This is an optimization exercise on Yosys and OpenROAD, whose aim is small area, not a production implementation.
At most, simulation tests tie the RTL to the original design; equivalence was not proved.
Some runs may be left out. An edit can pass the tests and still lose a function that they never use.
No functional check of the RTL was part of runs 2, 3, 7 and 8.

--- config.mk ---
export PLATFORM = sky130hd
export DESIGN_NAME = Cordic
export DESIGN_NICKNAME = Cordic
export VERILOG_FILES = /design/flow/design.v
export SDC_FILE = /design/flow/constraint.sdc
export NUM_CORES = 4
export LEC_CHECK = 0
export CAP_MARGIN = 20
export CORE_MARGIN = 2
export CORE_UTILIZATION = 40
export SLEW_MARGIN = 20
--- constraint.sdc ---
create_clock -name core_clock -period 7.0 [get_ports {clk}]
set_input_delay 1.4000 -clock core_clock [delete_from_list [all_inputs] [get_ports {clk}]]
set_output_delay 1.4000 -clock core_clock [all_outputs]
set_load 0.01 [all_outputs]
--- design.v ---
module cordiciter(input clk,input signed  [15:0] Xin,input signed  [15:0] Yin,input   [15:0] Zin,input signed[15:0] prev_angle,output reg [15:0] Xout,output reg [15:0] Yout,output reg [15:0] Zout,input [2:0] i);
always @(posedge clk)
begin
    Xout<=Zin[15]? Xin+(Yin>>>i) : Xin-(Yin>>>i);
    Yout<=Zin[15]? Yin-(Xin>>>i) : Yin+(Xin>>>i);
    Zout<=Zin[15]? Zin+prev_angle : Zin-prev_angle;
end
endmodule
module Cordic(input clk,input signed  [15:0] Xin, input signed  [15:0] Yin, input  [15:0]  angle, output reg signed  [15:0]Xout, output reg signed  [15:0]Yout);
   localparam signed [17:0] allcosmulfactor = 18'sd40108;
   wire[15:0] Xi[0:7];  
   reg[15:0] x;
   assign Xi[0]=x;
   wire[15:0] Yi[0:7];  
   reg[15:0] y;
   assign Yi[0]=y;
   wire[15:0] Z[0:7];  
   reg[15:0] z;
   assign Z[0]=z;   
   wire signed [15:0]Xf;
   wire signed [15:0]Yf;
   wire [15:0] angle_rotated_total;
   wire [15:0] angles [0:7];
	assign angles[0] = 16'b0010000000000000; 
   assign angles[1] = 16'b0001001011100100; 
   assign angles[2] = 16'b0000100111111011; 
   assign angles[3] = 16'b0000010100010001; 
   assign angles[4] = 16'b0000001010001011;
   assign angles[5] = 16'b0000000101000101;
   assign angles[6] = 16'b0000000010100010;
   assign angles[7] = 16'b0000000001010001;
   cordiciter c0(clk,Xi[0],Yi[0],Z[0],angles[0],Xi[1],Yi[1],Z[1],3'd0);
   cordiciter c1(clk,Xi[1],Yi[1],Z[1],angles[1],Xi[2],Yi[2],Z[2],3'd1);
   cordiciter c2(clk,Xi[2],Yi[2],Z[2],angles[2],Xi[3],Yi[3],Z[3],3'd2);
   cordiciter c3(clk,Xi[3],Yi[3],Z[3],angles[3],Xi[4],Yi[4],Z[4],3'd3);
   cordiciter c4(clk,Xi[4],Yi[4],Z[4],angles[4],Xi[5],Yi[5],Z[5],3'd4);
   cordiciter c5(clk,Xi[5],Yi[5],Z[5],angles[5],Xi[6],Yi[6],Z[6],3'd5);
   cordiciter c6(clk,Xi[6],Yi[6],Z[6],angles[6],Xi[7],Yi[7],Z[7],3'd6);
   cordiciter c7(clk,Xi[7],Yi[7],Z[7],angles[7],Xf,Yf,angle_rotated_total,3'd7);
   wire signed [33:0] xout_scaled = Xf*allcosmulfactor + 34'sd32768;
   wire signed [33:0] yout_scaled = Yf*allcosmulfactor + 34'sd32768;
   always @(posedge clk)
   begin
      case (angle[15:14])
      2'b00:  
         begin
            x<=Xin;
            y<=Yin;
            z<=angle;
         end
      2'b01:  
         begin
            x<=-Yin;
            y<=Xin;
            z<={2'b00,angle[13:0]};
         end
      2'b10:  
         begin
            x<=-Xin;
            y<=-Yin;
            z<={2'b00,angle[13:0]};
         end
      2'b11:  
         begin
            x<=Yin;
            y<=-Xin;
            z<={2'b00,angle[13:0]};
         end
   endcase
   Xout<=xout_scaled[31:16];
   Yout<=yout_scaled[31:16];
   end
endmodule
--- run.sh ---
#!/bin/bash
# synth_recipe.tcl (not shown) runs the flow's synth.tcl, then flattens the netlist and writes it again
# the make line also repeats each setting of config.mk as NAME=value (left out here)
make -C /OpenROAD-flow-scripts/flow DESIGN_CONFIG=/design/flow/config.mk WORK_HOME=/design/flow/orfs CLKGATE_MAP_FILE= SYNTH_SCRIPT=/design/flow/synth_recipe.tcl finish
==> results.sh, run 1 <==
export IMPL_grt_pass1_vias=26580
export IMPL_antenna_found_initial=0
export IMPL_firstDrtPassIters=5
export IMPL_clock_area_share_pct=4.155
export IMPL_num_vias=26750
export IMPL_gp_congestion=0.8934
export IMPL_multi_input_area_share_pct=62.68
export IMPL_cts_clk_slew_worst_paths_ns=0.06
export IMPL_hold_depth=0
export IMPL_core_area_um2=91250
export IMPL_crit_end="Xout[14]$_DFF_P_"
export IMPL_routedWlPerCell_um=13.97
export IMPL_cts_root_buf="clkbuf_16"
export IMPL_final_cell_mix="inv_1, ha_1, dfxtp_1, xnor2_1, a21oi_1"
export IMPL_viasPerCell=4.935
export IMPL_whs_endpoint="c1.Zout[0]$_DFF_P_"
export IMPL_dr_wl_met3_um=2295
export IMPL_drtAntennaViolNets=0
export IMPL_maxCapViolCount=0
export IMPL_buffers=92
export IMPL_setup_viol=0
export IMPL_drv_slew=0
export IMPL_synth_xor_area_share_pct=12.47
export IMPL_startpoint_type="flop"
export IMPL_die_x_um=306.9
export IMPL_multi_input_comb_cells=2970
export IMPL_critical_path_max_stage_delay_ns=0.63
export IMPL_io_buffers=80
export IMPL_nWellTaps=1186
export IMPL_rsz0062_at_grt="no"
export IMPL_netlist_area_um2=36710
export IMPL_hold_buffers=0
export IMPL_path_cells="ha_1 > fa_1 > inv_1 > fa_1 > fa_1 > fa_1 > inv_1 > fa_1 > inv_1 > ha_1 > nand4_1 > o21ai_0 > nor2_1 > xnor2_2 > nand4b_4 > nor4_2 > a2111oi_0 > a311oi_1 > nand2_1"
export IMPL_status="complete, no violations"
export IMPL_clock_path_buffers=3
export IMPL_fin_crit_sh_pct=90.54
export IMPL_ys_flop_type="dfxtp_1"
export IMPL_fin_tns_setup_ns=0
export IMPL_period_needed_ns=6.338
export IMPL_yosysWarnings=2
export IMPL_htreeDepth=2
export IMPL_drive_above_1_share_pct=3.755
export IMPL_synth_simple_area_share_pct=10.04
export IMPL_ios=81
export IMPL_synth_compound_gate_area_share_pct=14.56
export IMPL_clock_latency_ns=0.63
export IMPL_relSlewSlack_pct=41.86
export IMPL_nClkBuffers=65
export IMPL_ctsResizeCount=0
export IMPL_diodes=0
export IMPL_drc=0
export IMPL_grt_use_total_pct=16.34
export IMPL_arrival_ns=6.86
export IMPL_ys_seq_area_share_pct=23.51
export IMPL_critPathRequiredTime_ns=7.52
export IMPL_worst_setup_path_type="reg2reg"
## run 1: per-stage QoR
| step | instances | hold slack [ns] | cell area (um2) | setup WS (ns) |
|---|---|---|---|---|
| 2_1_floorplan | 4118 | 0.3096 | 36710 | 1.085 |
| 3_3_place_gp | 5327 | 0.3128 | 38820 | 0.7726 |
| 3_5_place_dp | 5327 | 0.3121 | 38820 | 0.6753 |
| 4_1_cts | 5420 | 0.3272 | 40500 | 0.6572 |
| 5_1_grt | 5420 | 0.3322 | 40500 | 0.1620 |
| 6_report | 5420 | 0.3272 | 40500 | 0.6620 |
## run 1: critical path: cells and delay by family (launching register included)
kind	cells	cell delay (ns)
compound gates	3	0.83
xor+xnor	1	0.30
flops	1	0.63
buf+inv	3	0.15
fa+ha+maj	7	3.24
simple gates	5	1.10
## run 1: synth_stat cells (10+ instances only)
| library cell | n | area, um2 |
|---|---|---|
| inv_1 | 646 | 2425 |
| ha_1 | 586 | 7332 |
| dfxtp_1 | 431 | 8628 |
| xnor2_1 | 355 | 3109 |
| a21oi_1 | 340 | 1702 |
| nor2_1 | 299 | 1122 |
| fa_1 | 199 | 3984 |
| xor2_1 | 163 | 1428 |
| o21ai_0 | 151 | 755.7 |
| nand2_1 | 139 | 521.8 |
| nor3_1 | 90 | 450.4 |
| o21bai_1 | 88 | 660.6 |
| a21o_1 | 74 | 555.5 |
| clkbuf_1 | 59 | 221.5 |
| nor2b_1 | 42 | 262.8 |
| nand3_1 | 40 | 200.2 |
| or3_1 | 30 | 187.7 |
| mux2i_1 | 29 | 290.3 |
| nor4_1 | 28 | 175.2 |
| nand2b_1 | 24 | 150.1 |
| a21boi_0 | 22 | 165.2 |
| a31oi_1 | 17 | 106.4 |
| o41ai_1 | 17 | 148.9 |
| and2_1 | 15 | 93.84 |
| o21a_1 | 15 | 112.6 |
| a211oi_1 | 14 | 105.1 |
| o31ai_1 | 14 | 105.1 |
| a31o_2 | 12 | 105.1 |
| and3_1 | 12 | 75.07 |
| nand4_1 | 12 | 75.07 |
| a2111o_1 | 11 | 123.9 |
| mux2_2 | 10 | 112.6 |
| o2111ai_1 | 10 | 87.58 |
## run 1: metal layers
layer	track usage, %	vias to the layer above
met5	0	-
met4	6.635	0
met3	2.226	134
met2	30.46	356
met1	18.62	12330
li1	-	13920
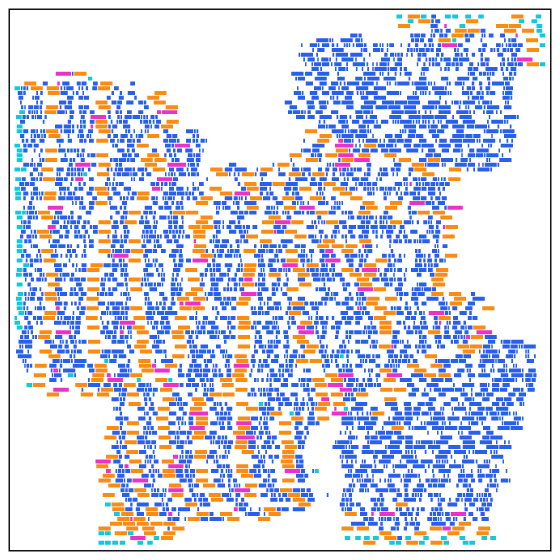
*Cell classes on the final placement, run 1*
Key: all other logic = blue [cells 3618, share of their area 71%]; clock drivers and dummy loads = magenta [cells 93, share of their area 4.3%]; flip-flops = orange [cells 431, share of their area 22%]; other buffers and delay cells = cyan [cells 92, share of their area 2.3%]

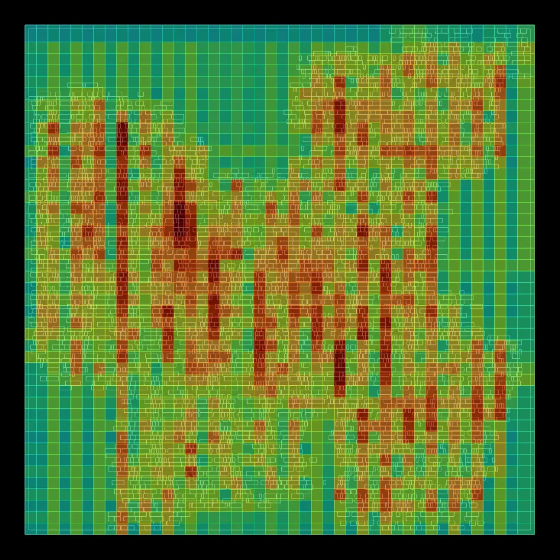
*Routing congestion map, run 1*
GR peak layer: met2
Post-Route Utilization: 44.39%
met1 usage: 18.62%
GR Util met3: 2.226%

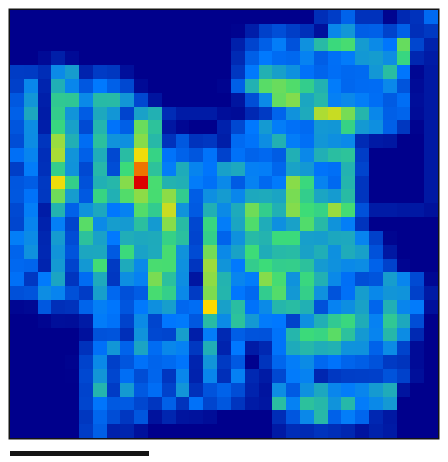
*Routed metal per tile, run 1*
Bar = 100 um. 31 x 31 tiles, from dark blue (low) to red (high), scaled to the fullest tile. Values are wire area over tile area, all layers added.
21% of the tiles are nearly empty. The mean over all tiles is 0.13. The densest ninth of the die: centre. 5.6% of the tiles are over half the peak. The fullest tile reaches 0.60.

==> run 1 -> run 2 <==
==> design.v (replaced) <==
module Cordic(input clk, input signed [15:0] Xin, input signed [15:0] Yin, input [15:0] angle,
              output reg signed [15:0] Xout, output reg signed [15:0] Yout);
   function [31:0] radd;
      input [31:0] a;
      input [31:0] b;
      input        cin;
      integer k;
      reg c;
      begin
         c = cin;
         for (k = 0; k < 32; k = k + 1) begin
            radd[k] = a[k] ^ b[k] ^ c;
            c = (a[k] & b[k]) | (a[k] & c) | (b[k] & c);
         end
      end
   endfunction
   function [31:0] iter;
      input [15:0] x;
      input [15:0] y;
      input        neg;
      input [2:0]  sh;
      reg [15:0] xs, ys, xn, yn;
      begin
         xs = $signed(x) >>> sh;
         ys = $signed(y) >>> sh;
         xn = radd({16'd0, x}, {16'd0, ys ^ {16{~neg}}}, ~neg);
         yn = radd({16'd0, y}, {16'd0, xs ^ {16{neg}}}, neg);
         iter = {xn, yn};
      end
   endfunction
   function [15:0] scale;
      input [15:0] v;
      reg [31:0] xe, t1, t, vv, u;
      begin
         xe = {{16{v[15]}}, v};
         t1 = radd(xe, xe << 2, 1'b0);
         t  = radd(t1, xe << 5, 1'b0);
         vv = radd(t << 4, ~t, 1'b1);
         u  = radd(t << 8, vv, 1'b0);
         u  = radd(u, 32'd8192, 1'b0);
         scale = u[29:14];
      end
   endfunction
   localparam [15:0] A1 = 16'h12e4, A2 = 16'h09fb, A3 = 16'h0511, A4 = 16'h028b,
                     A5 = 16'h0145, A6 = 16'h00a2, A7 = 16'h0051;
   function [15:0] zstep;
      input [15:0] z;    
      input [15:0] a;
      begin
         zstep = radd({16'd0, z}, {16'd0, z[15] ? a : (~a + 16'd1)}, 1'b0);
      end
   endfunction
   reg [15:0] x0, y0;
   reg [15:0] a0;
   always @(posedge clk) begin
      x0 <= Xin; y0 <= Yin; a0 <= angle;
   end
   wire [15:0] nx0 = -x0;
   wire [15:0] ny0 = -y0;
   reg  [15:0] xq, yq;
   always @* begin
      case (a0[15:14])
         2'd0: begin xq = x0;  yq = y0;  end
         2'd1: begin xq = ny0; yq = x0;  end
         2'd2: begin xq = nx0; yq = ny0; end
         default: begin xq = y0; yq = nx0; end
      endcase
   end
   wire [31:0] it0 = iter(xq, yq, 1'b0, 3'd0);
   wire [15:0] z1 = {{3{~a0[13]}}, a0[12:0]};
   wire [31:0] it1 = iter(it0[31:16], it0[15:0], z1[15], 3'd1);
   wire [15:0] z2 = zstep(z1, A1);
   wire [15:0] z3 = zstep(z2, A2);
   wire [15:0] z4 = zstep(z3, A3);
   reg [15:0] x2, y2;
   reg        d2, d3;
   reg [11:0] z4r;
   always @(posedge clk) begin
      x2 <= it1[31:16]; y2 <= it1[15:0];
      d2 <= z2[15]; d3 <= z3[15]; z4r <= z4[11:0];
   end
   wire [31:0] it2 = iter(x2, y2, d2, 3'd2);
   wire [15:0] z4e = {{4{z4r[11]}}, z4r};
   wire [15:0] z5 = zstep(z4e, A4);
   wire [15:0] z6 = zstep(z5, A5);
   wire [15:0] z7 = zstep(z6, A6);
   reg [15:0] x3, y3;
   reg [4:0]  dd3;    
   always @(posedge clk) begin
      x3 <= it2[31:16]; y3 <= it2[15:0];
      dd3 <= {z7[15], z6[15], z5[15], z4e[15], d3};
   end
   wire [31:0] it3 = iter(x3, y3, dd3[0], 3'd3);
   reg [15:0] x4, y4; reg [3:0] dd4;
   always @(posedge clk) begin x4 <= it3[31:16]; y4 <= it3[15:0]; dd4 <= dd3[4:1]; end
   wire [31:0] it4 = iter(x4, y4, dd4[0], 3'd4);
   reg [15:0] x5, y5; reg [2:0] dd5;
   always @(posedge clk) begin x5 <= it4[31:16]; y5 <= it4[15:0]; dd5 <= dd4[3:1]; end
   wire [31:0] it5 = iter(x5, y5, dd5[0], 3'd5);
   reg [15:0] x6, y6; reg [1:0] dd6;
   always @(posedge clk) begin x6 <= it5[31:16]; y6 <= it5[15:0]; dd6 <= dd5[2:1]; end
   wire [31:0] it6 = iter(x6, y6, dd6[0], 3'd6);
   reg [15:0] x7, y7; reg dd7;
   always @(posedge clk) begin x7 <= it6[31:16]; y7 <= it6[15:0]; dd7 <= dd6[1]; end
   wire [31:0] it7 = iter(x7, y7, dd7, 3'd7);
   reg [15:0] x8, y8;
   always @(posedge clk) begin x8 <= it7[31:16]; y8 <= it7[15:0]; end
   reg [15:0] x9, y9;
   always @(posedge clk) begin x9 <= x8; y9 <= y8; end
   always @(posedge clk) begin
      Xout <= scale(x9);
      Yout <= scale(y9);
   end
endmodule
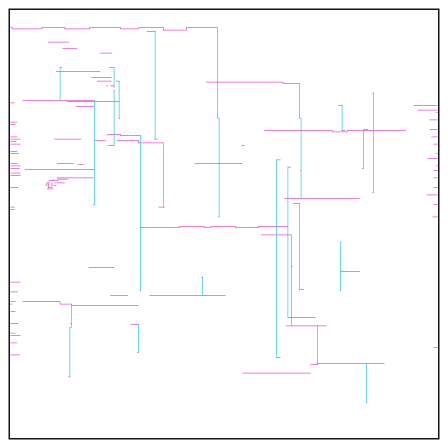
*Wiring by layer, run 2*
Two of the layers only.
Key: met3 = magenta [wire length 1220 um]; met4 = cyan [wire length 1020 um]
DR vias: 13080
GRT Total Usage: 14.53%
DR WL/cell: 12.72 um

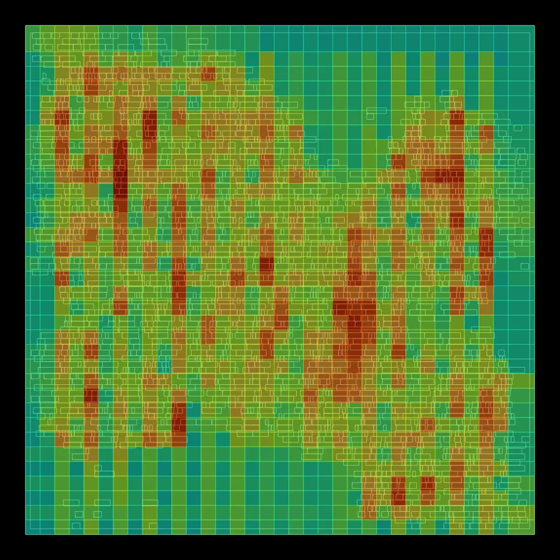
*Routing congestion map, run 2*
Post-Route Utilization: 51.44%
GR Util met3: 2.239%
met1 usage: 16.39%
met2 Track Usage GR: 27.61%

==> run 2 against run 1 <==
Against the previous run:
- the layout now fails its checks (negative setup slack)
- first-iteration DRC count is 62% lower
- clock-buffer cell count down 3
- fmax decreased by 48%
- non-clock buffer count is 243 higher
- wire length fell by 48%
- largest cell class unchanged
- highest routed layer unchanged
==> results.sh, run 2 <==
export IMPL_status="finished with violations"
export IMPL_violatedChecks="negative setup slack"
export IMPL_grt_pass1_vias=14470
export IMPL_ys_flop_type="dfxtp_1"
export IMPL_die_h_um=240.1
export IMPL_gp_congestion=0.8349
export IMPL_syn2layout_area_growth_pct=27.09
export IMPL_clock_latency_ns=0.56
export IMPL_final_cell_mix="inv_1, dfxtp_1, buf_4, fa_1, fa_2"
export IMPL_drtAntennaViolNets=0
export IMPL_dpl_worst_slack_ns=-5.254
export IMPL_yosysMostFrequentCell="inv_1"
export IMPL_cts_tree="done"
export IMPL_io_buffers=80
export IMPL_maxCapViolCount=0
export IMPL_worst_hold_slack_ns=0.3195
export IMPL_startpoint_type="flop"
export IMPL_critical_path_max_stage_delay_ns=0.59
export IMPL_diodes=0
export IMPL_antenna_found_initial=0
export IMPL_grt_busiest_layer="met2"
export IMPL_rsz0062_at_grt="yes"
export IMPL_setup_viol=49
export IMPL_hold_buffers=0
export IMPL_ys_seq_area_share_pct=32.77
export IMPL_critPathRequiredTime_ns=7.49
export IMPL_postLayoutCellArea_um2=28340
export IMPL_worst_setup_path_type="reg2reg"
export IMPL_htreeDepth=2
export IMPL_ios=81
export IMPL_viasPerCell=4.240
export IMPL_relSlewSlack_pct=32.46
export IMPL_drc=0
export IMPL_cts_root_buf="clkbuf_16"
export IMPL_multi_input_area_um2=13700
export IMPL_hold_viol=0
export IMPL_synth_commonest_cells="inv_1, fa_1, dfxtp_1, xnor2_1, xor2_1"
export IMPL_firstDrtPassIters=4
export IMPL_cts_clk_slew_worst_paths_ns=0.06
export IMPL_fin_crit_sh_pct=173.2
export IMPL_period_needed_ns=12.12
export IMPL_cp_end_kind="flop"
export IMPL_synth_area_leader_cell="fa_1"
export IMPL_arrival_ns=12.62
export IMPL_avgSynthCellArea_um2=11.28
export IMPL_netlist_area_um2=22300
export IMPL_place_area_um2=26060
export IMPL_drv_slew=0
export IMPL_cp_slowest_cell="fa_2"
export IMPL_clock_sinks=365
export IMPL_clock_path_buffers=3
export IMPL_async_flop_share_pct=0
export IMPL_regArea_um2=7338
export IMPL_drive_above_1_share_pct=29.95
export IMPL_synthCells=1976
export IMPL_core_area_um2=55090
export IMPL_worst_slack_ns=-5.125
export IMPL_grt_max_degree=37
export IMPL_yosys_area_top_type_share_pct=34.30
export IMPL_numCtsBuffers=43
export IMPL_placementRows=86
export IMPL_die_x_um=240.1
export IMPL_start_util_pct=40.47
export IMPL_yosysWarnings=1
export IMPL_synth_top_cells_by_area="fa_1, dfxtp_1, inv_1, xnor2_1, xor2_1"
export IMPL_dp_hpwl_um=32150
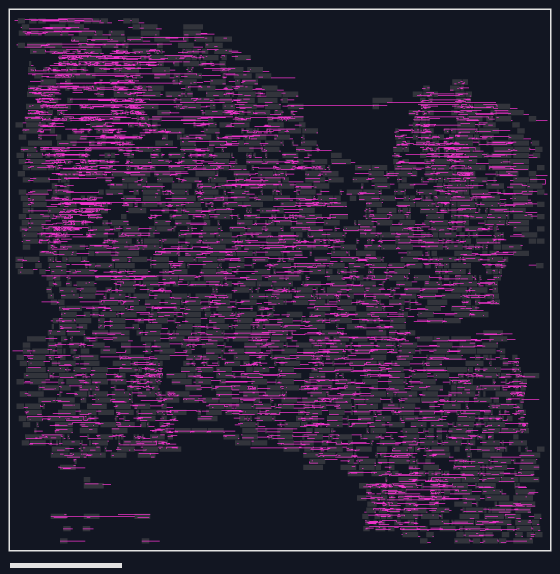
*Signal wires on met1, run 2*
Bar = 50 um.
The longest straight run is 75.0 um. The layer carries 15400 um of wire. 2619 nets have wire on it.
DRT Wirelength: 39260 um

## run 2: cell types whose count changed in the layout (fill, tap and decap cells not counted), moves of 69 or more
| cell | change |
|---|---|
| buf_4 | +236 |
| xnor2_1 | -235 |
| inv_2 | +87 |
| fa_2 | +183 |
| o21bai_1 | -87 |
| ha_1 | -557 |
| nor3_1 | -69 |
| a21oi_1 | -310 |
| dfxtp_1 | -79 |
| nand2_1 | -108 |
| o21ai_0 | -126 |
| a21o_1 | -71 |
| inv_1 | -179 |
| nor2_1 | -256 |
## run 2: worst max-delay path, delay by kind of cell (launching register included)
family / cells / cell delay, ns
XOR/XNOR: 3 / 0.44
adder cells (fa/ha/maj): 31 / 11.08
buffers and inverters: 5 / 0.23
flip-flops: 1 / 0.35
## run 2: worst paths after layout
check,start,slack [ns],to,cells past startpoint
setup reg to reg,x9[0]$_DFF_P_,-5.12,Xout[15]$_DFF_P_,39
setup / recovery,x9[0]$_DFF_P_,-5.12,Xout[15]$_DFF_P_,39
hold / removal,x8[8]$_DFF_P_,0.32,x9[8]$_DFF_P_,0
hold reg to reg,x8[8]$_DFF_P_,0.32,x9[8]$_DFF_P_,0
## run 2: kinds of logic after synthesis
| logic type | count (synthesis) | synth area share (%) |
|---|---|---|
| muxes | 36 | 2.368 |
| AOI/OAI and AO/OA | 122 | 3.575 |
| and+or+nand+nor | 154 | 3.518 |
| adders and majority gates | 452 | 38.15 |
| DFF | 365 | 32.77 |
| buffers and inverters | 610 | 10.31 |
| xor gates and xnor gates | 237 | 9.309 |
## run 2: area by class of cell
class,count,share of cell area (%)
inverters,560,7.484
multi-input cells,1001,48.34
clock inverters,14,0.7241
flip-flops and latches,365,25.90
clock buffers,62,4.486
repair buffers,335,9.766
well taps,748,3.303
## run 2: per-layer routing
metal,wire (um),vias to the layer above
li1,-,6434
met1,15400,6428
met2,21620,163
met3,1224,55
met4,1018,0
met5,0,-
## run 2: per-stage QoR
step / TNS, ns / std cells
floorplan: -107.53 / 1976
global placement: -110.81 / 2974
detailed placement: -114.96 / 2974
CTS: -109.18 / 3081
global route: -119.35 / 3085
finish: -107.14 / 3085
## run 2: repair_timing
item	CTS	global route
buffers inserted	31	5
gates resized for setup	59	71
pin swaps	45	23
setup endpoints to repair	52	54
==> run 2 -> run 3 <==
==> design.v (replaced) <==
module Cordic(input clk, input signed [15:0] Xin, input signed [15:0] Yin, input [15:0] angle,
              output reg signed [15:0] Xout, output reg signed [15:0] Yout);
   function [15:0] radd;
      input [15:0] a;
      input [15:0] b;
      input        cin;
      integer k;
      reg c;
      begin
         c = cin;
         for (k = 0; k < 16; k = k + 1) begin
            radd[k] = a[k] ^ b[k] ^ c;
            c = (a[k] & b[k]) | (a[k] & c) | (b[k] & c);
         end
      end
   endfunction
   function [31:0] iter;
      input [15:0] x;
      input [15:0] y;
      input        neg;
      input [2:0]  sh;
      reg [15:0] xs, ys;
      begin
         xs = $signed(x) >>> sh;
         ys = $signed(y) >>> sh;
         iter = {radd(x, ys ^ {16{~neg}}, ~neg), radd(y, xs ^ {16{neg}}, neg)};
      end
   endfunction
   function [15:0] scale;
      input [15:0] v;
      reg [31:0] xe, t, u;
      begin
         xe = {{16{v[15]}}, v};
         t = xe + (xe << 2) + (xe << 5);
         u = (t << 8) + (t << 4) - t + 32'd8192;
         scale = u[29:14];
      end
   endfunction
   localparam signed [15:0] A1 = 16'sh12e4, A2 = 16'sh09fb, A3 = 16'sh0511, A4 = 16'sh028b,
                            A5 = 16'sh0145, A6 = 16'sh00a2, A7 = 16'sh0051;
   wire signed [15:0] z1 = {{3{~angle[13]}}, angle[12:0]};    
   wire signed [15:0] z2 = z1[15] ? z1 + A1 : z1 - A1;
   wire signed [15:0] z3 = z2[15] ? z2 + A2 : z2 - A2;
   wire signed [15:0] z4 = z3[15] ? z3 + A3 : z3 - A3;
   reg [15:0] x0, y0;
   reg [1:0]  q0;
   reg [3:1]  d0;
   reg [11:0] z4r;       
   always @(posedge clk) begin
      x0 <= Xin; y0 <= Yin; q0 <= angle[15:14];
      d0 <= {z3[15], z2[15], z1[15]};
      z4r <= z4[11:0];
   end
   wire signed [15:0] z4e = {{4{z4r[11]}}, z4r};
   wire signed [15:0] z5 = z4e[15] ? z4e + A4 : z4e - A4;
   wire signed [15:0] z6 = z5[15] ? z5 + A5 : z5 - A5;
   wire signed [15:0] z7 = z6[15] ? z6 + A6 : z6 - A6;
   wire [15:0] ny0 = radd(~y0, 16'd0, 1'b1);
   wire mx = q0[1] ^ q0[0];      
   wire my = ~q0[1];             
   wire mxy = q0[1];             
   wire myy = q0[1] ^ q0[0];     
   wire [15:0] x1n = radd(x0 ^ {16{mx}},  my  ? ny0 : y0, mx);
   wire [15:0] y1n = radd(x0 ^ {16{mxy}}, myy ? ny0 : y0, mxy);
   reg [15:0] x1, y1;
   reg [7:1]  d1;
   always @(posedge clk) begin
      x1 <= ~x1n; y1 <= ~y1n; d1 <= {z7[15], z6[15], z5[15], z4e[15], d0};
   end
   wire [31:0] it1 = iter(~x1, ~y1, d1[1], 3'd1);
   reg [15:0] x2, y2; reg [7:2] d2;
   always @(posedge clk) begin x2 <= ~it1[31:16]; y2 <= ~it1[15:0]; d2 <= d1[7:2]; end
   wire [31:0] it2 = iter(~x2, ~y2, d2[2], 3'd2);
   reg [15:0] x3, y3; reg [7:3] d3;
   always @(posedge clk) begin x3 <= ~it2[31:16]; y3 <= ~it2[15:0]; d3 <= d2[7:3]; end
   wire [31:0] it3 = iter(~x3, ~y3, d3[3], 3'd3);
   reg [15:0] x4, y4; reg [7:4] d4;
   always @(posedge clk) begin x4 <= ~it3[31:16]; y4 <= ~it3[15:0]; d4 <= d3[7:4]; end
   wire [31:0] it4 = iter(~x4, ~y4, d4[4], 3'd4);
   reg [15:0] x5, y5; reg [7:5] d5;
   always @(posedge clk) begin x5 <= ~it4[31:16]; y5 <= ~it4[15:0]; d5 <= d4[7:5]; end
   wire [31:0] it5 = iter(~x5, ~y5, d5[5], 3'd5);
   reg [15:0] x6, y6; reg [7:6] d6;
   always @(posedge clk) begin x6 <= ~it5[31:16]; y6 <= ~it5[15:0]; d6 <= d5[7:6]; end
   wire [31:0] it6 = iter(~x6, ~y6, d6[6], 3'd6);
   reg [15:0] x7, y7; reg d7;
   always @(posedge clk) begin x7 <= ~it6[31:16]; y7 <= ~it6[15:0]; d7 <= d6[7]; end
   wire [31:0] it7 = iter(~x7, ~y7, d7, 3'd7);
   reg [15:0] x8, y8;
   always @(posedge clk) begin x8 <= ~it7[31:16]; y8 <= ~it7[15:0]; end
   always @(posedge clk) begin
      Xout <= scale(~x8);
      Yout <= scale(~y8);
   end
endmodule
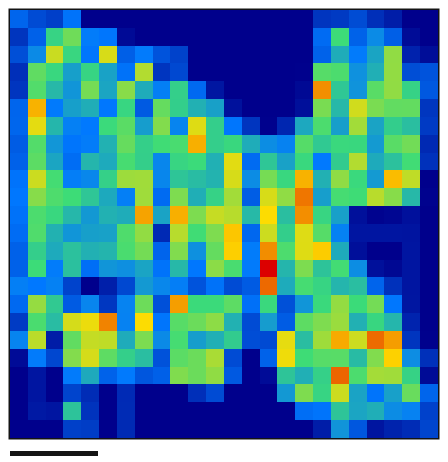
*Routed metal per tile, run 3*
Bar = 50 um. 24 x 24 tiles, from dark blue (low) to red (high), scaled to the fullest tile. Values are wire area over tile area, all layers added.
DR WL/cell: 13.09 um
DRT Wirelength: 37510 um

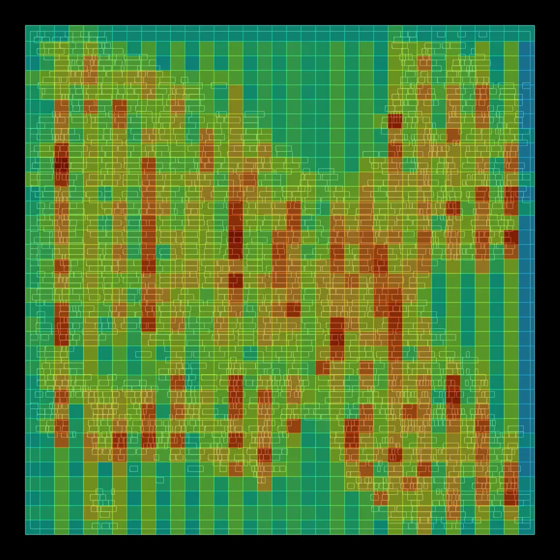
*Routing congestion map, run 3*
met1 usage: 14.14%
Post-Route Utilization: 46.90%
met2 Track Usage GR: 26.42%
GRT Total Usage: 13.30%
GR Util met3: 2.060%

==> run 3 against run 2 <==
Against the previous run:
- now clean on timing, DRC and antenna
- via count shrank 0.67%
- global-route usage shrank 1.2 points
- die area grew 1.7%
- register-to-register slack gained 5.4 ns
- final cell count shrank 7.1%
- fmax grew 79%
- first-iteration DRC count shrank 13%
==> results.sh, run 3 <==
export IMPL_status="complete, no violations"
export IMPL_synth_simple_area_share_pct=4.009
export IMPL_regArea_um2=7311
export IMPL_drt_initial_drc_count=354
export IMPL_drc=0
export IMPL_synth_top_family_by_area="adder cells"
export IMPL_cpMostUsedCell="fa_1"
export IMPL_synth_compound_gate_area_share_pct=7.423
export IMPL_clock_fmax_mhz=148.0
export IMPL_rsz0062_at_grt="yes"
export IMPL_path_delay_family="adder cells"
export IMPL_final_cell_mix="dfxtp_1, fa_1, ha_1, xnor2_1, inv_1"
export IMPL_arrival_ns=7.18
export IMPL_placementRows=87
export IMPL_cp_slowest_cell="dfxtp_1"
export IMPL_period_needed_ns=6.756
export IMPL_diodes=0
export IMPL_place_area_um2=24840
export IMPL_antenna_found_initial=0
export IMPL_synth_fa_ha_area_share_pct=38.39
export IMPL_grt_max_degree=36
export IMPL_critPathBufInv=0
export IMPL_async_flop_share_pct=0
export IMPL_synth_xor_area_share_pct=13.16
export IMPL_core_area_um2=56280
export IMPL_synth_top_cells_by_area="dfxtp_1, fa_1, ha_1, xnor2_1, xor2_1"
export IMPL_cts_root_buf="clkbuf_16"
export IMPL_maxCapViolCount=0
export IMPL_clock_latency_ns=0.59
export IMPL_firstDrtPassIters=4
export IMPL_ff2ff_setup_slack_ns=0.24
export IMPL_synthCells=1914
export IMPL_die_h_um=242.2
export IMPL_worst_setup_path_type="reg2reg"
export IMPL_clock_path_buffers=3
export IMPL_critical_path_max_stage_delay_ns=0.44
export IMPL_cts_clk_slew_worst_paths_ns=0.06
export IMPL_tightestPinTransition_ns=1.054
export IMPL_hold_viol=0
export IMPL_numCtsBuffers=43
export IMPL_viasPerCell=4.535
export IMPL_gp_congestion=0.8072
export IMPL_postLayoutCellArea_um2=26390
export IMPL_synth_seq_cells=365
export IMPL_syn2layout_area_growth_pct=16.34
export IMPL_worstPathMaxFanout=3
export IMPL_multi_input_area_um2=14700
export IMPL_ys_seq_area_share_pct=32.21
export IMPL_critPathRequiredTime_ns=7.43
export IMPL_final_nets=2650
export IMPL_htreeDepth=2
export IMPL_hold_buffers=0
export IMPL_grt_pass1_vias=14430
export IMPL_drv_slew=0
export IMPL_synth_mux_area_fraction_pct=1.412
export IMPL_n_fill_cell=5044
export IMPL_yosysWarnings=1
export IMPL_die_x_um=242.2
export IMPL_path_cells="mux2_2 > fa_1 > fa_1 > fa_1 > fa_1 > fa_1 > fa_1 > fa_1 > fa_1 > fa_1 > fa_1 > fa_1 > fa_1 > fa_1 > fa_1 > xor2_1"
export IMPL_synth_commonest_cells="dfxtp_1, fa_1, ha_1, xnor2_1, inv_1"
export IMPL_avgSynthCellArea_um2=11.85
export IMPL_fin_crit_sh_pct=96.52
export IMPL_yosysMostFrequentCell="dfxtp_1"
export IMPL_clock_sinks=365
export IMPL_netlist_area_um2=22690
export IMPL_cts_tree="done"
export IMPL_io_buffers=80
export IMPL_startpoint_type="flop"
export IMPL_drive_above_1_share_pct=8.630
export IMPL_start_util_pct=40.31
export IMPL_synth_area_leader_cell="dfxtp_1"
export IMPL_drtAntennaViolNets=0
export IMPL_ys_flop_type="dfxtp_1"
export IMPL_yosys_area_top_type_share_pct=32.21
export IMPL_relSlewSlack_pct=29.52
export IMPL_dp_hpwl_um=31640
export IMPL_cp_end_kind="flop"
export IMPL_setup_viol=0
export IMPL_ios=81
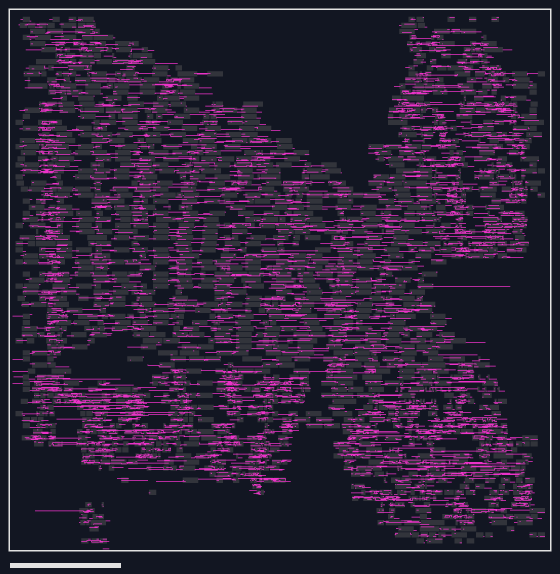
*Signal wires on met1, run 3*
Bar = 50 um.
The wires run mostly horizontal. The layer carries 15100 um of wire. The layer holds 40% of the routed length. 2510 nets have wire on it.
DR vias: 12990

run 3: final cells by class:
cell class                 instances  share of cell area, %
multi-input combinational       1344                  55.68
sequential                       365                  27.70
inverter                         177                  2.517
timing repair buffer             146                  4.921
clock inverter                    18                 0.9576
tap                              756                  3.584
clock buffer                      59                  4.646
run 3: worst paths after layout:
path,start,endpoint,cells after the start
worst max register to register,y7[7]$_DFF_P_,x8[15]$_DFF_P_,16
worst min-delay path,d4[5]$_DFF_P_,d5[5]$_DFF_P_,0
worst max-delay path,y7[7]$_DFF_P_,x8[15]$_DFF_P_,16
worst min register to register,d4[5]$_DFF_P_,d5[5]$_DFF_P_,0
run 3: worst register-to-register path, stage by stage (launching register included):
cell     delay [ns]
dfxtp_1        0.44
mux2_2         0.38
fa_1           0.39
fa_1           0.41
fa_1           0.43
fa_1           0.42
fa_1           0.40
fa_1           0.40
fa_1           0.40
fa_1           0.41
fa_1           0.40
fa_1           0.40
fa_1           0.39
fa_1           0.39
fa_1           0.39
fa_1           0.38
xor2_1         0.18
run 3: cell families (layout without fill, tap and decap cells):
| kind of cell | after synthesis | in the layout |
|---|---|---|
| compound gates | 262 | 262 |
| mux | 31 | 31 |
| buf+inv | 205 | 400 |
| xor+xnor | 338 | 338 |
| simple gates | 189 | 189 |
| fa+ha+maj | 524 | 524 |
| flops | 365 | 365 |
run 3: per-stage QoR:
step                      cells   TNS, ns  hold slack [ns]  util, %  setup WS, ns
final                      2865         0           0.3129    46.90        0.2439
after global routing       2865  -0.06383           0.3293    46.90      -0.06383
after CTS                  2863         0           0.3215    46.77       0.01993
after detailed placement   2786    -4.202           0.3121    44.13       -0.7750
after global placement     2786    -2.988           0.3103    44.13       -0.5596
after floorplan            1914  -0.02217           0.3096        -      -0.02217
run 3: layer usage:
metal / vias up / share of wire [%] / track usage, %
li1: 6584 / - / -
met1: 6232 / 40 / 14.14
met2: 123 / 55 / 26.42
met3: 53 / 2.7 / 2.060
met4: 0 / 2.5 / 4.321
met5: - / 0 / 0
run 3: repair_timing:
item	CTS	global route
endpoints found under the hold margin	0	0
setup buffers	0	2
resized for setup	3	21
endpoints found under the setup margin	4	9
pin swaps	0	5
==> run 3 -> run 4 <==
--- a/design.v
+++ b/design.v
@@ -20,8 +20,11 @@
       input        neg;
       input [2:0]  sh;
+      reg signed [15:0] xv, yv;
       reg [15:0] xs, ys;
       begin
-         xs = $signed(x) >>> sh;
-         ys = $signed(y) >>> sh;
+         xv = x;
+         yv = y;
+         xs = xv >>> sh;
+         ys = yv >>> sh;
          iter = {radd(x, ys ^ {16{~neg}}, ~neg), radd(y, xs ^ {16{neg}}, neg)};
       end
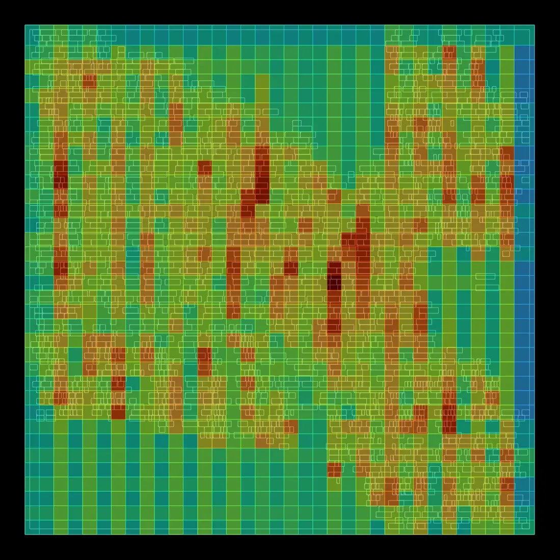
*Routing congestion map, run 4*
GRT Total Usage: 13.33%
Post-Route Utilization: 46.16%
GR Util met3: 2.206%
met1 usage: 14.91%

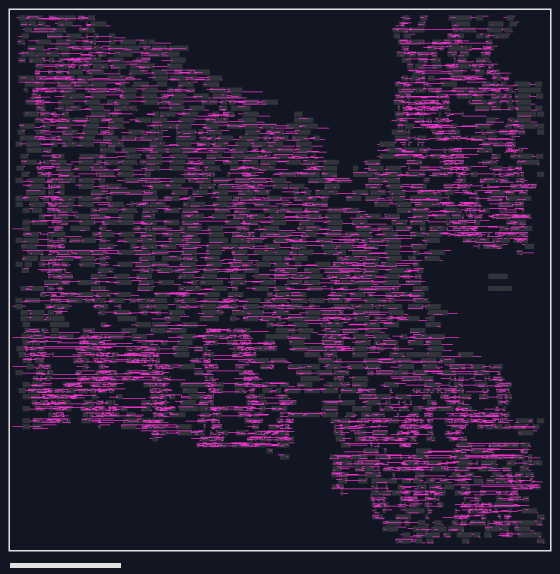
*Signal wires on met1, run 4*
Bar = 50 um.
The layer holds 42% of the routed length. The longest straight run is 43.2 um. The wires run mostly horizontal. The layer carries 16200 um of wire. 2521 nets have wire on it.

==> run 4 against run 3 <==
Against the previous run:
- synthesized cell count is 3.4% higher
- via count is 3.7% higher
- clock skew is 0.0033 ns higher
- flip-flop and latch count stayed put
- core utilization is 0.74 points lower
- register-to-register slack hardly changed
- first-iteration DRC count is 1.7% higher
- critical path type unchanged
- final area is 0.33% higher
- still clean on timing, DRC and antenna
==> results.sh, run 4 <==
export IMPL_drt_wl_total_um=38760
export IMPL_synth_enable_flop_cells=0
export IMPL_drtAntennaViolNets=0
export IMPL_drv_slew=0
export IMPL_dp_cells=2824
export IMPL_met2_usage_pct=25.43
export IMPL_multi_input_area_um2=15050
export IMPL_clock_path_buffers=3
export IMPL_cp_end_kind="flop"
export IMPL_avgSynthCellArea_um2=11.67
export IMPL_dieArea_um2=59690
export IMPL_worstPathMaxFanout=2
export IMPL_drive_above_1_share_pct=6.742
export IMPL_synth_top_cells_by_area="dfxtp_1, fa_1, ha_1, xnor2_1, xor2_1"
export IMPL_routedWlPerCell_um=13.36
export IMPL_io_buffers=80
export IMPL_async_flop_share_pct=0
export IMPL_regArea_um2=7310
export IMPL_numCtsBuffers=42
export IMPL_startpoint_type="flop"
export IMPL_drt_initial_drc_count=360
export IMPL_drc=0
export IMPL_status="complete, no violations"
export IMPL_htreeDepth=2
export IMPL_hold_path_class="reg2reg"
export IMPL_maxCapViolCount=0
export IMPL_yosys_area_top_type_share_pct=31.63
export IMPL_gp_congestion=0.8339
export IMPL_synthCells=1980
export IMPL_final_nets=2676
export IMPL_ios=81
export IMPL_relSlewSlack_pct=31.61
export IMPL_instances_no_fill=2901
export IMPL_cts_clk_slew_worst_paths_ns=0.06
export IMPL_fin_crit_sh_pct=96.58
export IMPL_dpl_worst_slack_ns=-0.1785
export IMPL_hold_viol=0
export IMPL_layout_commonest_cell="dfxtp_1"
export IMPL_yosysWarnings=1
export IMPL_num_vias=13470
export IMPL_cts_root_buf="clkbuf_16"
export IMPL_grt_busiest_layer="met2"
export IMPL_final_cell_mix="dfxtp_1, fa_1, ha_1, xnor2_1, inv_1"
export IMPL_clock_latency_ns=0.59
export IMPL_diodes=0
export IMPL_clock_fmax_mhz=147.9
export IMPL_rsz0062_at_grt="no"
export IMPL_worst_setup_path_type="reg2reg"
export IMPL_fin_tns_setup_ns=0
export IMPL_placementRows=88
export IMPL_n_fill_cell=5251
export IMPL_synth_commonest_cells="dfxtp_1, fa_1, ha_1, xnor2_1, inv_1"
export IMPL_grt_max_degree=38
export IMPL_yosysMostFrequentCell="dfxtp_1"
export IMPL_overflow=0
export IMPL_worst_hold_slack_ns=0.3235
export IMPL_ys_seq_area_share_pct=31.63
export IMPL_dp_hpwl_um=32560
export IMPL_place_area_um2=24990
export IMPL_arrival_ns=7.27
export IMPL_critPathRequiredTime_ns=7.51
export IMPL_netlist_cell_type_count=74
export IMPL_synth_seq_cells=365
export IMPL_start_util_pct=40.27
export IMPL_syn2layout_area_growth_pct=14.63
export IMPL_ys_flop_type="dfxtp_1"
export IMPL_antenna_found_initial=0
export IMPL_die_x_um=244.3
export IMPL_postLayoutCellArea_um2=26480
export IMPL_hold_buffers=0
export IMPL_clock_sinks=365
export IMPL_firstDrtPassIters=4
export IMPL_synth_area_leader_cell="dfxtp_1"
export IMPL_netlist_area_um2=23100
export IMPL_ff2ff_setup_slack_ns=0.24
export IMPL_finClkSkew_ns=0.04102
export IMPL_die_h_um=244.3
export IMPL_grt_pass1_wl_um=66720
export IMPL_period_needed_ns=6.760
export IMPL_worst_slack_ns=0.2396
export IMPL_setup_viol=0
export IMPL_grt_pass1_vias=14720
export IMPL_viasPerCell=4.643
export IMPL_cts_tree="done"
export IMPL_tightestPinTransition_ns=1.019
export IMPL_core_area_um2=57370
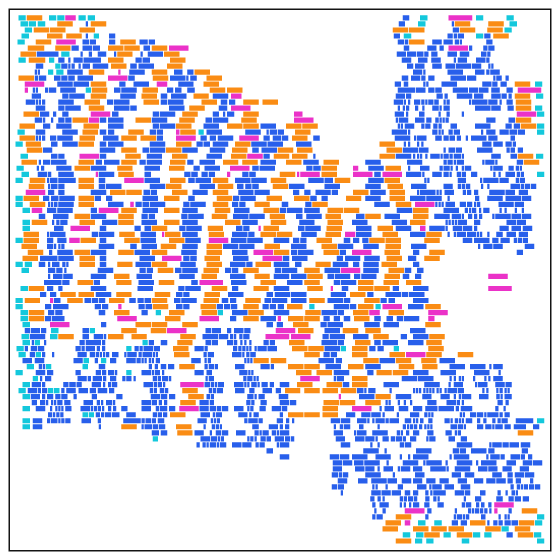
*Cell classes on the final placement, run 4*
Key: clock drivers and dummy loads = magenta [cells 77, share of their area 5.8%]; all other logic = blue [cells 1585, share of their area 62%]; other buffers and delay cells = cyan [cells 109, share of their area 4.0%]; flip-flops = orange [cells 365, share of their area 29%]

## run 4: cell count changes in the layout (fill, tap and decap cells not counted), moves of 5 or more
cell / previous run / this run
a21o_1: 40 / 34
o21bai_1: 21 / 16
o21ai_0: 42 / 47
o2111ai_1: 1 / 6
nand2_1: 32 / 45
buf_4: 65 / 28
a31oi_1: 3 / 9
nor3_1: 12 / 25
nor2_1: 68 / 86
## run 4: kinds of logic (layout without fill, tap and decap cells)
| logic type | Yosys count | in the layout | share of synthesized area (%) |
|---|---|---|---|
| XOR/XNOR | 333 | 333 | 12.84 |
| multiplexers | 34 | 34 | 1.516 |
| adder cells (fa/ha/maj) | 524 | 524 | 37.71 |
| AO/OA/AOI/OAI | 286 | 286 | 8.221 |
| buffers and inverters | 208 | 364 | 3.379 |
| AND/OR/NAND/NOR | 230 | 230 | 4.712 |
| flip-flops | 365 | 365 | 31.63 |
## run 4: repair_timing
action | CTS | global route
setup endpoints to repair | 0 | 2
buffers inserted | 0 | 0
gates resized for setup | 0 | 7
## run 4: layout make-up
type	count	share of cell area [%]
clock inverters	20	1.068
multi-input cells	1407	56.85
inverters	178	2.523
flip-flops and latches	365	27.60
clock buffers	57	4.484
well taps	765	3.614
repair buffers	109	3.860
## run 4: critical path, stage by stage (launching register included)
cell and delay (ns):
dfxtp_1 0.35, inv_1 0.07, ha_1 0.29, mux2i_1 0.09
fa_2 0.37, fa_1 0.38, fa_1 0.39, fa_1 0.39
fa_1 0.40, fa_1 0.39, fa_1 0.39, fa_1 0.40
fa_2 0.36, fa_1 0.39, fa_1 0.40, fa_1 0.40
fa_2 0.36, fa_2 0.37, xnor2_2 0.15, xnor2_1 0.20
xnor2_1 0.15
## run 4: metal layers
metal / share of wire (%) / wire, um / vias up
li1: - / - / 6811
met1: 42 / 16180 / 6452
met2: 53 / 20350 / 142
met3: 2.6 / 1009 / 65
met4: 3.1 / 1214 / 0
met5: 0 / 0 / -
## run 4: worst paths after layout
| path | from | end | cells after the start |
|---|---|---|---|
| setup / recovery | y0[1]$_DFF_P_ | x1[15]$_DFF_P_ | 20 |
| hold / removal | d5[7]$_DFF_P_ | d6[7]$_DFF_P_ | 0 |
| setup reg to reg | y0[1]$_DFF_P_ | x1[15]$_DFF_P_ | 20 |
| hold reg to reg | d5[7]$_DFF_P_ | d6[7]$_DFF_P_ | 0 |
==> run 4 -> run 5 <==
--- a/config.mk
+++ b/config.mk
@@ -8,4 +8,5 @@
 export CAP_MARGIN = 20
 export CORE_MARGIN = 2
-export CORE_UTILIZATION = 40
+export CORE_UTILIZATION = 60
+export CTS_BUF_LIST = sky130_fd_sc_hd__clkbuf_4
 export SLEW_MARGIN = 20
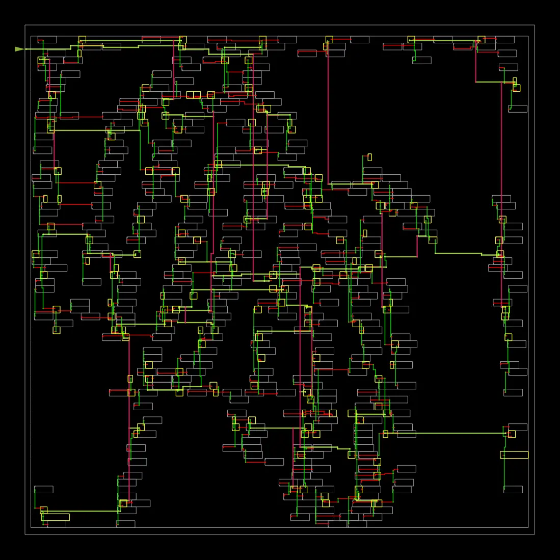
*Clock wiring as the flow saved it, run 5*
Clock Buffer Count: 133
clk sinks: 365
TritonCTS Buffers: 96
sequential cells: 365

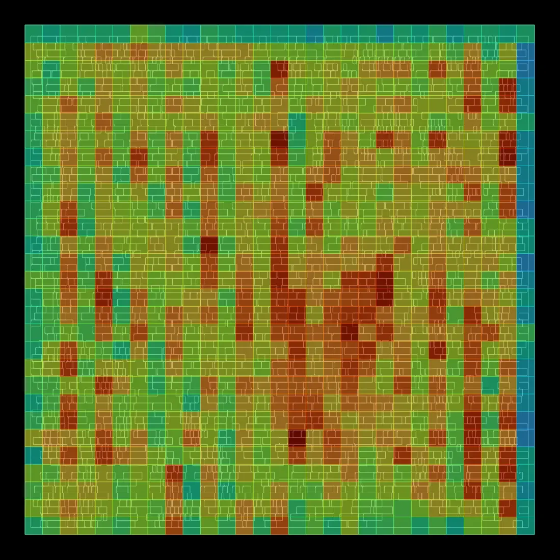
*Routing congestion map, run 5*
Post-Route Utilization: 68.69%
met2 Track Usage GR: 40.14%
GRT Total Usage: 20.54%
met1 usage: 21.45%

==> run 5 against run 4 <==
Against the previous run:
- still clean on timing, DRC and antenna
- final area shrank 2.1%
- first-iteration DRC count shrank 4.7%
- die area shrank 33%
- sequential share of layout area grew 0.59 points
- worst hold slack lost 0.0014 ns
- worst setup slack gained 0.0085 ns
- via count grew 3.5%
- critical path depth shrank 1
- fmax grew 0.13%
- clock-buffer cell count grew 76
- critical path type unchanged
- largest cell class unchanged
==> results.sh, run 5 <==
export IMPL_ff2ff_setup_slack_ns=0.25
export IMPL_cts_clk_slew_worst_paths_ns=0.06
export IMPL_antenna_found_initial=1
export IMPL_ios=81
export IMPL_worstSetupStartpoint="q0[0]$_DFF_P_"
export IMPL_cts_root_buf="clkbuf_4"
export IMPL_dieArea_um2=40090
export IMPL_status="complete, no violations"
export IMPL_regArea_um2=7312
export IMPL_hold_path_class="reg2reg"
export IMPL_crit_end="x1[15]$_DFF_P_"
export IMPL_hold_buffers=0
export IMPL_place_area_um2=24710
export IMPL_critPathRequiredTime_ns=7.69
export IMPL_cp_end_kind="flop"
export IMPL_maxCapViolCount=0
export IMPL_die_h_um=200.2
export IMPL_setup_viol=0
export IMPL_synth_top_cells_by_area="dfxtp_1, fa_1, ha_1, xnor2_1, xor2_1"
export IMPL_netlist_area_um2=23100
export IMPL_startpoint_type="flop"
export IMPL_core_area_um2=37760
export IMPL_gp_congestion=0.8409
export IMPL_routedWlPerCell_um=14.16
export IMPL_yosys_area_top_type_share_pct=31.63
export IMPL_relSlewSlack_pct=30.91
export IMPL_final_nets=2735
export IMPL_period_needed_ns=6.752
export IMPL_dp_hpwl_um=32370
export IMPL_yosysMostFrequentCell="dfxtp_1"
export IMPL_drv_slew=0
export IMPL_finClkSkew_ns=0.04661
export IMPL_ys_flop_type="dfxtp_1"
export IMPL_placementRows=71
export IMPL_drt_initial_drc_count=343
export IMPL_arrival_ns=7.44
export IMPL_dp_cells=2575
export IMPL_synthCells=1980
export IMPL_rr_worst_depth=19
export IMPL_drc=0
export IMPL_drtAntennaViolNets=0
export IMPL_n_fill_cell=2926
export IMPL_num_vias=13940
export IMPL_drt_wl_total_um=38840
export IMPL_fin_tns_setup_ns=0
export IMPL_hold_viol=0
export IMPL_synth_seq_cells=365
export IMPL_worst_slack_ns=0.2481
export IMPL_fin_crit_sh_pct=96.46
export IMPL_synth_enable_flop_cells=0
export IMPL_htreeDepth=3
export IMPL_cts_tree="done"
export IMPL_r2r_end="x1[15]$_DFF_P_"
export IMPL_avgSynthCellArea_um2=11.67
export IMPL_netlist_cell_type_count=74
export IMPL_syn2layout_area_growth_pct=12.26
export IMPL_viasPerCell=5.082
export IMPL_firstDrtPassIters=4
export IMPL_grt_pass1_vias=15250
export IMPL_synth_commonest_cells="dfxtp_1, fa_1, ha_1, xnor2_1, inv_1"
export IMPL_yosysWarnings=1
export IMPL_postLayoutCellArea_um2=25930
export IMPL_reg2reg_from="q0[0]$_DFF_P_"
export IMPL_clock_fmax_mhz=148.1
export IMPL_hp_start="d5[7]$_DFF_P_"
export IMPL_start_util_pct=61.19
export IMPL_grt_pass1_wl_um=67630
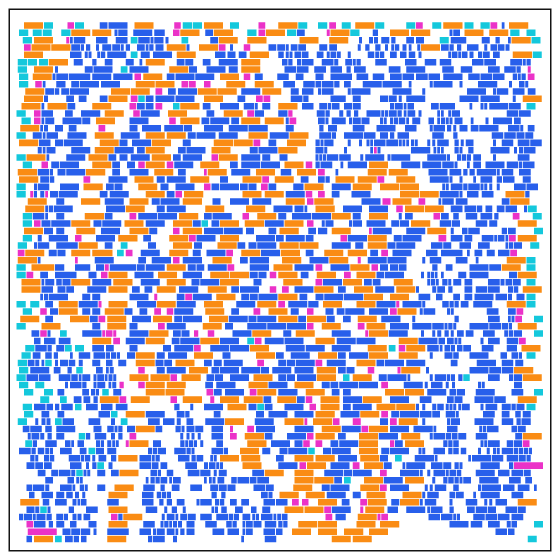
*Cell classes on the final placement, run 5*
Key: all other logic = blue [cells 1585, share of their area 62%]; clock drivers and dummy loads = magenta [cells 167, share of their area 4.8%]; flip-flops = orange [cells 365, share of their area 29%]; other buffers and delay cells = cyan [cells 114, share of their area 4.2%]

-- run 5: cells by family (layout without fill, tap and decap cells) --
| kind of cell | after synthesis | in the layout | share of synthesized area, % |
|---|---|---|---|
| adders and majority gates | 524 | 524 | 37.71 |
| and+or+nand+nor | 230 | 230 | 4.712 |
| DFF | 365 | 365 | 31.63 |
| muxes | 34 | 34 | 1.516 |
| AOI/OAI and AO/OA | 286 | 286 | 8.221 |
| buffers and inverters | 208 | 459 | 3.379 |
| other | 0 | 1 | 0 |
| xor gates and xnor gates | 333 | 333 | 12.84 |
-- run 5: worst max-delay path: stages (launching register included) --
cell	delay (ns)
dfxtp_4	0.41
xor2_4	0.22
xnor2_1	0.12
fa_1	0.44
fa_1	0.40
fa_1	0.39
fa_1	0.38
fa_1	0.38
fa_1	0.40
fa_2	0.36
fa_1	0.40
fa_1	0.39
fa_1	0.40
fa_1	0.40
fa_1	0.41
fa_2	0.36
fa_2	0.36
xnor2_2	0.15
xnor2_1	0.18
xnor2_1	0.13
-- run 5: layout make-up --
type | instances | share of cell area, %
Inverter | 178 | 2.576
Antenna cell | 1 | 0.009649
Sequential cell | 365 | 28.19
Clock inverter | 34 | 0.7960
Tap cell | 511 | 2.465
Timing Repair Buffer | 114 | 4.072
Clock buffer | 133 | 3.850
Multi-Input combinational cell | 1407 | 58.04
-- run 5: repair_timing --
item | in CTS | in global routing
gates resized for setup | 1 | 6
setup buffers | 0 | 0
setup endpoints to repair | 1 | 2
hold endpoints to repair | 0 | 0
gates cloned | 0 | 0
pin swaps | 0 | 2
-- run 5: how the worst min path moves through the flow --
stage	cells past startpoint	end
5_1_grt	0	d3[4]$_DFF_P_
2_1_floorplan	0	d1[1]$_DFF_P_
3_3_place_gp	0	d5[7]$_DFF_P_
3_5_place_dp	0	d2[6]$_DFF_P_
4_1_cts	0	d6[7]$_DFF_P_
6_report	0	d6[7]$_DFF_P_
-- run 5: metal layers --
layer / global-route usage (%) / share of wire [%] / up-vias
met5: 0 / 0 / -
met4: 8.529 / 2.8 / 0
met3: 3.580 / 3.0 / 68
met2: 40.14 / 55 / 194
met1: 21.45 / 39 / 6687
li1: - / - / 6992
==> run 5 -> run 6 <==
--- a/config.mk
+++ b/config.mk
@@ -8,5 +8,6 @@
 export CAP_MARGIN = 20
 export CORE_MARGIN = 2
-export CORE_UTILIZATION = 60
-export CTS_BUF_LIST = sky130_fd_sc_hd__clkbuf_4
+export CORE_UTILIZATION = 70
+export CTS_BUF_LIST = sky130_fd_sc_hd__clkbuf_2 sky130_fd_sc_hd__clkbuf_4
+export PLACE_DENSITY = 0.8
 export SLEW_MARGIN = 20
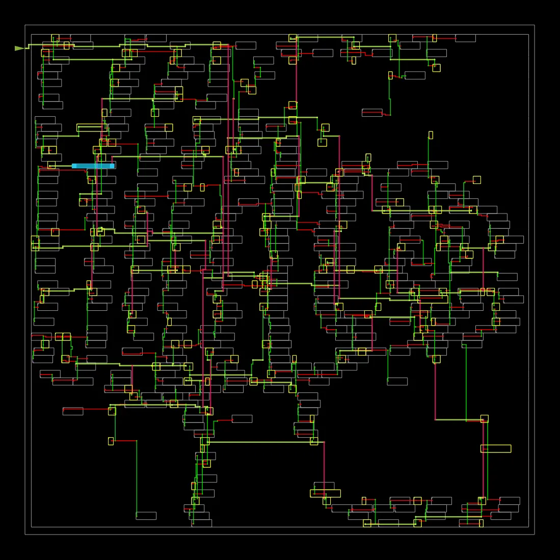
*Clock wiring as the flow saved it, run 6*
TritonCTS Buffers: 91
Clock Skews: 0.08224 ns
clock latency on the worst-skew pair: 0.79 ns
Clock Buffer Count: 128

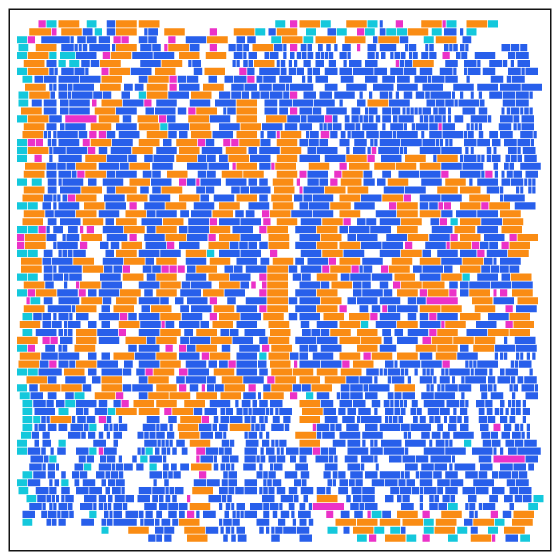
*Cell classes on the final placement, run 6*
Key: clock drivers and dummy loads = magenta [cells 169, share of their area 4.9%]; all other logic = blue [cells 1585, share of their area 62%]; flip-flops = orange [cells 365, share of their area 29%]; other buffers and delay cells = cyan [cells 106, share of their area 4.0%]
Core Region: 32540 um2
site row count: 66
sequential share of cell area: 28.27%
Post-Route Utilization: 79.47%
fin area: 25860 um2

==> run 6 against run 5 <==
Against the previous run:
- worst hold slack got worse by 0.022 ns
- still clean on timing, DRC and antenna
- critical path type unchanged
- fmax decreased by 0.52%
- largest cell class unchanged
- worst setup slack got worse by 0.035 ns
- first-iteration DRC count increased by 27%
- clock-buffer cell count decreased by 5
- non-clock buffer count decreased by 8
- global-route usage increased by 4.6 points
==> results.sh, run 6 <==
export IMPL_firstDrtPassIters=5
export IMPL_fin_tns_setup_ns=0
export IMPL_clock_path_buffers=3
export IMPL_cts_tree="done"
export IMPL_io_buffers=80
export IMPL_grt_pass1_wl_um=69360
export IMPL_htreeDepth=3
export IMPL_clock_fmax_mhz=147.3
export IMPL_netlist_area_um2=23100
export IMPL_drt_initial_drc_count=434
export IMPL_final_cell_mix="dfxtp_1, fa_1, ha_1, xnor2_1, inv_1"
export IMPL_cts_clk_slew_worst_paths_ns=0.07
export IMPL_worst_setup_path_type="reg2reg"
export IMPL_cts_root_buf="clkbuf_4"
export IMPL_worst_hold_slack_ns=0.3004
export IMPL_worstPathMaxFanout=5
export IMPL_maxCapViolCount=0
export IMPL_viasPerCell=5.301
export IMPL_tightestPinTransition_ns=0.8555
export IMPL_synthCells=1980
export IMPL_ys_flop_type="dfxtp_1"
export IMPL_critical_path_max_stage_delay_ns=0.45
export IMPL_synth_seq_cells=365
export IMPL_period_needed_ns=6.787
export IMPL_layout_commonest_cell="dfxtp_1"
export IMPL_synth_commonest_cells="dfxtp_1, fa_1, ha_1, xnor2_1, inv_1"
export IMPL_cpMostUsedCell="fa_1"
export IMPL_dieArea_um2=34470
export IMPL_cp_end_kind="flop"
export IMPL_clock_sinks=365
export IMPL_instances_no_fill=2668
export IMPL_ys_seq_area_share_pct=31.63
export IMPL_path_cells="xor2_4 > xnor2_1 > fa_1 > fa_1 > fa_1 > fa_1 > fa_1 > fa_1 > fa_2 > fa_1 > fa_1 > fa_1 > fa_2 > fa_2 > fa_1 > fa_2 > xnor2_2 > xnor2_1 > xnor2_1"
export IMPL_grt_max_degree=39
export IMPL_syn2layout_area_growth_pct=11.92
export IMPL_grt_use_total_pct=25.10
export IMPL_setup_viol=0
export IMPL_drtAntennaViolNets=0
export IMPL_dpl_worst_slack_ns=-0.2272
export IMPL_drv_slew=0
export IMPL_gp_congestion=0.8377
export IMPL_yosysMostFrequentCell="dfxtp_1"
export IMPL_routedWlPerCell_um=14.92
export IMPL_status="complete, no violations"
export IMPL_ios=81
export IMPL_final_nets=2722
export IMPL_yosys_area_top_type_share_pct=31.63
export IMPL_hold_buffers=0
export IMPL_hold_viol=0
export IMPL_synth_top_cells_by_area="dfxtp_1, fa_1, ha_1, xnor2_1, xor2_1"
export IMPL_die_x_um=185.7
export IMPL_async_flop_share_pct=0
export IMPL_critPathBufInv=0
export IMPL_start_util_pct=71.00
export IMPL_dp_hpwl_um=32120
export IMPL_cp_slowest_cell="fa_1"
export IMPL_synth_area_leader_cell="dfxtp_1"
export IMPL_avgSynthCellArea_um2=11.67
export IMPL_netlist_cell_type_count=74
export IMPL_drt_wl_total_um=39820
export IMPL_drc=0
export IMPL_hold_path_class="reg2reg"
export IMPL_rsz0062_at_grt="yes"
export IMPL_arrival_ns=7.39
export IMPL_synth_enable_flop_cells=0
export IMPL_fin_crit_sh_pct=96.96
export IMPL_yosysWarnings=1
export IMPL_die_h_um=185.7
export IMPL_place_area_um2=24560
export IMPL_relSlewSlack_pct=42.56
export IMPL_drive_above_1_share_pct=9.753
export IMPL_grt_pass1_vias=15390
export IMPL_critPathRequiredTime_ns=7.60
export IMPL_antenna_found_initial=2
export IMPL_ff2ff_setup_slack_ns=0.21
export IMPL_num_vias=14140
export IMPL_dp_cells=2498
export IMPL_overflow=0
export IMPL_worst_slack_ns=0.2128
export IMPL_path_delay_family="adder cells"
export IMPL_startpoint_type="flop"
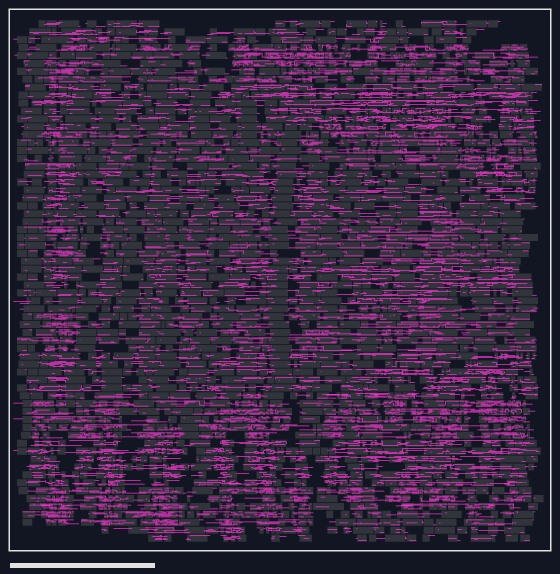
*Signal wires on met1, run 6*
Bar = 50 um.
2572 nets have wire on it. The layer holds 39% of the routed length. The layer carries 15500 um of wire. The longest straight run is 28.5 um.

[run 6: cell types whose count changed in the layout (fill, tap and decap cells not counted), sizes merged]
cell,change
clkinv,+7
inv,-1
bufinv,+2
buf,-8
clkinvlp,-1
clkbuf,-5
[run 6: what timing repair did]
item,4_1_cts,5_1_grt
setup endpoints to repair,1,3
resized for setup,1,7
buffers inserted,0,0
[run 6: cell families after synthesis]
kind of cell             Yosys count  share of synthesized area [%]
AO/OA/AOI/OAI                    286                          8.221
adder cells (fa/ha/maj)          524                          37.71
AND/OR/NAND/NOR                  230                          4.712
buffers and inverters            208                          3.379
XOR/XNOR                         333                          12.84
flip-flops                       365                          31.63
multiplexers                      34                          1.516
[run 6: worst reg2reg max path, cell delays in order (launching register included)]
cell and delay, ns:
dfxtp_2 0.44, xor2_4 0.24, xnor2_1 0.12, fa_1 0.45, fa_1 0.39, fa_1 0.40, fa_1 0.39, fa_1 0.40
fa_1 0.39, fa_2 0.36, fa_1 0.39, fa_1 0.40, fa_1 0.40, fa_2 0.36, fa_2 0.35, fa_1 0.41
fa_2 0.37, xnor2_2 0.15, xnor2_1 0.14, xnor2_1 0.13
[run 6: final timing paths]
kind / cells after the start / from / to
worst max-delay path: 19 / q0[1]$_DFF_P_ / x1[15]$_DFF_P_
worst min-delay path: 0 / d2[3]$_DFF_P_ / d3[3]$_DFF_P_
worst max register to register: 19 / q0[1]$_DFF_P_ / x1[15]$_DFF_P_
worst min register to register: 0 / d2[3]$_DFF_P_ / d3[3]$_DFF_P_
[run 6: routing by layer]
| layer | GRT usage (%) | up-vias | share of wire [%] |
|---|---|---|---|
| met1 | 27.90 | 6815 | 39 |
| met3 | 4.617 | 99 | 3.7 |
| met5 | 0 | - | 0.033 |
| met2 | 47.52 | 248 | 54 |
| li1 | - | 6980 | - |
| met4 | 9.386 | 2 | 3.1 |
[run 6: layout make-up]
type                    instances  area, um2
diodes                          1      2.502
clock buffers                 128      960.9
clock inverters                41      289.0
fillers                      2032       6680
inverters                     178      668.1
multi-input cells            1407      15070
flip-flops and latches        365       7310
well taps                     442      553.0
repair buffers                106       1003
--- run 7 (changed files replaced; the others as in run 6) ---
==> design.v <==
module cordic_fa(input a, input b, input c, output s, output co);
   assign s = a ^ b ^ c;
   assign co = (a & b) | (a & c) | (b & c);
endmodule
module cordic_ha(input a, input b, output s, output co);
   assign s = a ^ b;
   assign co = a & b;
endmodule
module cordic_rca #(parameter N = 16) (input [N-1:0] a, input [N-1:0] b, input ci, output [N-1:0] s);
   wire [N:0] c;
   assign c[0] = ci;
   genvar k;
   generate for (k = 0; k < N; k = k + 1) begin : gb
      cordic_fa u (.a(a[k]), .b(b[k]), .c(c[k]), .s(s[k]), .co(c[k+1]));
   end endgenerate
endmodule
module cordic_inc #(parameter N = 16) (input [N-1:0] a, input ci, output [N-1:0] s);
   wire [N:0] c;
   assign c[0] = ci;
   genvar k;
   generate for (k = 0; k < N; k = k + 1) begin : gb
      cordic_ha u (.a(a[k]), .b(c[k]), .s(s[k]), .co(c[k+1]));
   end endgenerate
endmodule
module cordic_zstep #(parameter N = 14, parameter [15:0] A = 16'h0, parameter L = 0)
                     (input [N-1:0] z, input neg, output [N-1:0] zn);
   localparam [15:0] NA = ~A + 16'd1;
   wire [N:0] c;
   genvar k;
   generate
      if (L > 0) begin : lo
         assign zn[L-1:0] = z[L-1:0];
      end
      assign zn[L] = ~z[L];
      assign c[L+1] = z[L];
      for (k = L + 1; k < N; k = k + 1) begin : gb
         if (A[k] == 1'b0 && NA[k] == 1'b0) begin : h0
            cordic_ha u (.a(z[k]), .b(c[k]), .s(zn[k]), .co(c[k+1]));
         end else if (A[k] == 1'b1 && NA[k] == 1'b1) begin : h1
            cordic_fa u (.a(z[k]), .b(1'b1), .c(c[k]), .s(zn[k]), .co(c[k+1]));
         end else if (A[k] == 1'b1) begin : fp
            cordic_fa u (.a(z[k]), .b(neg), .c(c[k]), .s(zn[k]), .co(c[k+1]));
         end else begin : fn
            cordic_fa u (.a(z[k]), .b(~neg), .c(c[k]), .s(zn[k]), .co(c[k+1]));
         end
      end
   endgenerate
endmodule
module cordic_maj(input a, input b, input c, output y);
   assign y = (a & b) | (a & c) | (b & c);
endmodule
module cordic_ha1(input a, input b, output s, output co);
   assign s = ~(a ^ b);
   assign co = a | b;
endmodule
module cordic_scale(input [15:0] v, output [15:0] o);
   wire [15:0] u = {~v[15], v[14:0]};
   wire [15:0] w = {v[15], ~v[14:0]};
   wire s1, c2; cordic_fa f2 (.a(u[0]), .b(u[2]), .c(w[5]), .s(s1), .co(c2));
   wire s3, c4; cordic_fa f4 (.a(u[1]), .b(u[3]), .c(w[6]), .s(s3), .co(c4));
   wire s5, c6; cordic_fa f6 (.a(u[2]), .b(u[4]), .c(w[7]), .s(s5), .co(c6));
   wire s7, c8; cordic_ha h8 (.a(u[10]), .b(u[12]), .s(s7), .co(c8));
   wire s9, c10; cordic_fa f10 (.a(u[3]), .b(u[5]), .c(w[8]), .s(s9), .co(c10));
   wire s11, c12; cordic_ha h12 (.a(u[11]), .b(u[13]), .s(s11), .co(c12));
   wire s13, c14; cordic_fa f14 (.a(u[4]), .b(u[6]), .c(w[9]), .s(s13), .co(c14));
   wire s15, c16; cordic_fa f16 (.a(w[0]), .b(u[3]), .c(u[5]), .s(s15), .co(c16));
   wire s17, c18; cordic_fa f18 (.a(w[1]), .b(u[4]), .c(u[6]), .s(s17), .co(c18));
   wire s19, c20; cordic_fa f20 (.a(w[2]), .b(u[5]), .c(u[7]), .s(s19), .co(c20));
   wire s21, c22; cordic_fa f22 (.a(u[0]), .b(w[3]), .c(u[6]), .s(s21), .co(c22));
   wire s23, c24; cordic_ha h24 (.a(u[8]), .b(u[9]), .s(s23), .co(c24));
   wire s25, c26; cordic_fa f26 (.a(u[1]), .b(w[4]), .c(u[7]), .s(s25), .co(c26));
   wire s27, c28; cordic_fa f28 (.a(u[9]), .b(u[10]), .c(w[12]), .s(s27), .co(c28));
   wire s29, c30; cordic_fa f30 (.a(u[8]), .b(u[10]), .c(u[11]), .s(s29), .co(c30));
   wire s31, c32; cordic_ha1 f32 (.a(w[13]), .b(s1), .s(s31), .co(c32));
   wire s33, c34; cordic_fa f34 (.a(u[9]), .b(u[11]), .c(u[12]), .s(s33), .co(c34));
   wire s35, c36; cordic_fa f36 (.a(w[14]), .b(s3), .c(c2), .s(s35), .co(c36));
   wire s37, c38; cordic_ha1 f38 (.a(u[13]), .b(w[15]), .s(s37), .co(c38));
   wire s39, c40; cordic_fa f40 (.a(s5), .b(s7), .c(c4), .s(s39), .co(c40));
   wire s41, c42; cordic_ha1 f42 (.a(u[14]), .b(s9), .s(s41), .co(c42));
   wire s43, c44; cordic_fa f44 (.a(s11), .b(c6), .c(c8), .s(s43), .co(c44));
   wire s45, c46; cordic_fa f46 (.a(u[12]), .b(u[14]), .c(u[15]), .s(s45), .co(c46));
   wire s47, c48; cordic_fa f48 (.a(s13), .b(c10), .c(c12), .s(s47), .co(c48));
   wire s49, c50; cordic_fa f50 (.a(u[5]), .b(u[7]), .c(w[10]), .s(s49), .co(c50));
   wire s51, c52; cordic_fa f52 (.a(u[13]), .b(u[15]), .c(c14), .s(s51), .co(c52));
   wire s53, c54; cordic_fa f54 (.a(u[6]), .b(u[8]), .c(w[11]), .s(s53), .co(c54));
   wire s55; assign s55 = ~u[14];
   wire s57, c58; cordic_fa f58 (.a(u[7]), .b(u[9]), .c(w[12]), .s(s57), .co(c58));
   wire s59, c60; cordic_ha h60 (.a(u[8]), .b(u[10]), .s(s59), .co(c60));
   wire s61, c62; cordic_ha h62 (.a(u[9]), .b(u[11]), .s(s61), .co(c62));
   wire s63, c64; cordic_ha h64 (.a(u[0]), .b(u[2]), .s(s63), .co(c64));
   wire s65, c66; cordic_fa f66 (.a(u[1]), .b(u[3]), .c(u[4]), .s(s65), .co(c66));
   wire s67, c68; cordic_fa f68 (.a(u[2]), .b(u[4]), .c(u[5]), .s(s67), .co(c68));
   wire s69, c70; cordic_ha1 f70 (.a(u[6]), .b(w[8]), .s(s69), .co(c70));
   wire s71, c72; cordic_fa f72 (.a(u[7]), .b(w[9]), .c(s17), .s(s71), .co(c72));
   wire s73, c74; cordic_fa f74 (.a(u[8]), .b(w[10]), .c(s19), .s(s73), .co(c74));
   wire s75, c76; cordic_fa f76 (.a(w[11]), .b(s21), .c(s23), .s(s75), .co(c76));
   wire s77, c78; cordic_fa f78 (.a(s25), .b(s27), .c(c22), .s(s77), .co(c78));
   wire s79, c80; cordic_fa f80 (.a(s29), .b(s31), .c(c26), .s(s79), .co(c80));
   wire s81, c82; cordic_fa f82 (.a(s33), .b(s35), .c(c30), .s(s81), .co(c82));
   wire s83, c84; cordic_fa f84 (.a(s37), .b(s39), .c(c34), .s(s83), .co(c84));
   wire s85, c86; cordic_fa f86 (.a(s41), .b(s43), .c(c38), .s(s85), .co(c86));
   wire s87, c88; cordic_fa f88 (.a(s45), .b(s47), .c(c42), .s(s87), .co(c88));
   wire s89, c90; cordic_fa f90 (.a(s49), .b(s51), .c(c46), .s(s89), .co(c90));
   wire s91, c92; cordic_fa f92 (.a(s53), .b(s55), .c(c50), .s(s91), .co(c92));
   wire s93, c94; cordic_fa f94 (.a(u[15]), .b(s57), .c(c54), .s(s93), .co(c94));
   wire s95, c96; cordic_ha1 f96 (.a(w[13]), .b(s59), .s(s95), .co(c96));
   wire s97, c98; cordic_ha1 f98 (.a(w[14]), .b(s61), .s(s97), .co(c98));
   wire s99, c100; cordic_fa f100 (.a(u[10]), .b(u[12]), .c(w[15]), .s(s99), .co(c100));
   wire s101, c102; cordic_ha h102 (.a(u[11]), .b(u[13]), .s(s101), .co(c102));
   wire s103, c104; cordic_ha h104 (.a(u[12]), .b(u[14]), .s(s103), .co(c104));
   wire s105, c106; cordic_ha h106 (.a(u[0]), .b(u[1]), .s(s105), .co(c106));
   wire s107, c108; cordic_fa f108 (.a(u[1]), .b(u[2]), .c(w[4]), .s(s107), .co(c108));
   wire s109, c110; cordic_fa f110 (.a(u[3]), .b(w[5]), .c(s63), .s(s109), .co(c110));
   wire s111, c112; cordic_fa f112 (.a(w[6]), .b(s65), .c(c64), .s(s111), .co(c112));
   wire s113, c114; cordic_fa f114 (.a(w[7]), .b(s67), .c(c66), .s(s113), .co(c114));
   wire s115, c116; cordic_fa f116 (.a(s15), .b(s69), .c(c68), .s(s115), .co(c116));
   wire s117, c118; cordic_fa f118 (.a(c16), .b(s71), .c(c70), .s(s117), .co(c118));
   wire s119, c120; cordic_fa f120 (.a(c18), .b(s73), .c(c72), .s(s119), .co(c120));
   wire s121, c122; cordic_fa f122 (.a(c20), .b(s75), .c(c74), .s(s121), .co(c122));
   wire s123, c124; cordic_fa f124 (.a(c24), .b(s77), .c(c76), .s(s123), .co(c124));
   wire s125, c126; cordic_fa f126 (.a(c28), .b(s79), .c(c78), .s(s125), .co(c126));
   wire s127, c128; cordic_fa f128 (.a(c32), .b(s81), .c(c80), .s(s127), .co(c128));
   wire s129, c130; cordic_fa f130 (.a(c36), .b(s83), .c(c82), .s(s129), .co(c130));
   wire s131, c132; cordic_fa f132 (.a(c40), .b(s85), .c(c84), .s(s131), .co(c132));
   wire s133, c134; cordic_fa f134 (.a(c44), .b(s87), .c(c86), .s(s133), .co(c134));
   wire s135, c136; cordic_fa f136 (.a(c48), .b(s89), .c(c88), .s(s135), .co(c136));
   wire s137, c138; cordic_fa f138 (.a(c52), .b(s91), .c(c90), .s(s137), .co(c138));
   wire s139, c140; cordic_fa f140 (.a(u[14]), .b(s93), .c(c92), .s(s139), .co(c140));
   wire s141, c142; cordic_fa f142 (.a(c58), .b(s95), .c(c94), .s(s141), .co(c142));
   wire s143, c144; cordic_fa f144 (.a(c60), .b(s97), .c(c96), .s(s143), .co(c144));
   wire s145, c146; cordic_fa f146 (.a(c62), .b(s99), .c(c98), .s(s145), .co(c146));
   wire s147, c148; cordic_ha1 f148 (.a(s101), .b(c100), .s(s147), .co(c148));
   wire s149, c150; cordic_ha1 f150 (.a(s103), .b(c102), .s(s149), .co(c150));
   wire s151, c152; cordic_fa f152 (.a(u[13]), .b(u[15]), .c(c104), .s(s151), .co(c152));
   wire s153; assign s153 = ~u[14];
   wire k155; cordic_maj m155 (.a(w[0]), .b(1'b1), .c(1'b0), .y(k155));
   wire k156 = w[1] & k155;
   wire k157; cordic_maj m157 (.a(u[0]), .b(w[2]), .c(k156), .y(k157));
   wire k158; cordic_maj m158 (.a(w[3]), .b(s105), .c(k157), .y(k158));
   wire k159; cordic_maj m159 (.a(s107), .b(c106), .c(k158), .y(k159));
   wire k160; cordic_maj m160 (.a(s109), .b(c108), .c(k159), .y(k160));
   wire k161; cordic_maj m161 (.a(s111), .b(c110), .c(k160), .y(k161));
   wire k162; cordic_maj m162 (.a(s113), .b(c112), .c(k161), .y(k162));
   wire k163; cordic_maj m163 (.a(s115), .b(c114), .c(k162), .y(k163));
   wire k164; cordic_maj m164 (.a(s117), .b(c116), .c(k163), .y(k164));
   wire k165; cordic_maj m165 (.a(s119), .b(c118), .c(k164), .y(k165));
   wire k166; cordic_maj m166 (.a(s121), .b(c120), .c(k165), .y(k166));
   wire k167; cordic_maj m167 (.a(s123), .b(c122), .c(k166), .y(k167));
   wire k168; cordic_maj m168 (.a(s125), .b(c124), .c(k167), .y(k168));
   wire t169, r170; cordic_fa g170 (.a(s127), .b(c126), .c(1'b0), .s(t169), .co(r170));
   wire t171, r172; cordic_fa g172 (.a(s129), .b(c128), .c(r170), .s(t171), .co(r172));
   wire t173, r174; cordic_fa g174 (.a(s131), .b(c130), .c(r172), .s(t173), .co(r174));
   wire t175, r176; cordic_fa g176 (.a(s133), .b(c132), .c(r174), .s(t175), .co(r176));
   wire t177, r178; cordic_fa g178 (.a(s135), .b(c134), .c(r176), .s(t177), .co(r178));
   wire t179, r180; cordic_fa g180 (.a(s137), .b(c136), .c(r178), .s(t179), .co(r180));
   wire t181, r182; cordic_fa g182 (.a(s139), .b(c138), .c(r180), .s(t181), .co(r182));
   wire t183, r184; cordic_fa g184 (.a(s141), .b(c140), .c(r182), .s(t183), .co(r184));
   wire t185, r186; cordic_fa g186 (.a(s127), .b(c126), .c(1'b1), .s(t185), .co(r186));
   wire t187, r188; cordic_fa g188 (.a(s129), .b(c128), .c(r186), .s(t187), .co(r188));
   wire t189, r190; cordic_fa g190 (.a(s131), .b(c130), .c(r188), .s(t189), .co(r190));
   wire t191, r192; cordic_fa g192 (.a(s133), .b(c132), .c(r190), .s(t191), .co(r192));
   wire t193, r194; cordic_fa g194 (.a(s135), .b(c134), .c(r192), .s(t193), .co(r194));
   wire t195, r196; cordic_fa g196 (.a(s137), .b(c136), .c(r194), .s(t195), .co(r196));
   wire t197, r198; cordic_fa g198 (.a(s139), .b(c138), .c(r196), .s(t197), .co(r198));
   wire t199, r200; cordic_fa g200 (.a(s141), .b(c140), .c(r198), .s(t199), .co(r200));
   wire q201 = k168 ? r200 : r184;
   wire t202, r203; cordic_fa g203 (.a(s143), .b(c142), .c(1'b0), .s(t202), .co(r203));
   wire t204, r205; cordic_fa g205 (.a(s145), .b(c144), .c(r203), .s(t204), .co(r205));
   wire t206, r207; cordic_fa g207 (.a(s147), .b(c146), .c(r205), .s(t206), .co(r207));
   wire t208, r209; cordic_fa g209 (.a(s149), .b(c148), .c(r207), .s(t208), .co(r209));
   wire t210, r211; cordic_fa g211 (.a(s151), .b(c150), .c(r209), .s(t210), .co(r211));
   wire t212, r213; cordic_fa g213 (.a(s153), .b(c152), .c(r211), .s(t212), .co(r213));
   wire t214, r215; cordic_fa g215 (.a(u[15]), .b(u[14]), .c(r213), .s(t214), .co(r215));
   wire t216, r217; cordic_fa g217 (.a(1'b1), .b(1'b0), .c(r215), .s(t216), .co(r217));
   wire t218, r219; cordic_fa g219 (.a(s143), .b(c142), .c(1'b1), .s(t218), .co(r219));
   wire t220, r221; cordic_fa g221 (.a(s145), .b(c144), .c(r219), .s(t220), .co(r221));
   wire t222, r223; cordic_fa g223 (.a(s147), .b(c146), .c(r221), .s(t222), .co(r223));
   wire t224, r225; cordic_fa g225 (.a(s149), .b(c148), .c(r223), .s(t224), .co(r225));
   wire t226, r227; cordic_fa g227 (.a(s151), .b(c150), .c(r225), .s(t226), .co(r227));
   wire t228, r229; cordic_fa g229 (.a(s153), .b(c152), .c(r227), .s(t228), .co(r229));
   wire t230, r231; cordic_fa g231 (.a(u[15]), .b(u[14]), .c(r229), .s(t230), .co(r231));
   wire t232, r233; cordic_fa g233 (.a(1'b1), .b(1'b0), .c(r231), .s(t232), .co(r233));
   wire q234 = q201 ? r233 : r217;
   assign o = {(q201 ? t232 : t216), (q201 ? t230 : t214), (q201 ? t228 : t212), (q201 ? t226 : t210), (q201 ? t224 : t208), (q201 ? t222 : t206), (q201 ? t220 : t204), (q201 ? t218 : t202), (k168 ? t199 : t183), (k168 ? t197 : t181), (k168 ? t195 : t179), (k168 ? t193 : t177), (k168 ? t191 : t175), (k168 ? t189 : t173), (k168 ? t187 : t171), (k168 ? t185 : t169)};
endmodule
module Cordic(input clk, input signed [15:0] Xin, input signed [15:0] Yin, input [15:0] angle,
              output reg signed [15:0] Xout, output reg signed [15:0] Yout);
   reg [15:0] x0, y0;
   reg [1:0]  q0;
   reg [13:0] a0;
   always @(posedge clk) begin
      x0 <= Xin; y0 <= Yin; q0 <= angle[15:14]; a0 <= angle[13:0];
   end
   wire [15:0] ny0;                                  
   assign ny0[0] = y0[0];
   cordic_inc #(15) negy (.a(~y0[15:1]), .ci(~y0[0]), .s(ny0[15:1]));
   wire mx  = q0[1] ^ q0[0];     
   wire my  = ~q0[1];            
   wire mxy = q0[1];             
   wire myy = q0[1] ^ q0[0];     
   wire [15:0] x1n, y1n;
   cordic_rca #(16) addx1 (.a(x0 ^ {16{mx}}),  .b(my  ? ny0 : y0), .ci(mx),  .s(x1n));
   cordic_rca #(16) addy1 (.a(x0 ^ {16{mxy}}), .b(myy ? ny0 : y0), .ci(mxy), .s(y1n));
   wire [13:0] z1 = {~a0[13], a0[12:0]};            
   wire [13:0] z2n;                                  
   cordic_zstep #(14, 16'h12e4, 2) zs1 (.z(z1), .neg(z1[13]), .zn(z2n));
   reg [15:0] x1, y1;
   reg        d1;
   reg [13:0] z2;
   always @(posedge clk) begin
      x1 <= x1n; y1 <= y1n; d1 <= z1[13]; z2 <= z2n;
   end
   wire [15:0] x2n, y2n;
   cordic_rca #(16) ax1 (.a(x1), .b({{1{y1[15]}}, y1[15:1]} ^ {16{~d1}}), .ci(~d1), .s(x2n));
   cordic_rca #(16) ay1 (.a(y1), .b({{1{x1[15]}}, x1[15:1]} ^ {16{d1}}),  .ci(d1),  .s(y2n));
   wire [12:0] z3n;                                  
   cordic_zstep #(13, 16'h09fb, 0) zs2 (.z(z2[12:0]), .neg(z2[13]), .zn(z3n));
   reg [15:0] x2, y2; reg d2; reg [12:0] z3;
   always @(posedge clk) begin
      x2 <= x2n; y2 <= y2n; d2 <= z2[13]; z3 <= z3n;
   end
   wire [15:0] x3n, y3n;
   cordic_rca #(16) ax2 (.a(x2), .b({{2{y2[15]}}, y2[15:2]} ^ {16{~d2}}), .ci(~d2), .s(x3n));
   cordic_rca #(16) ay2 (.a(y2), .b({{2{x2[15]}}, x2[15:2]} ^ {16{d2}}),  .ci(d2),  .s(y3n));
   wire [11:0] z4n;                                  
   cordic_zstep #(12, 16'h0511, 0) zs3 (.z(z3[11:0]), .neg(z3[12]), .zn(z4n));
   reg [15:0] x3, y3; reg d3; reg [11:0] z4;
   always @(posedge clk) begin
      x3 <= x3n; y3 <= y3n; d3 <= z3[12]; z4 <= z4n;
   end
   wire [15:0] x4n, y4n;
   cordic_rca #(16) ax3 (.a(x3), .b({{3{y3[15]}}, y3[15:3]} ^ {16{~d3}}), .ci(~d3), .s(x4n));
   cordic_rca #(16) ay3 (.a(y3), .b({{3{x3[15]}}, x3[15:3]} ^ {16{d3}}),  .ci(d3),  .s(y4n));
   wire [10:0] z5n;                                  
   cordic_zstep #(11, 16'h028b, 0) zs4 (.z(z4[10:0]), .neg(z4[11]), .zn(z5n));
   reg [15:0] x4, y4; reg d4; reg [10:0] z5;
   always @(posedge clk) begin
      x4 <= x4n; y4 <= y4n; d4 <= z4[11]; z5 <= z5n;
   end
   wire [15:0] x5n, y5n;
   cordic_rca #(16) ax4 (.a(x4), .b({{4{y4[15]}}, y4[15:4]} ^ {16{~d4}}), .ci(~d4), .s(x5n));
   cordic_rca #(16) ay4 (.a(y4), .b({{4{x4[15]}}, x4[15:4]} ^ {16{d4}}),  .ci(d4),  .s(y5n));
   wire [9:0] z6n;                                   
   cordic_zstep #(10, 16'h0145, 0) zs5 (.z(z5[9:0]), .neg(z5[10]), .zn(z6n));
   reg [15:0] x5, y5; reg d5; reg [9:0] z6;
   always @(posedge clk) begin
      x5 <= x5n; y5 <= y5n; d5 <= z5[10]; z6 <= z6n;
   end
   wire [15:0] x6n, y6n;
   cordic_rca #(16) ax5 (.a(x5), .b({{5{y5[15]}}, y5[15:5]} ^ {16{~d5}}), .ci(~d5), .s(x6n));
   cordic_rca #(16) ay5 (.a(y5), .b({{5{x5[15]}}, x5[15:5]} ^ {16{d5}}),  .ci(d5),  .s(y6n));
   wire [8:0] z7n;                                   
   cordic_zstep #(9, 16'h00a2, 1) zs6 (.z(z6[8:0]), .neg(z6[9]), .zn(z7n));
   reg [15:0] x6, y6; reg [7:6] d6;
   always @(posedge clk) begin
      x6 <= x6n; y6 <= y6n; d6 <= {z7n[8], z6[9]};
   end
   wire [15:0] x7n, y7n;
   cordic_rca #(16) ax6 (.a(x6), .b({{6{y6[15]}}, y6[15:6]} ^ {16{~d6[6]}}), .ci(~d6[6]), .s(x7n));
   cordic_rca #(16) ay6 (.a(y6), .b({{6{x6[15]}}, x6[15:6]} ^ {16{d6[6]}}),  .ci(d6[6]),  .s(y7n));
   reg [15:0] x7, y7; reg d7;
   always @(posedge clk) begin x7 <= x7n; y7 <= y7n; d7 <= d6[7]; end
   wire [15:0] x8n, y8n;
   cordic_rca #(16) ax7 (.a(x7), .b({{7{y7[15]}}, y7[15:7]} ^ {16{~d7}}), .ci(~d7), .s(x8n));
   cordic_rca #(16) ay7 (.a(y7), .b({{7{x7[15]}}, x7[15:7]} ^ {16{d7}}),  .ci(d7),  .s(y8n));
   reg [15:0] x8, y8;
   always @(posedge clk) begin x8 <= x8n; y8 <= y8n; end
   wire [15:0] xs8, ys8;
   cordic_scale scx (.v(x8), .o(xs8));
   cordic_scale scy (.v(y8), .o(ys8));
   always @(posedge clk) begin
      Xout <= xs8;
      Yout <= ys8;
   end
endmodule
==> config.mk <==
export PLATFORM = sky130hd
export DESIGN_NAME = Cordic
export DESIGN_NICKNAME = Cordic
export VERILOG_FILES = /design/flow/design.v
export SDC_FILE = /design/flow/constraint.sdc
export NUM_CORES = 4
export LEC_CHECK = 0
export CAP_MARGIN = 20
export CORE_MARGIN = 2
export CORE_UTILIZATION = 40
export SLEW_MARGIN = 20
export SYNTH_HIERARCHICAL = 1
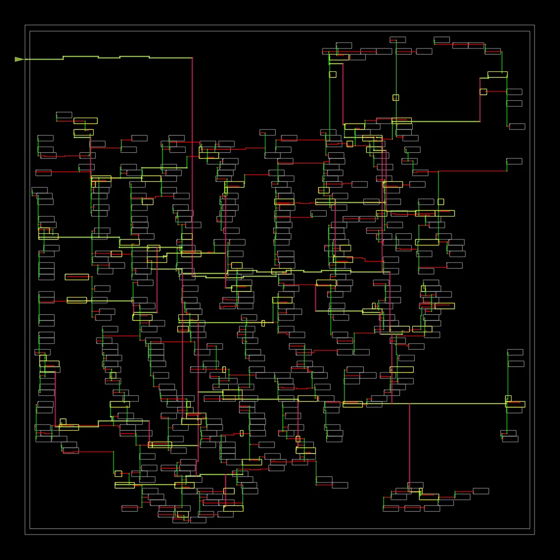
*Clock wiring as the flow saved it, run 7*
clk sinks: 403
TritonCTS Buffers: 47
sequential cells: 403
Clock Skews: 0.04735 ns
clock latency on the worst-skew pair: 0.59 ns

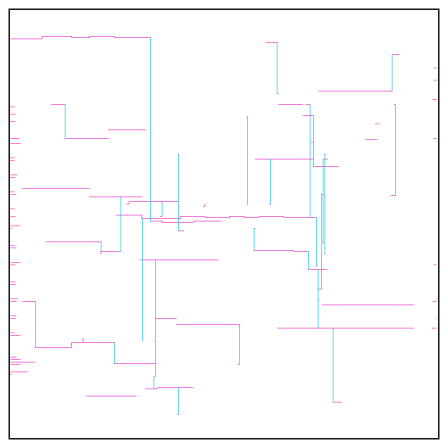
*Wiring by layer, run 7*
Two of the layers only.
Key: met4 = cyan [wire length 969 um]; met3 = magenta [wire length 1120 um]
DRT Wirelength: 31720 um
DR WL/cell: 13.47 um
GRT Total Usage: 12.47%
DR vias: 9744

==> run 7 against run 6 <==
Against the previous run:
- core utilization fell by 32 points
- wire length fell by 20%
- via count fell by 31%
- fmax fell by 0.33%
- flip-flop and latch count rose by 38
- synthesized area fell by 3.9%
- worst hold slack improved by 0.024 ns
- critical path type unchanged
- critical endpoint is now x8[15]$_DFF_P_
==> results.sh, run 7 <==
export IMPL_status="complete, no violations"
export IMPL_clock_fmax_mhz=146.8
export IMPL_tightestPinTransition_ns=1.007
export IMPL_maxCapViolCount=0
export IMPL_final_nets=2163
export IMPL_hold_viol=0
export IMPL_viasPerCell=4.139
export IMPL_syn2layout_area_growth_pct=17.36
export IMPL_avgSynthCellArea_um2=15.76
export IMPL_io_buffers=80
export IMPL_startpoint_type="flop"
export IMPL_dieArea_um2=57370
export IMPL_dp_cells=2268
export IMPL_hold_path_class="reg2reg"
export IMPL_hold_buffers=0
export IMPL_layout_commonest_cell="fa_1"
export IMPL_setup_viol=0
export IMPL_cp_slowest_cell="fa_1"
export IMPL_die_h_um=239.5
export IMPL_worstPathMaxFanout=2
export IMPL_worst_setup_path_type="reg2reg"
export IMPL_drtAntennaViolNets=0
export IMPL_start_util_pct=40.36
export IMPL_arrival_ns=7.24
export IMPL_relSlewSlack_pct=32.36
export IMPL_fin_tns_setup_ns=0
export IMPL_htreeDepth=2
export IMPL_cp_end_kind="flop"
export IMPL_grt_pass1_wl_um=57070
export IMPL_cts_clk_slew_worst_paths_ns=0.06
export IMPL_synthCells=1408
export IMPL_ios=81
export IMPL_yosysWarnings=7
export IMPL_multi_input_area_um2=13740
export IMPL_dp_hpwl_um=26600
export IMPL_final_cell_mix="fa_1, dfxtp_1, inv_1, xor2_1, fa_2"
export IMPL_regArea_um2=8090
export IMPL_post_cts_buffers=0
export IMPL_drc=0
export IMPL_grt_pass1_vias=11970
export IMPL_drv_slew=0
export IMPL_cts_root_buf="clkbuf_16"
export IMPL_core_area_um2=54990
export IMPL_placementRows=86
export IMPL_gp_congestion=0.8417
export IMPL_worst_hold_slack_ns=0.3244
export IMPL_period_needed_ns=6.810
export IMPL_drive_above_1_share_pct=20.30
export IMPL_diodes=0
export IMPL_antenna_found_initial=0
export IMPL_cpMostUsedCell="fa_1"
export IMPL_path_cells="xnor2_1 > fa_1 > fa_1 > fa_1 > fa_2 > fa_2 > fa_1 > fa_2 > fa_2 > fa_1 > fa_1 > fa_1 > fa_1 > fa_1 > fa_1 > fa_1 > fa_1"
export IMPL_overflow=0
export IMPL_netlist_area_um2=22190
export IMPL_die_x_um=239.5
export IMPL_grt_max_degree=29
export IMPL_fin_crit_sh_pct=97.28
export IMPL_n_fill_cell=4789
export IMPL_critical_path_max_stage_delay_ns=0.44
export IMPL_firstDrtPassIters=4
export IMPL_drt_initial_drc_count=204
export IMPL_cts_tree="done"
export IMPL_clock_path_buffers=3
export IMPL_instances_no_fill=2354
export IMPL_critPathRequiredTime_ns=7.43
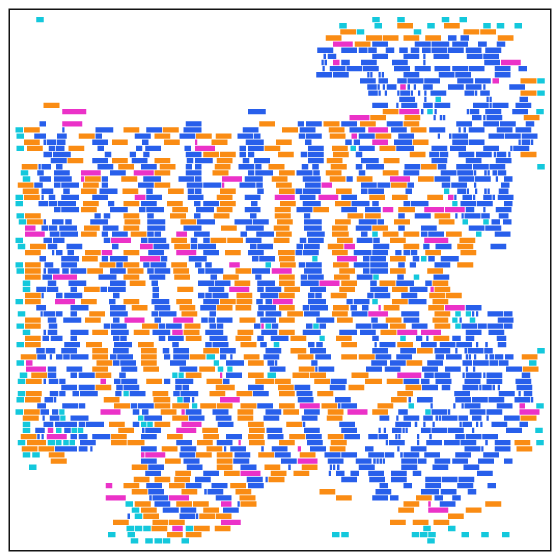
*Cell classes on the final placement, run 7*
Post-Route Utilization: 47.36%
fin area: 26040 um2

## run 7: changes by cell type in the layout (fill, tap and decap cells not counted), moves of 34 or more
cell / before / now
clkbuf_16: 0 / 47
nor2_1: 86 / 0
xnor2_1: 199 / 84
fa_2: 4 / 94
mux2_2: 8 / 53
a21oi_1: 87 / 0
clkbuf_4: 128 / 0
nand2_1: 45 / 0
a21o_1: 34 / 0
inv_1: 176 / 131
fa_1: 283 / 402
ha_1: 237 / 49
o21ai_0: 47 / 0
## run 7: layout make-up
type	instances	share of cell area, %
clock buffer	65	5.198
timing repair buffer	128	4.487
tap	748	3.594
inverter	131	1.888
sequential	403	31.07
clock inverter	21	1.004
multi-input combinational	858	52.76
## run 7: final timing paths
kind,start,end,slack (ns),depth (start not counted)
worst max-delay path,y7[7]$_DFF_P_,x8[15]$_DFF_P_,0.19,17
worst min-delay path,d6[7]$_DFF_P_,d7$_DFF_P_,0.32,0
worst min register to register,d6[7]$_DFF_P_,d7$_DFF_P_,0.32,0
worst max register to register,y7[7]$_DFF_P_,x8[15]$_DFF_P_,0.19,17
## run 7: critical path, delay by kind of cell, from the launching register on
family / cells / cell delay, ns
adders and majority gates: 16 / 6.18
DFF: 1 / 0.35
xor gates and xnor gates: 1 / 0.14
## run 7: metrics by stage
| step | area [um2] | setup WS (ns) |
|---|---|---|
| 2_1_floorplan | 22370 | -0.03510 |
| 3_3_place_gp | 24180 | -0.06635 |
| 3_5_place_dp | 24180 | -0.1232 |
| 4_1_cts | 25870 | 0.008278 |
| 5_1_grt | 26040 | -0.006723 |
| 6_report | 26040 | 0.1901 |
## run 7: repair_timing
action | in CTS | in global routing
endpoints found under the hold margin | 0 | 0
endpoints found under the setup margin | 16 | 16
resized for setup | 32 | 68
## run 7: per-layer routing
metal  global-route usage, %  wire length (um)  vias to the layer above  part of all wire (%)
met5                       0                 0                        -                     0
met4                   4.678               968                        0                   3.1
met3                   2.455              1118                       61                   3.5
met2                   24.02             17820                      120                    56
met1                   13.30             11810                     5032                    37
li1                        -                 -                     4531                     -
==> run 7 -> run 8 <==
--- a/config.mk
+++ b/config.mk
@@ -8,5 +8,8 @@
 export CAP_MARGIN = 20
 export CORE_MARGIN = 2
-export CORE_UTILIZATION = 40
+export CORE_UTILIZATION = 60
+export CTS_BUF_LIST = sky130_fd_sc_hd__clkbuf_16
+export CTS_CLUSTER_DIAMETER = 60
+export CTS_CLUSTER_SIZE = 24
 export SLEW_MARGIN = 20
 export SYNTH_HIERARCHICAL = 1
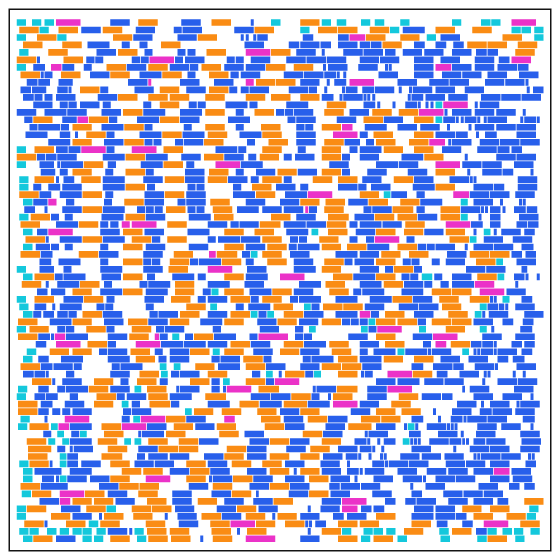
*Cell classes on the final placement, run 8*
Key: clock drivers and dummy loads = magenta [cells 63, share of their area 5.1%]; other buffers and delay cells = cyan [cells 131, share of their area 4.8%]; all other logic = blue [cells 989, share of their area 57%]; flip-flops = orange [cells 403, share of their area 33%]
Core Region: 36520 um2
Post-Route Utilization: 69.50%
sequential share of cell area: 31.87%
site row count: 70
fin area: 25380 um2

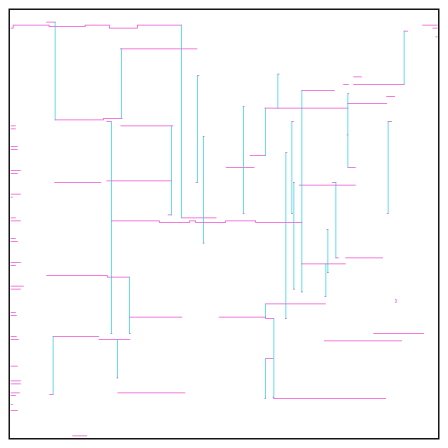
*Wiring by layer, run 8*
Two of the layers only.
Key: met3 = magenta [wire length 940 um]; met4 = cyan [wire length 1050 um]

==> run 8 against run 7 <==
Against the previous run:
- critical endpoint is now x4[15]$_DFF_P_
- sequential share of layout area rose by 0.81 points
- fmax fell by 0.20%
- final area fell by 2.5%
- final cell count fell by 13%
- still clean on timing, DRC and antenna
- register-to-register slack barely moved
==> results.sh, run 8 <==
export IMPL_grt_use_total_pct=18.79
export IMPL_period_needed_ns=6.823
export IMPL_hold_buffers=0
export IMPL_drt_initial_drc_count=212
export IMPL_setup_viol=0
export IMPL_grt_pass1_wl_um=56200
export IMPL_layout_commonest_cell="fa_1"
export IMPL_finClkSkew_ns=0.02365
export IMPL_drive_above_1_share_pct=19.92
export IMPL_yosysWarnings=7
export IMPL_cts_clk_slew_worst_paths_ns=0.08
export IMPL_grt_pass1_vias=11810
export IMPL_syn2layout_area_growth_pct=14.40
export IMPL_drv_slew=0
export IMPL_routedWlPerCell_um=15.52
export IMPL_gp_congestion=0.8540
export IMPL_avgSynthCellArea_um2=15.76
export IMPL_antenna_found_initial=0
export IMPL_diodes=0
export IMPL_n_fill_cell=2567
export IMPL_drt_wl_total_um=31890
export IMPL_htreeDepth=2
export IMPL_dieArea_um2=38540
export IMPL_drc=0
export IMPL_synthCells=1408
export IMPL_cts_root_buf="clkbuf_16"
export IMPL_startpoint_type="flop"
export IMPL_fin_crit_sh_pct=97.47
export IMPL_rsz0062_at_grt="no"
export IMPL_critPathRequiredTime_ns=7.43
export IMPL_hold_viol=0
export IMPL_final_nets=2154
export IMPL_clock_latency_ns=0.55
export IMPL_ios=81
export IMPL_place_area_um2=23850
export IMPL_worst_setup_path_type="reg2reg"
export IMPL_worstPathMaxFanout=2
export IMPL_maxUsedRoutingLayer="met4"
export IMPL_met1_length_um=11330
export IMPL_start_util_pct=60.76
export IMPL_grt_max_degree=29
export IMPL_status="complete, no violations"
export IMPL_die_x_um=196.3
export IMPL_dp_hpwl_um=27010
export IMPL_die_h_um=196.3
export IMPL_clock_sinks=403
export IMPL_num_vias=9747
export IMPL_dr_wl_met3_um=939
export IMPL_relSlewSlack_pct=31.29
export IMPL_clock_path_buffers=3
export IMPL_viasPerCell=4.745
export IMPL_hold_path_class="reg2reg"
export IMPL_final_cell_mix="fa_1, dfxtp_1, inv_1, xor2_1, fa_2"
export IMPL_cts_tree="done"
export IMPL_maxCapViolCount=0
export IMPL_clock_fmax_mhz=146.6
export IMPL_io_buffers=80
export IMPL_tightestPinTransition_ns=1.027
export IMPL_cp_end_kind="flop"
export IMPL_wl_met2_um=18570
export IMPL_netlist_area_um2=22190
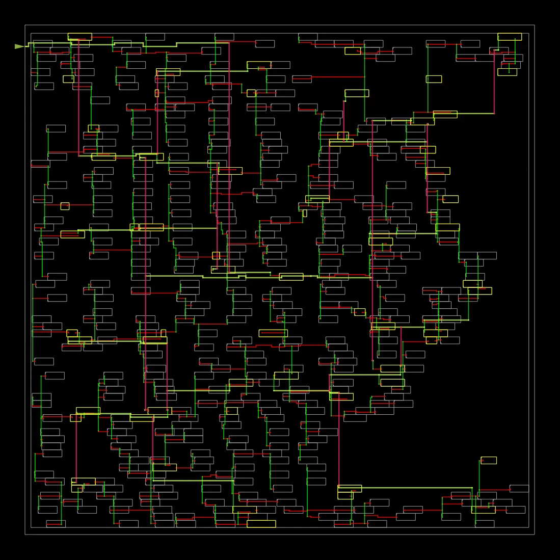
*Clock wiring as the flow saved it, run 8*
TritonCTS Buffers: 35

## run 8: routing by layer
metal | vias up | GRT usage [%]
li1 | 4507 | -
met1 | 5064 | 20.23
met2 | 118 | 36.73
met3 | 58 | 2.854
met4 | 0 | 7.239
met5 | - | 0
## run 8: repair_timing
item	CTS	global route
buffers inserted	0	0
setup endpoints to repair	16	16
resized for setup	38	66
## run 8: stage by stage
step	setup slack, ns	hold WS, ns	TNS [ns]	cells
6_report	0.1768	0.3321	0	2054
5_1_grt	0.002866	0.3384	0	2054
2_1_floorplan	-0.03510	0.3096	-0.1007	1424
3_5_place_dp	-0.1552	0.3135	-1.195	1991
4_1_cts	0.006433	0.3361	0	2054
3_3_place_gp	-0.06683	0.3120	-0.4355	1991
## run 8: final cells by class
cell class                      count  area, um2  area share (%)
Clock buffer                       37      925.9           3.647
Clock inverter                     26      345.3           1.360
Inverter                          131      491.7           1.937
Multi-Input combinational cell    858      13760           54.20
Sequential cell                   403       8090           31.87
Tap cell                          468      585.6           2.307
Timing Repair Buffer              131       1187           4.678
## run 8: worst max-delay path, cell delays in order (launching register included)
cell	delay, ns
dfxtp_1	0.35
xnor2_1	0.16
fa_2	0.37
fa_2	0.37
fa_1	0.40
fa_1	0.40
fa_2	0.36
fa_2	0.38
fa_1	0.40
fa_2	0.37
fa_1	0.39
fa_1	0.40
fa_1	0.40
fa_1	0.41
fa_1	0.40
fa_2	0.35
fa_1	0.38
fa_1	0.43
## run 8: worst paths after layout
path	depth (start not counted)	start	to	slack, ns
hold / removal	0	a0[0]$_DFF_P_	z2[0]$_DFF_P_	0.33
setup reg to reg	17	y3[3]$_DFF_P_	x4[15]$_DFF_P_	0.18
setup / recovery	17	y3[3]$_DFF_P_	x4[15]$_DFF_P_	0.18
hold reg to reg	0	a0[0]$_DFF_P_	z2[0]$_DFF_P_	0.33
--- run 9: outline of the changes from run 8 ---
design.v: 275 -> 265 lines; modules unchanged: 5
  cordic_scale: edited, 130 -> 129 lines
  Cordic: edited, 90 -> 93 lines
  removed: cordic_inc, cordic_ha1
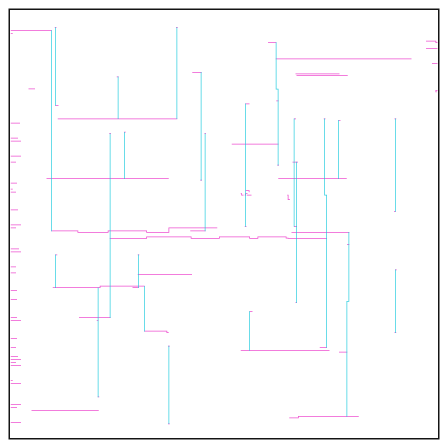
*Wiring by layer, run 9*
Two of the layers only.
DR vias: 9603
DR WL/cell: 15.40 um
DRT Wirelength: 30800 um

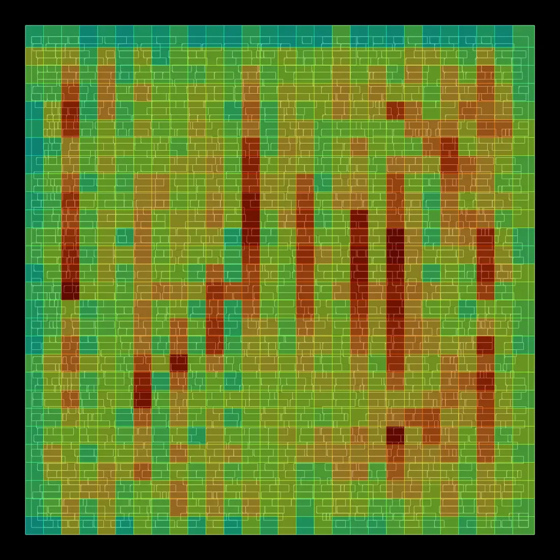
*Routing congestion map, run 9*
GRT Total Usage: 18.26%
met2 Track Usage GR: 35.98%
GR Util met3: 2.863%

==> run 9 against run 8 <==
Against the previous run:
- final cell count decreased by 2.6%
- critical path depth unchanged
- non-clock buffer count decreased by 5
- die area decreased by 1.7%
- clock skew decreased by 0.011 ns
- worst setup slack got worse by 0.010 ns
- core utilization increased by 0.53 points
- via count decreased by 1.5%
- critical path type unchanged
- critical endpoint is now x5[15]$_DFF_P_
- largest cell class unchanged
==> results.sh, run 9 <==
export IMPL_cpMostUsedCell="fa_1"
export IMPL_wl_met2_um=18090
export IMPL_period_needed_ns=6.833
export IMPL_final_cell_mix="fa_1, dfxtp_1, xor2_1, xnor2_1, fa_2"
export IMPL_gp_congestion=0.8596
export IMPL_hold_path_class="reg2reg"
export IMPL_place_area_um2=23510
export IMPL_path_delay_family="adder cells"
export IMPL_worst_setup_path_type="reg2reg"
export IMPL_overflow=0
export IMPL_layout_commonest_cell="fa_1"
export IMPL_cts_tree="done"
export IMPL_dp_hpwl_um=25970
export IMPL_core_area_um2=35660
export IMPL_clock_latency_ns=0.55
export IMPL_met1_length_um=10810
export IMPL_relSlewSlack_pct=34.73
export IMPL_viasPerCell=4.802
export IMPL_drtAntennaViolNets=0
export IMPL_status="complete, no violations"
export IMPL_clock_sinks=403
export IMPL_final_core_util_pct=70.03
export IMPL_cp_end_kind="flop"
export IMPL_cts_clk_slew_worst_paths_ns=0.07
export IMPL_syn2layout_area_growth_pct=14.51
export IMPL_synthCells=1357
export IMPL_critPathRequiredTime_ns=7.42
export IMPL_grt_max_degree=29
export IMPL_placementRows=69
export IMPL_worstSetupStartpoint="d4$_DFF_P_"
export IMPL_drv_slew=0
export IMPL_arrival_ns=7.25
export IMPL_fin_crit_sh_pct=97.62
export IMPL_worstPathMaxFanout=4
export IMPL_cts_root_buf="clkbuf_16"
export IMPL_avgSynthCellArea_um2=16.07
export IMPL_postLayoutCellArea_um2=24970
export IMPL_instances_no_fill=2000
export IMPL_setup_viol=0
export IMPL_hp_start="d6[7]$_DFF_P_"
export IMPL_grt_pass1_vias=11610
export IMPL_final_nets=2092
export IMPL_maxCapViolCount=0
export IMPL_clock_fmax_mhz=146.3
export IMPL_reg2reg_from="d4$_DFF_P_"
export IMPL_tightestPinTransition_ns=0.9757
export IMPL_clock_path_buffers=3
export IMPL_cp_slowest_cell="fa_1"
export IMPL_startpoint_type="flop"
export IMPL_drive_above_1_share_pct=17.80
export IMPL_dp_cells=1936
export IMPL_yosysWarnings=7
export IMPL_ios=81
export IMPL_finClkSkew_ns=0.01249
export IMPL_dieArea_um2=37880
export IMPL_htreeDepth=2
export IMPL_drc=0
export IMPL_antenna_found_initial=0
export IMPL_numCtsBuffers=36
export IMPL_critical_path_max_stage_delay_ns=0.43
export IMPL_netlist_area_um2=21810
export IMPL_die_x_um=194.6
export IMPL_die_h_um=194.6
export IMPL_drt_initial_drc_count=109
export IMPL_path_cells="xnor2_1 > fa_1 > fa_1 > fa_1 > fa_2 > fa_2 > fa_1 > fa_2 > fa_1 > fa_1 > fa_1 > fa_1 > fa_1 > fa_1 > fa_2 > fa_2 > fa_1"
export IMPL_grt_pass1_wl_um=54230
export IMPL_n_fill_cell=2450
export IMPL_firstDrtPassIters=6
export IMPL_diodes=0
export IMPL_io_buffers=80
export IMPL_maxUsedRoutingLayer="met4"
export IMPL_critPathBufInv=0
export IMPL_start_util_pct=61.16
export IMPL_hold_viol=0
export IMPL_dr_wl_met3_um=843
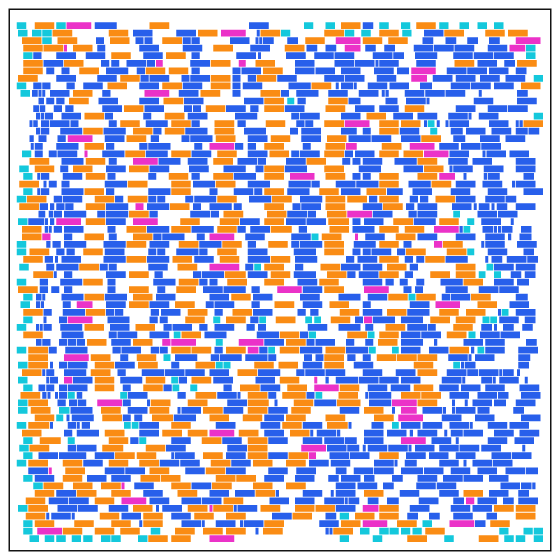
*Cell classes on the final placement, run 9*
Key: clock drivers and dummy loads = magenta [cells 64, share of their area 4.9%]; other buffers and delay cells = cyan [cells 126, share of their area 4.7%]; all other logic = blue [cells 946, share of their area 57%]; flip-flops = orange [cells 403, share of their area 33%]

-- run 9: through the flow --
step	TNS [ns]	setup WS [ns]	hold WS (ns)
final	0	0.1668	0.3257
after global routing	-0.003188	-0.003188	0.3335
after CTS	-0.02265	-0.02265	0.3321
after detailed placement	-0.9623	-0.2138	0.3135
after global placement	-0.4322	-0.1389	0.3118
after floorplan	-0.01673	-0.01673	0.3096
-- run 9: path summary, 6_finish.rpt --
kind | endpoint | slack [ns] | cells past startpoint
max | x5[15]$_DFF_P_ | 0.17 | 17
min | d7$_DFF_P_ | 0.33 | 0
max reg2reg | x5[15]$_DFF_P_ | 0.17 | 17
min reg2reg | d7$_DFF_P_ | 0.33 | 0
-- run 9: per-layer routing --
| layer | track usage (%) | vias up |
|---|---|---|
| met4 | 7.265 | 0 |
| li1 | - | 4395 |
| met1 | 19.27 | 5039 |
| met2 | 35.98 | 115 |
| met5 | 0 | - |
| met3 | 2.863 | 54 |
-- run 9: cell type report --
cell class                      instances  area, um2  share of cell area (%)
Inverter                               54      202.7                  0.8118
Multi-Input combinational cell        892      13750                   55.07
Timing Repair Buffer                  126       1150                   4.605
Tap cell                              461      576.8                   2.310
Clock inverter                         27      276.5                   1.107
Sequential cell                       403       8088                   32.39
Clock buffer                           37      925.9                   3.708
-- run 9: timing repair --
action | CTS | global route
setup endpoints to repair | 15 | 16
buffers inserted | 0 | 0
pin swaps | 0 | 1
gates cloned | 0 | 0
gates resized for setup | 30 | 72
hold buffers | 0 | 0
==> run 9 -> run 10 <==
--- a/config.mk
+++ b/config.mk
@@ -8,8 +8,9 @@
 export CAP_MARGIN = 20
 export CORE_MARGIN = 2
-export CORE_UTILIZATION = 60
+export CORE_UTILIZATION = 70
 export CTS_BUF_LIST = sky130_fd_sc_hd__clkbuf_16
-export CTS_CLUSTER_DIAMETER = 60
-export CTS_CLUSTER_SIZE = 24
+export CTS_CLUSTER_DIAMETER = 70
+export CTS_CLUSTER_SIZE = 32
+export PLACE_DENSITY = 0.75
 export SLEW_MARGIN = 20
 export SYNTH_HIERARCHICAL = 1
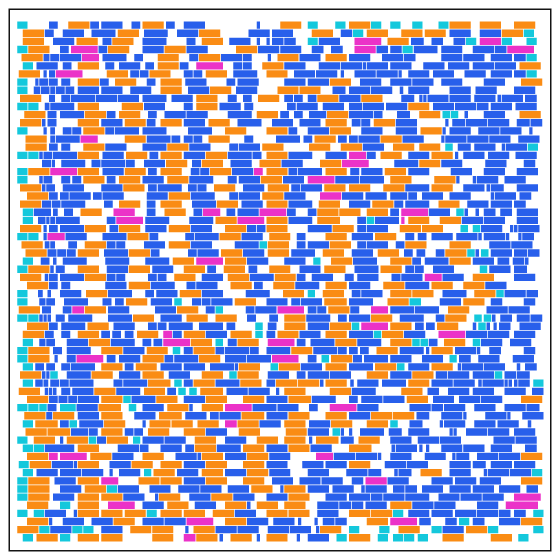
*Cell classes on the final placement, run 10*
sequential share of cell area: 32.67%
Post-Route Utilization: 80.68%

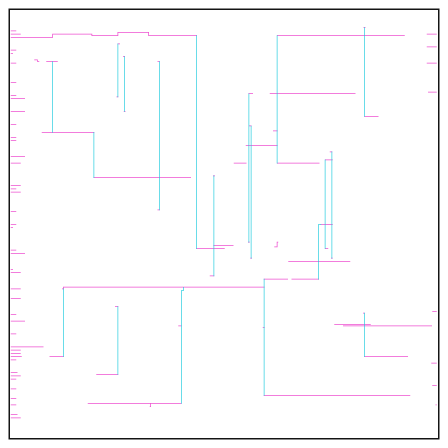
*Wiring by layer, run 10*
Two of the layers only.
GRT Total Usage: 21.40%
DRT Wirelength: 31070 um
DR vias: 9616
DR WL/cell: 16.16 um

==> run 10 against run 9 <==
Against the previous run:
- still clean on timing, DRC and antenna
- critical path depth is 1 higher
- worst hold slack better by 0.0061 ns
==> results.sh, run 10 <==
export IMPL_status="complete, no violations"
export IMPL_io_buffers=80
export IMPL_r2r_end="x8[15]$_DFF_P_"
export IMPL_grt_pass1_vias=11810
export IMPL_viasPerCell=5.001
export IMPL_die_h_um=180.5
export IMPL_ios=81
export IMPL_syn2layout_area_growth_pct=13.47
export IMPL_rr_worst_depth=18
export IMPL_dieArea_um2=32580
export IMPL_n_fill_cell=1683
export IMPL_period_needed_ns=6.820
export IMPL_reg2reg_from="d7$_DFF_P_"
export IMPL_critPathRequiredTime_ns=7.43
export IMPL_worst_path_stages=18
export IMPL_overflow=0
export IMPL_clock_path_buffers=3
export IMPL_yosysWarnings=7
export IMPL_final_cell_mix="fa_1, dfxtp_1, xor2_1, xnor2_1, fa_2"
export IMPL_finClkSkew_ns=0.01619
export IMPL_hold_viol=0
export IMPL_worst_setup_path_type="reg2reg"
export IMPL_antenna_found_initial=0
export IMPL_hold_path_class="reg2reg"
export IMPL_crit_end="x8[15]$_DFF_P_"
export IMPL_cts_tree="done"
export IMPL_arrival_ns=7.25
export IMPL_drc=0
export IMPL_die_x_um=180.5
export IMPL_numCtsBuffers=27
export IMPL_firstDrtPassIters=4
export IMPL_netlist_area_um2=21810
export IMPL_drive_above_1_share_pct=17.94
export IMPL_relSlewSlack_pct=35.29
export IMPL_core_area_um2=30670
export IMPL_start_util_pct=71.10
export IMPL_synthCells=1357
export IMPL_critPathBufInv=1
export IMPL_worstSetupStartpoint="d7$_DFF_P_"
export IMPL_avgSynthCellArea_um2=16.07
export IMPL_startpoint_type="flop"
export IMPL_dp_hpwl_um=25630
export IMPL_final_nets=2086
export IMPL_layout_commonest_cell="fa_1"
export IMPL_clock_fmax_mhz=146.6
export IMPL_fin_tns_setup_ns=0
export IMPL_path_cells="buf_4 > xnor2_1 > fa_1 > fa_1 > fa_2 > fa_2 > fa_1 > fa_2 > fa_2 > fa_2 > fa_1 > fa_1 > fa_2 > fa_2 > fa_1 > fa_1 > fa_2 > fa_1"
export IMPL_cts_clk_slew_worst_paths_ns=0.09
export IMPL_tightestPinTransition_ns=0.9674
export IMPL_clock_latency_ns=0.56
export IMPL_drv_slew=0
export IMPL_path_delay_family="adder cells"
export IMPL_ff2ff_setup_slack_ns=0.18
export IMPL_instances_no_fill=1923
export IMPL_post_cts_buffers=0
export IMPL_setup_viol=0
export IMPL_cts_root_buf="clkbuf_16"
export IMPL_drt_initial_drc_count=184
export IMPL_gp_congestion=0.8615
export IMPL_cp_end_kind="flop"
export IMPL_drtAntennaViolNets=0
export IMPL_maxCapViolCount=0
export IMPL_worstPathMaxFanout=3
export IMPL_diodes=0
export IMPL_dp_cells=1874
export IMPL_clock_sinks=403
export IMPL_fin_crit_sh_pct=97.42
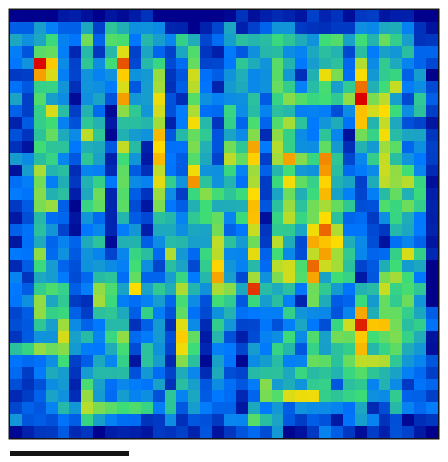
*Routed metal per tile, run 10*
Bar = 50 um. 36 x 36 tiles, from dark blue (low) to red (high), scaled to the fullest tile. Values are wire area over tile area, all layers added.
2.2% of the tiles are nearly empty. The fullest tile reaches 0.43. 19% of the tiles are over half the peak.

[run 10: how the worst min path moves through the flow]
stage	cells past startpoint	from	end	slack, ns
after floorplan	0	d6[7]$_DFF_P_	d7$_DFF_P_	0.31
final	0	a0[1]$_DFF_P_	z2[1]$_DFF_P_	0.33
after global routing	0	d6[7]$_DFF_P_	d7$_DFF_P_	0.34
after detailed placement	0	d6[7]$_DFF_P_	d7$_DFF_P_	0.31
after CTS	0	a0[1]$_DFF_P_	z2[1]$_DFF_P_	0.33
after global placement	0	a0[0]$_DFF_P_	z2[0]$_DFF_P_	0.31
[run 10: per-layer routing]
metal	track usage, %	routed length [um]	vias up
met5	0	0	-
met4	5.290	779	0
met3	2.466	805	45
met2	43.83	18910	112
met1	23.05	10570	5069
li1	-	-	4390
[run 10: repair_timing]
action	CTS	global route
setup endpoints to repair	16	16
resized for setup	40	70
hold buffers	0	0
pin swaps	1	1
[run 10: final cells by class]
type	instances	area (um2)	share of cell area (%)
multi-input cells	892	13770	55.64
flip-flops and latches	403	8083	32.67
repair buffers	129	1180	4.768
clock buffers	27	675.6	2.731
well taps	396	495.5	2.002
clock inverters	22	340.3	1.375
inverters	54	202.7	0.8192
[run 10: metrics by stage]
stage	worst slack, ns	util [%]	cell area, um2	hold slack [ns]
after CTS	0.0004903	80.05	24550	0.3326
final	0.1805	80.68	24740	0.3319
after floorplan	-0.01673	-	22080	0.3096
after global placement	-0.1114	76.42	23440	0.3113
after detailed placement	-0.1966	76.42	23440	0.3147
after global routing	-0.002207	80.68	24740	0.3441

==> layout pictures side by side <==
Signal wires on met1.
picture 1
Bar = 50 um.
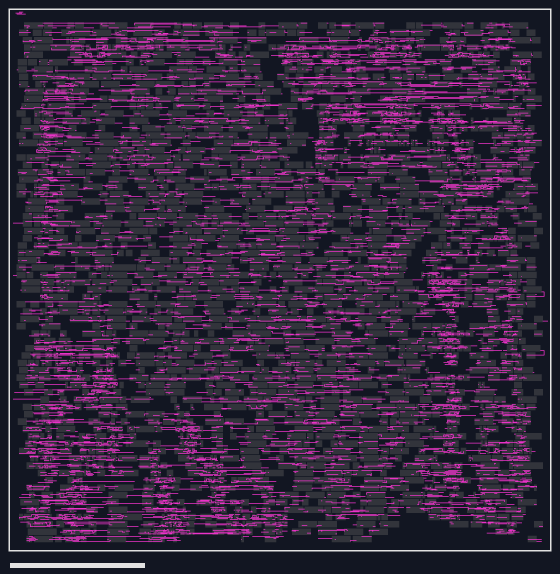
picture 2
Bar = 100 um.
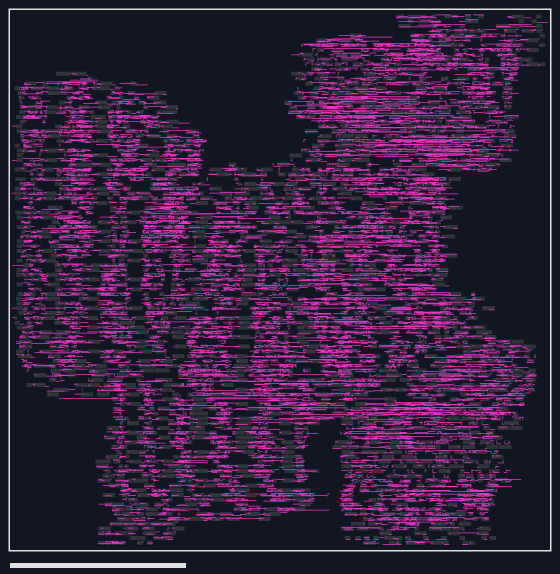
picture 3
Bar = 50 um.
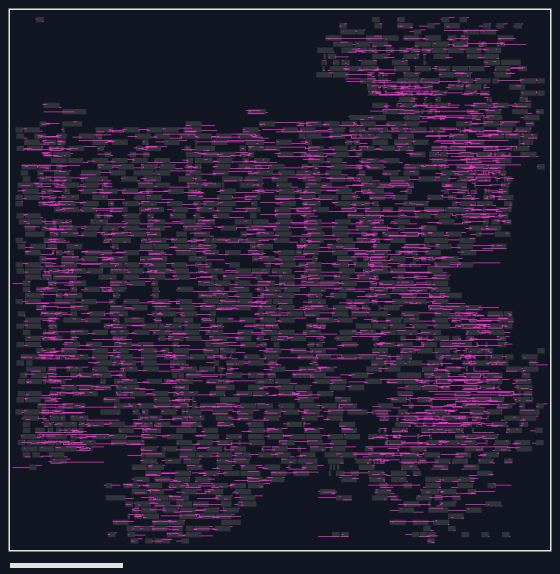
picture 4
Bar = 50 um.
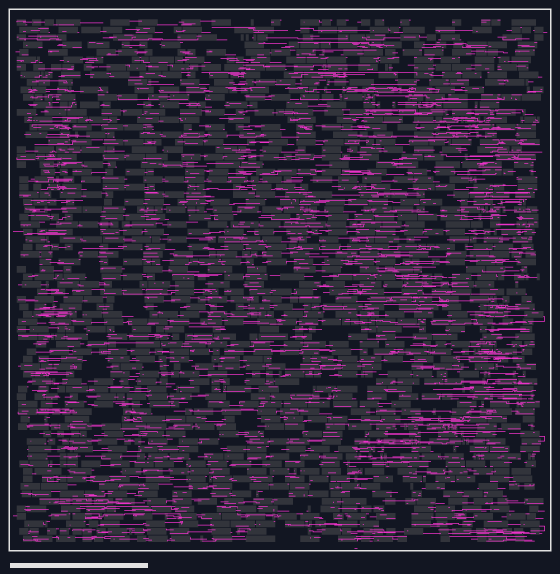
| picture | from |
|---|---|
| picture 2 | run 1 |
| picture 4 | run 8 |
| picture 1 | run 5 |
| picture 3 | run 7 |
The one with the largest die is picture 2.

Key to picture 2:
The layer carries 32.0 mm of wire. The layer holds 42% of the routed length.


## Gallery

Routing congestion map.
image #1
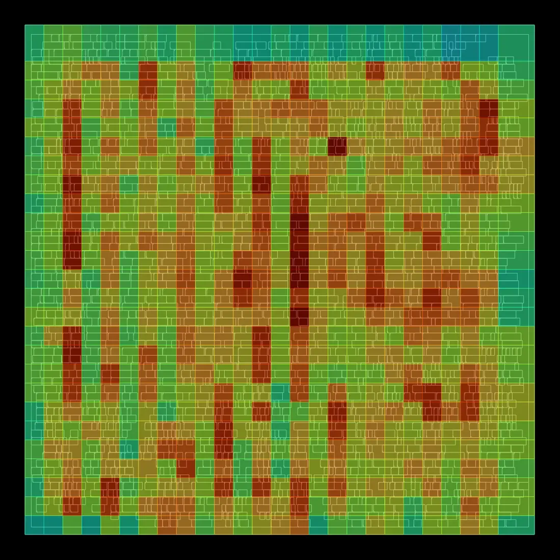
image #2
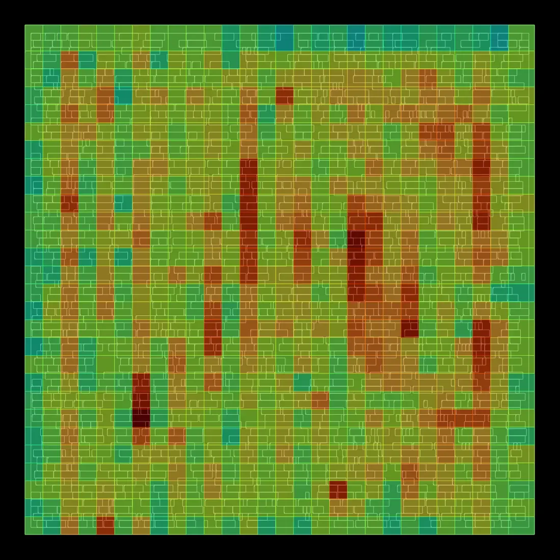
image #3
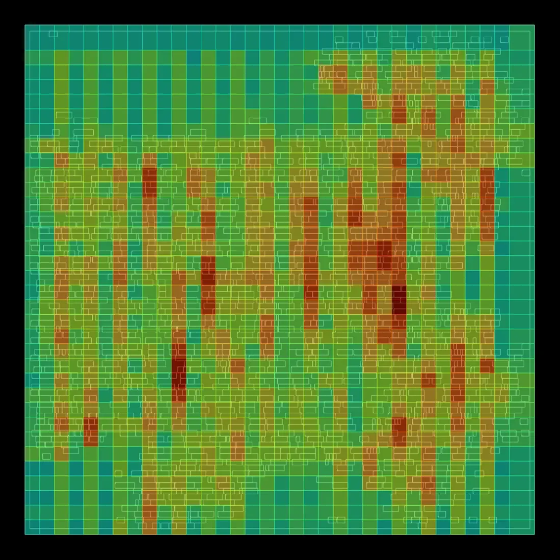
image #4
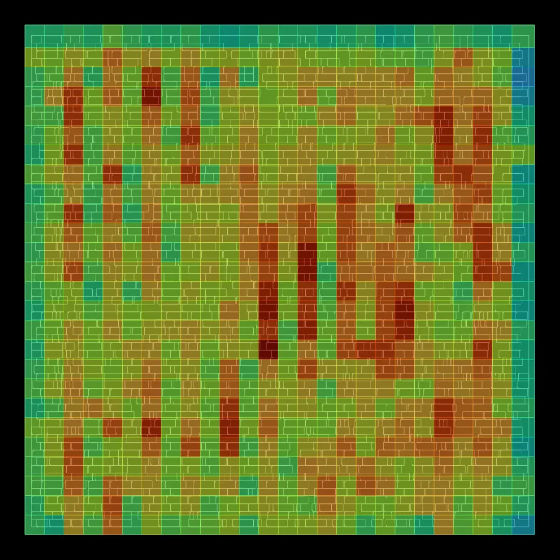
- run 8 = image #2
- run 7 = image #3
- run 10 = image #4
- run 6 = image #1
- lowest track usage: image #3
- lowest utilization: image #3

[afterwards: timing with drivers on the ports]
In the flow no input, the clock included, has a driving cell. The finished layouts below were timed again as built, in two steps.
Step 1 sets driving cells, clkbuf_16 on the clock port and buf_2 on the other inputs (assumed; they add their load-dependent delay and slew).
Step 2 adds t to the input delays and takes it off the output delays; t is the mean of the earliest and latest rising clock arrival at the registers after step 1. Input paths then give back, and output paths get back, about the clock's delay inside the block.
Slacks: ideal ports / drivers / drivers and shift; pairs: ideal ports / drivers.
| run | t (ns) | slack for setup (ns) | worst setup path after step 2 | latest minus earliest clock arrival (ns) |
|---|---|---|---|---|
| run 1 | 0.676 | 0.662 / 0.662 / 0.662 | register to register | 0.034 / 0.034 |
| run 2 | 0.609 | -5.125 / -5.125 / -5.125 | register to register | 0.026 / 0.027 |
| run 3 | 0.623 | 0.244 / 0.244 / -0.197 | input to register | 0.041 / 0.041 |
| run 4 | 0.624 | 0.240 / 0.240 / -0.254 | input to register | 0.042 / 0.042 |
| run 5 | 0.795 | 0.248 / 0.248 / -0.296 | input to register | 0.047 / 0.047 |
| run 6 | 0.798 | 0.213 / 0.213 / -0.298 | input to register | 0.089 / 0.089 |
| run 7 | 0.627 | 0.190 / 0.190 / 0.190 | register to register | 0.050 / 0.050 |
| run 8 | 0.589 | 0.177 / 0.177 / 0.177 | register to register | 0.026 / 0.027 |
| run 9 | 0.594 | 0.167 / 0.167 / 0.167 | register to register | 0.019 / 0.020 |
| run 10 | 0.609 | 0.180 / 0.180 / 0.180 | register to register | 0.019 / 0.019 |
With both steps, setup timing fails in run 3, run 4, run 5 and run 6, where it was met with ideal ports. For run 5, which loses most, drivers alone change the setup slack by 0.000 ns; drivers and shift together by -0.544 ns.
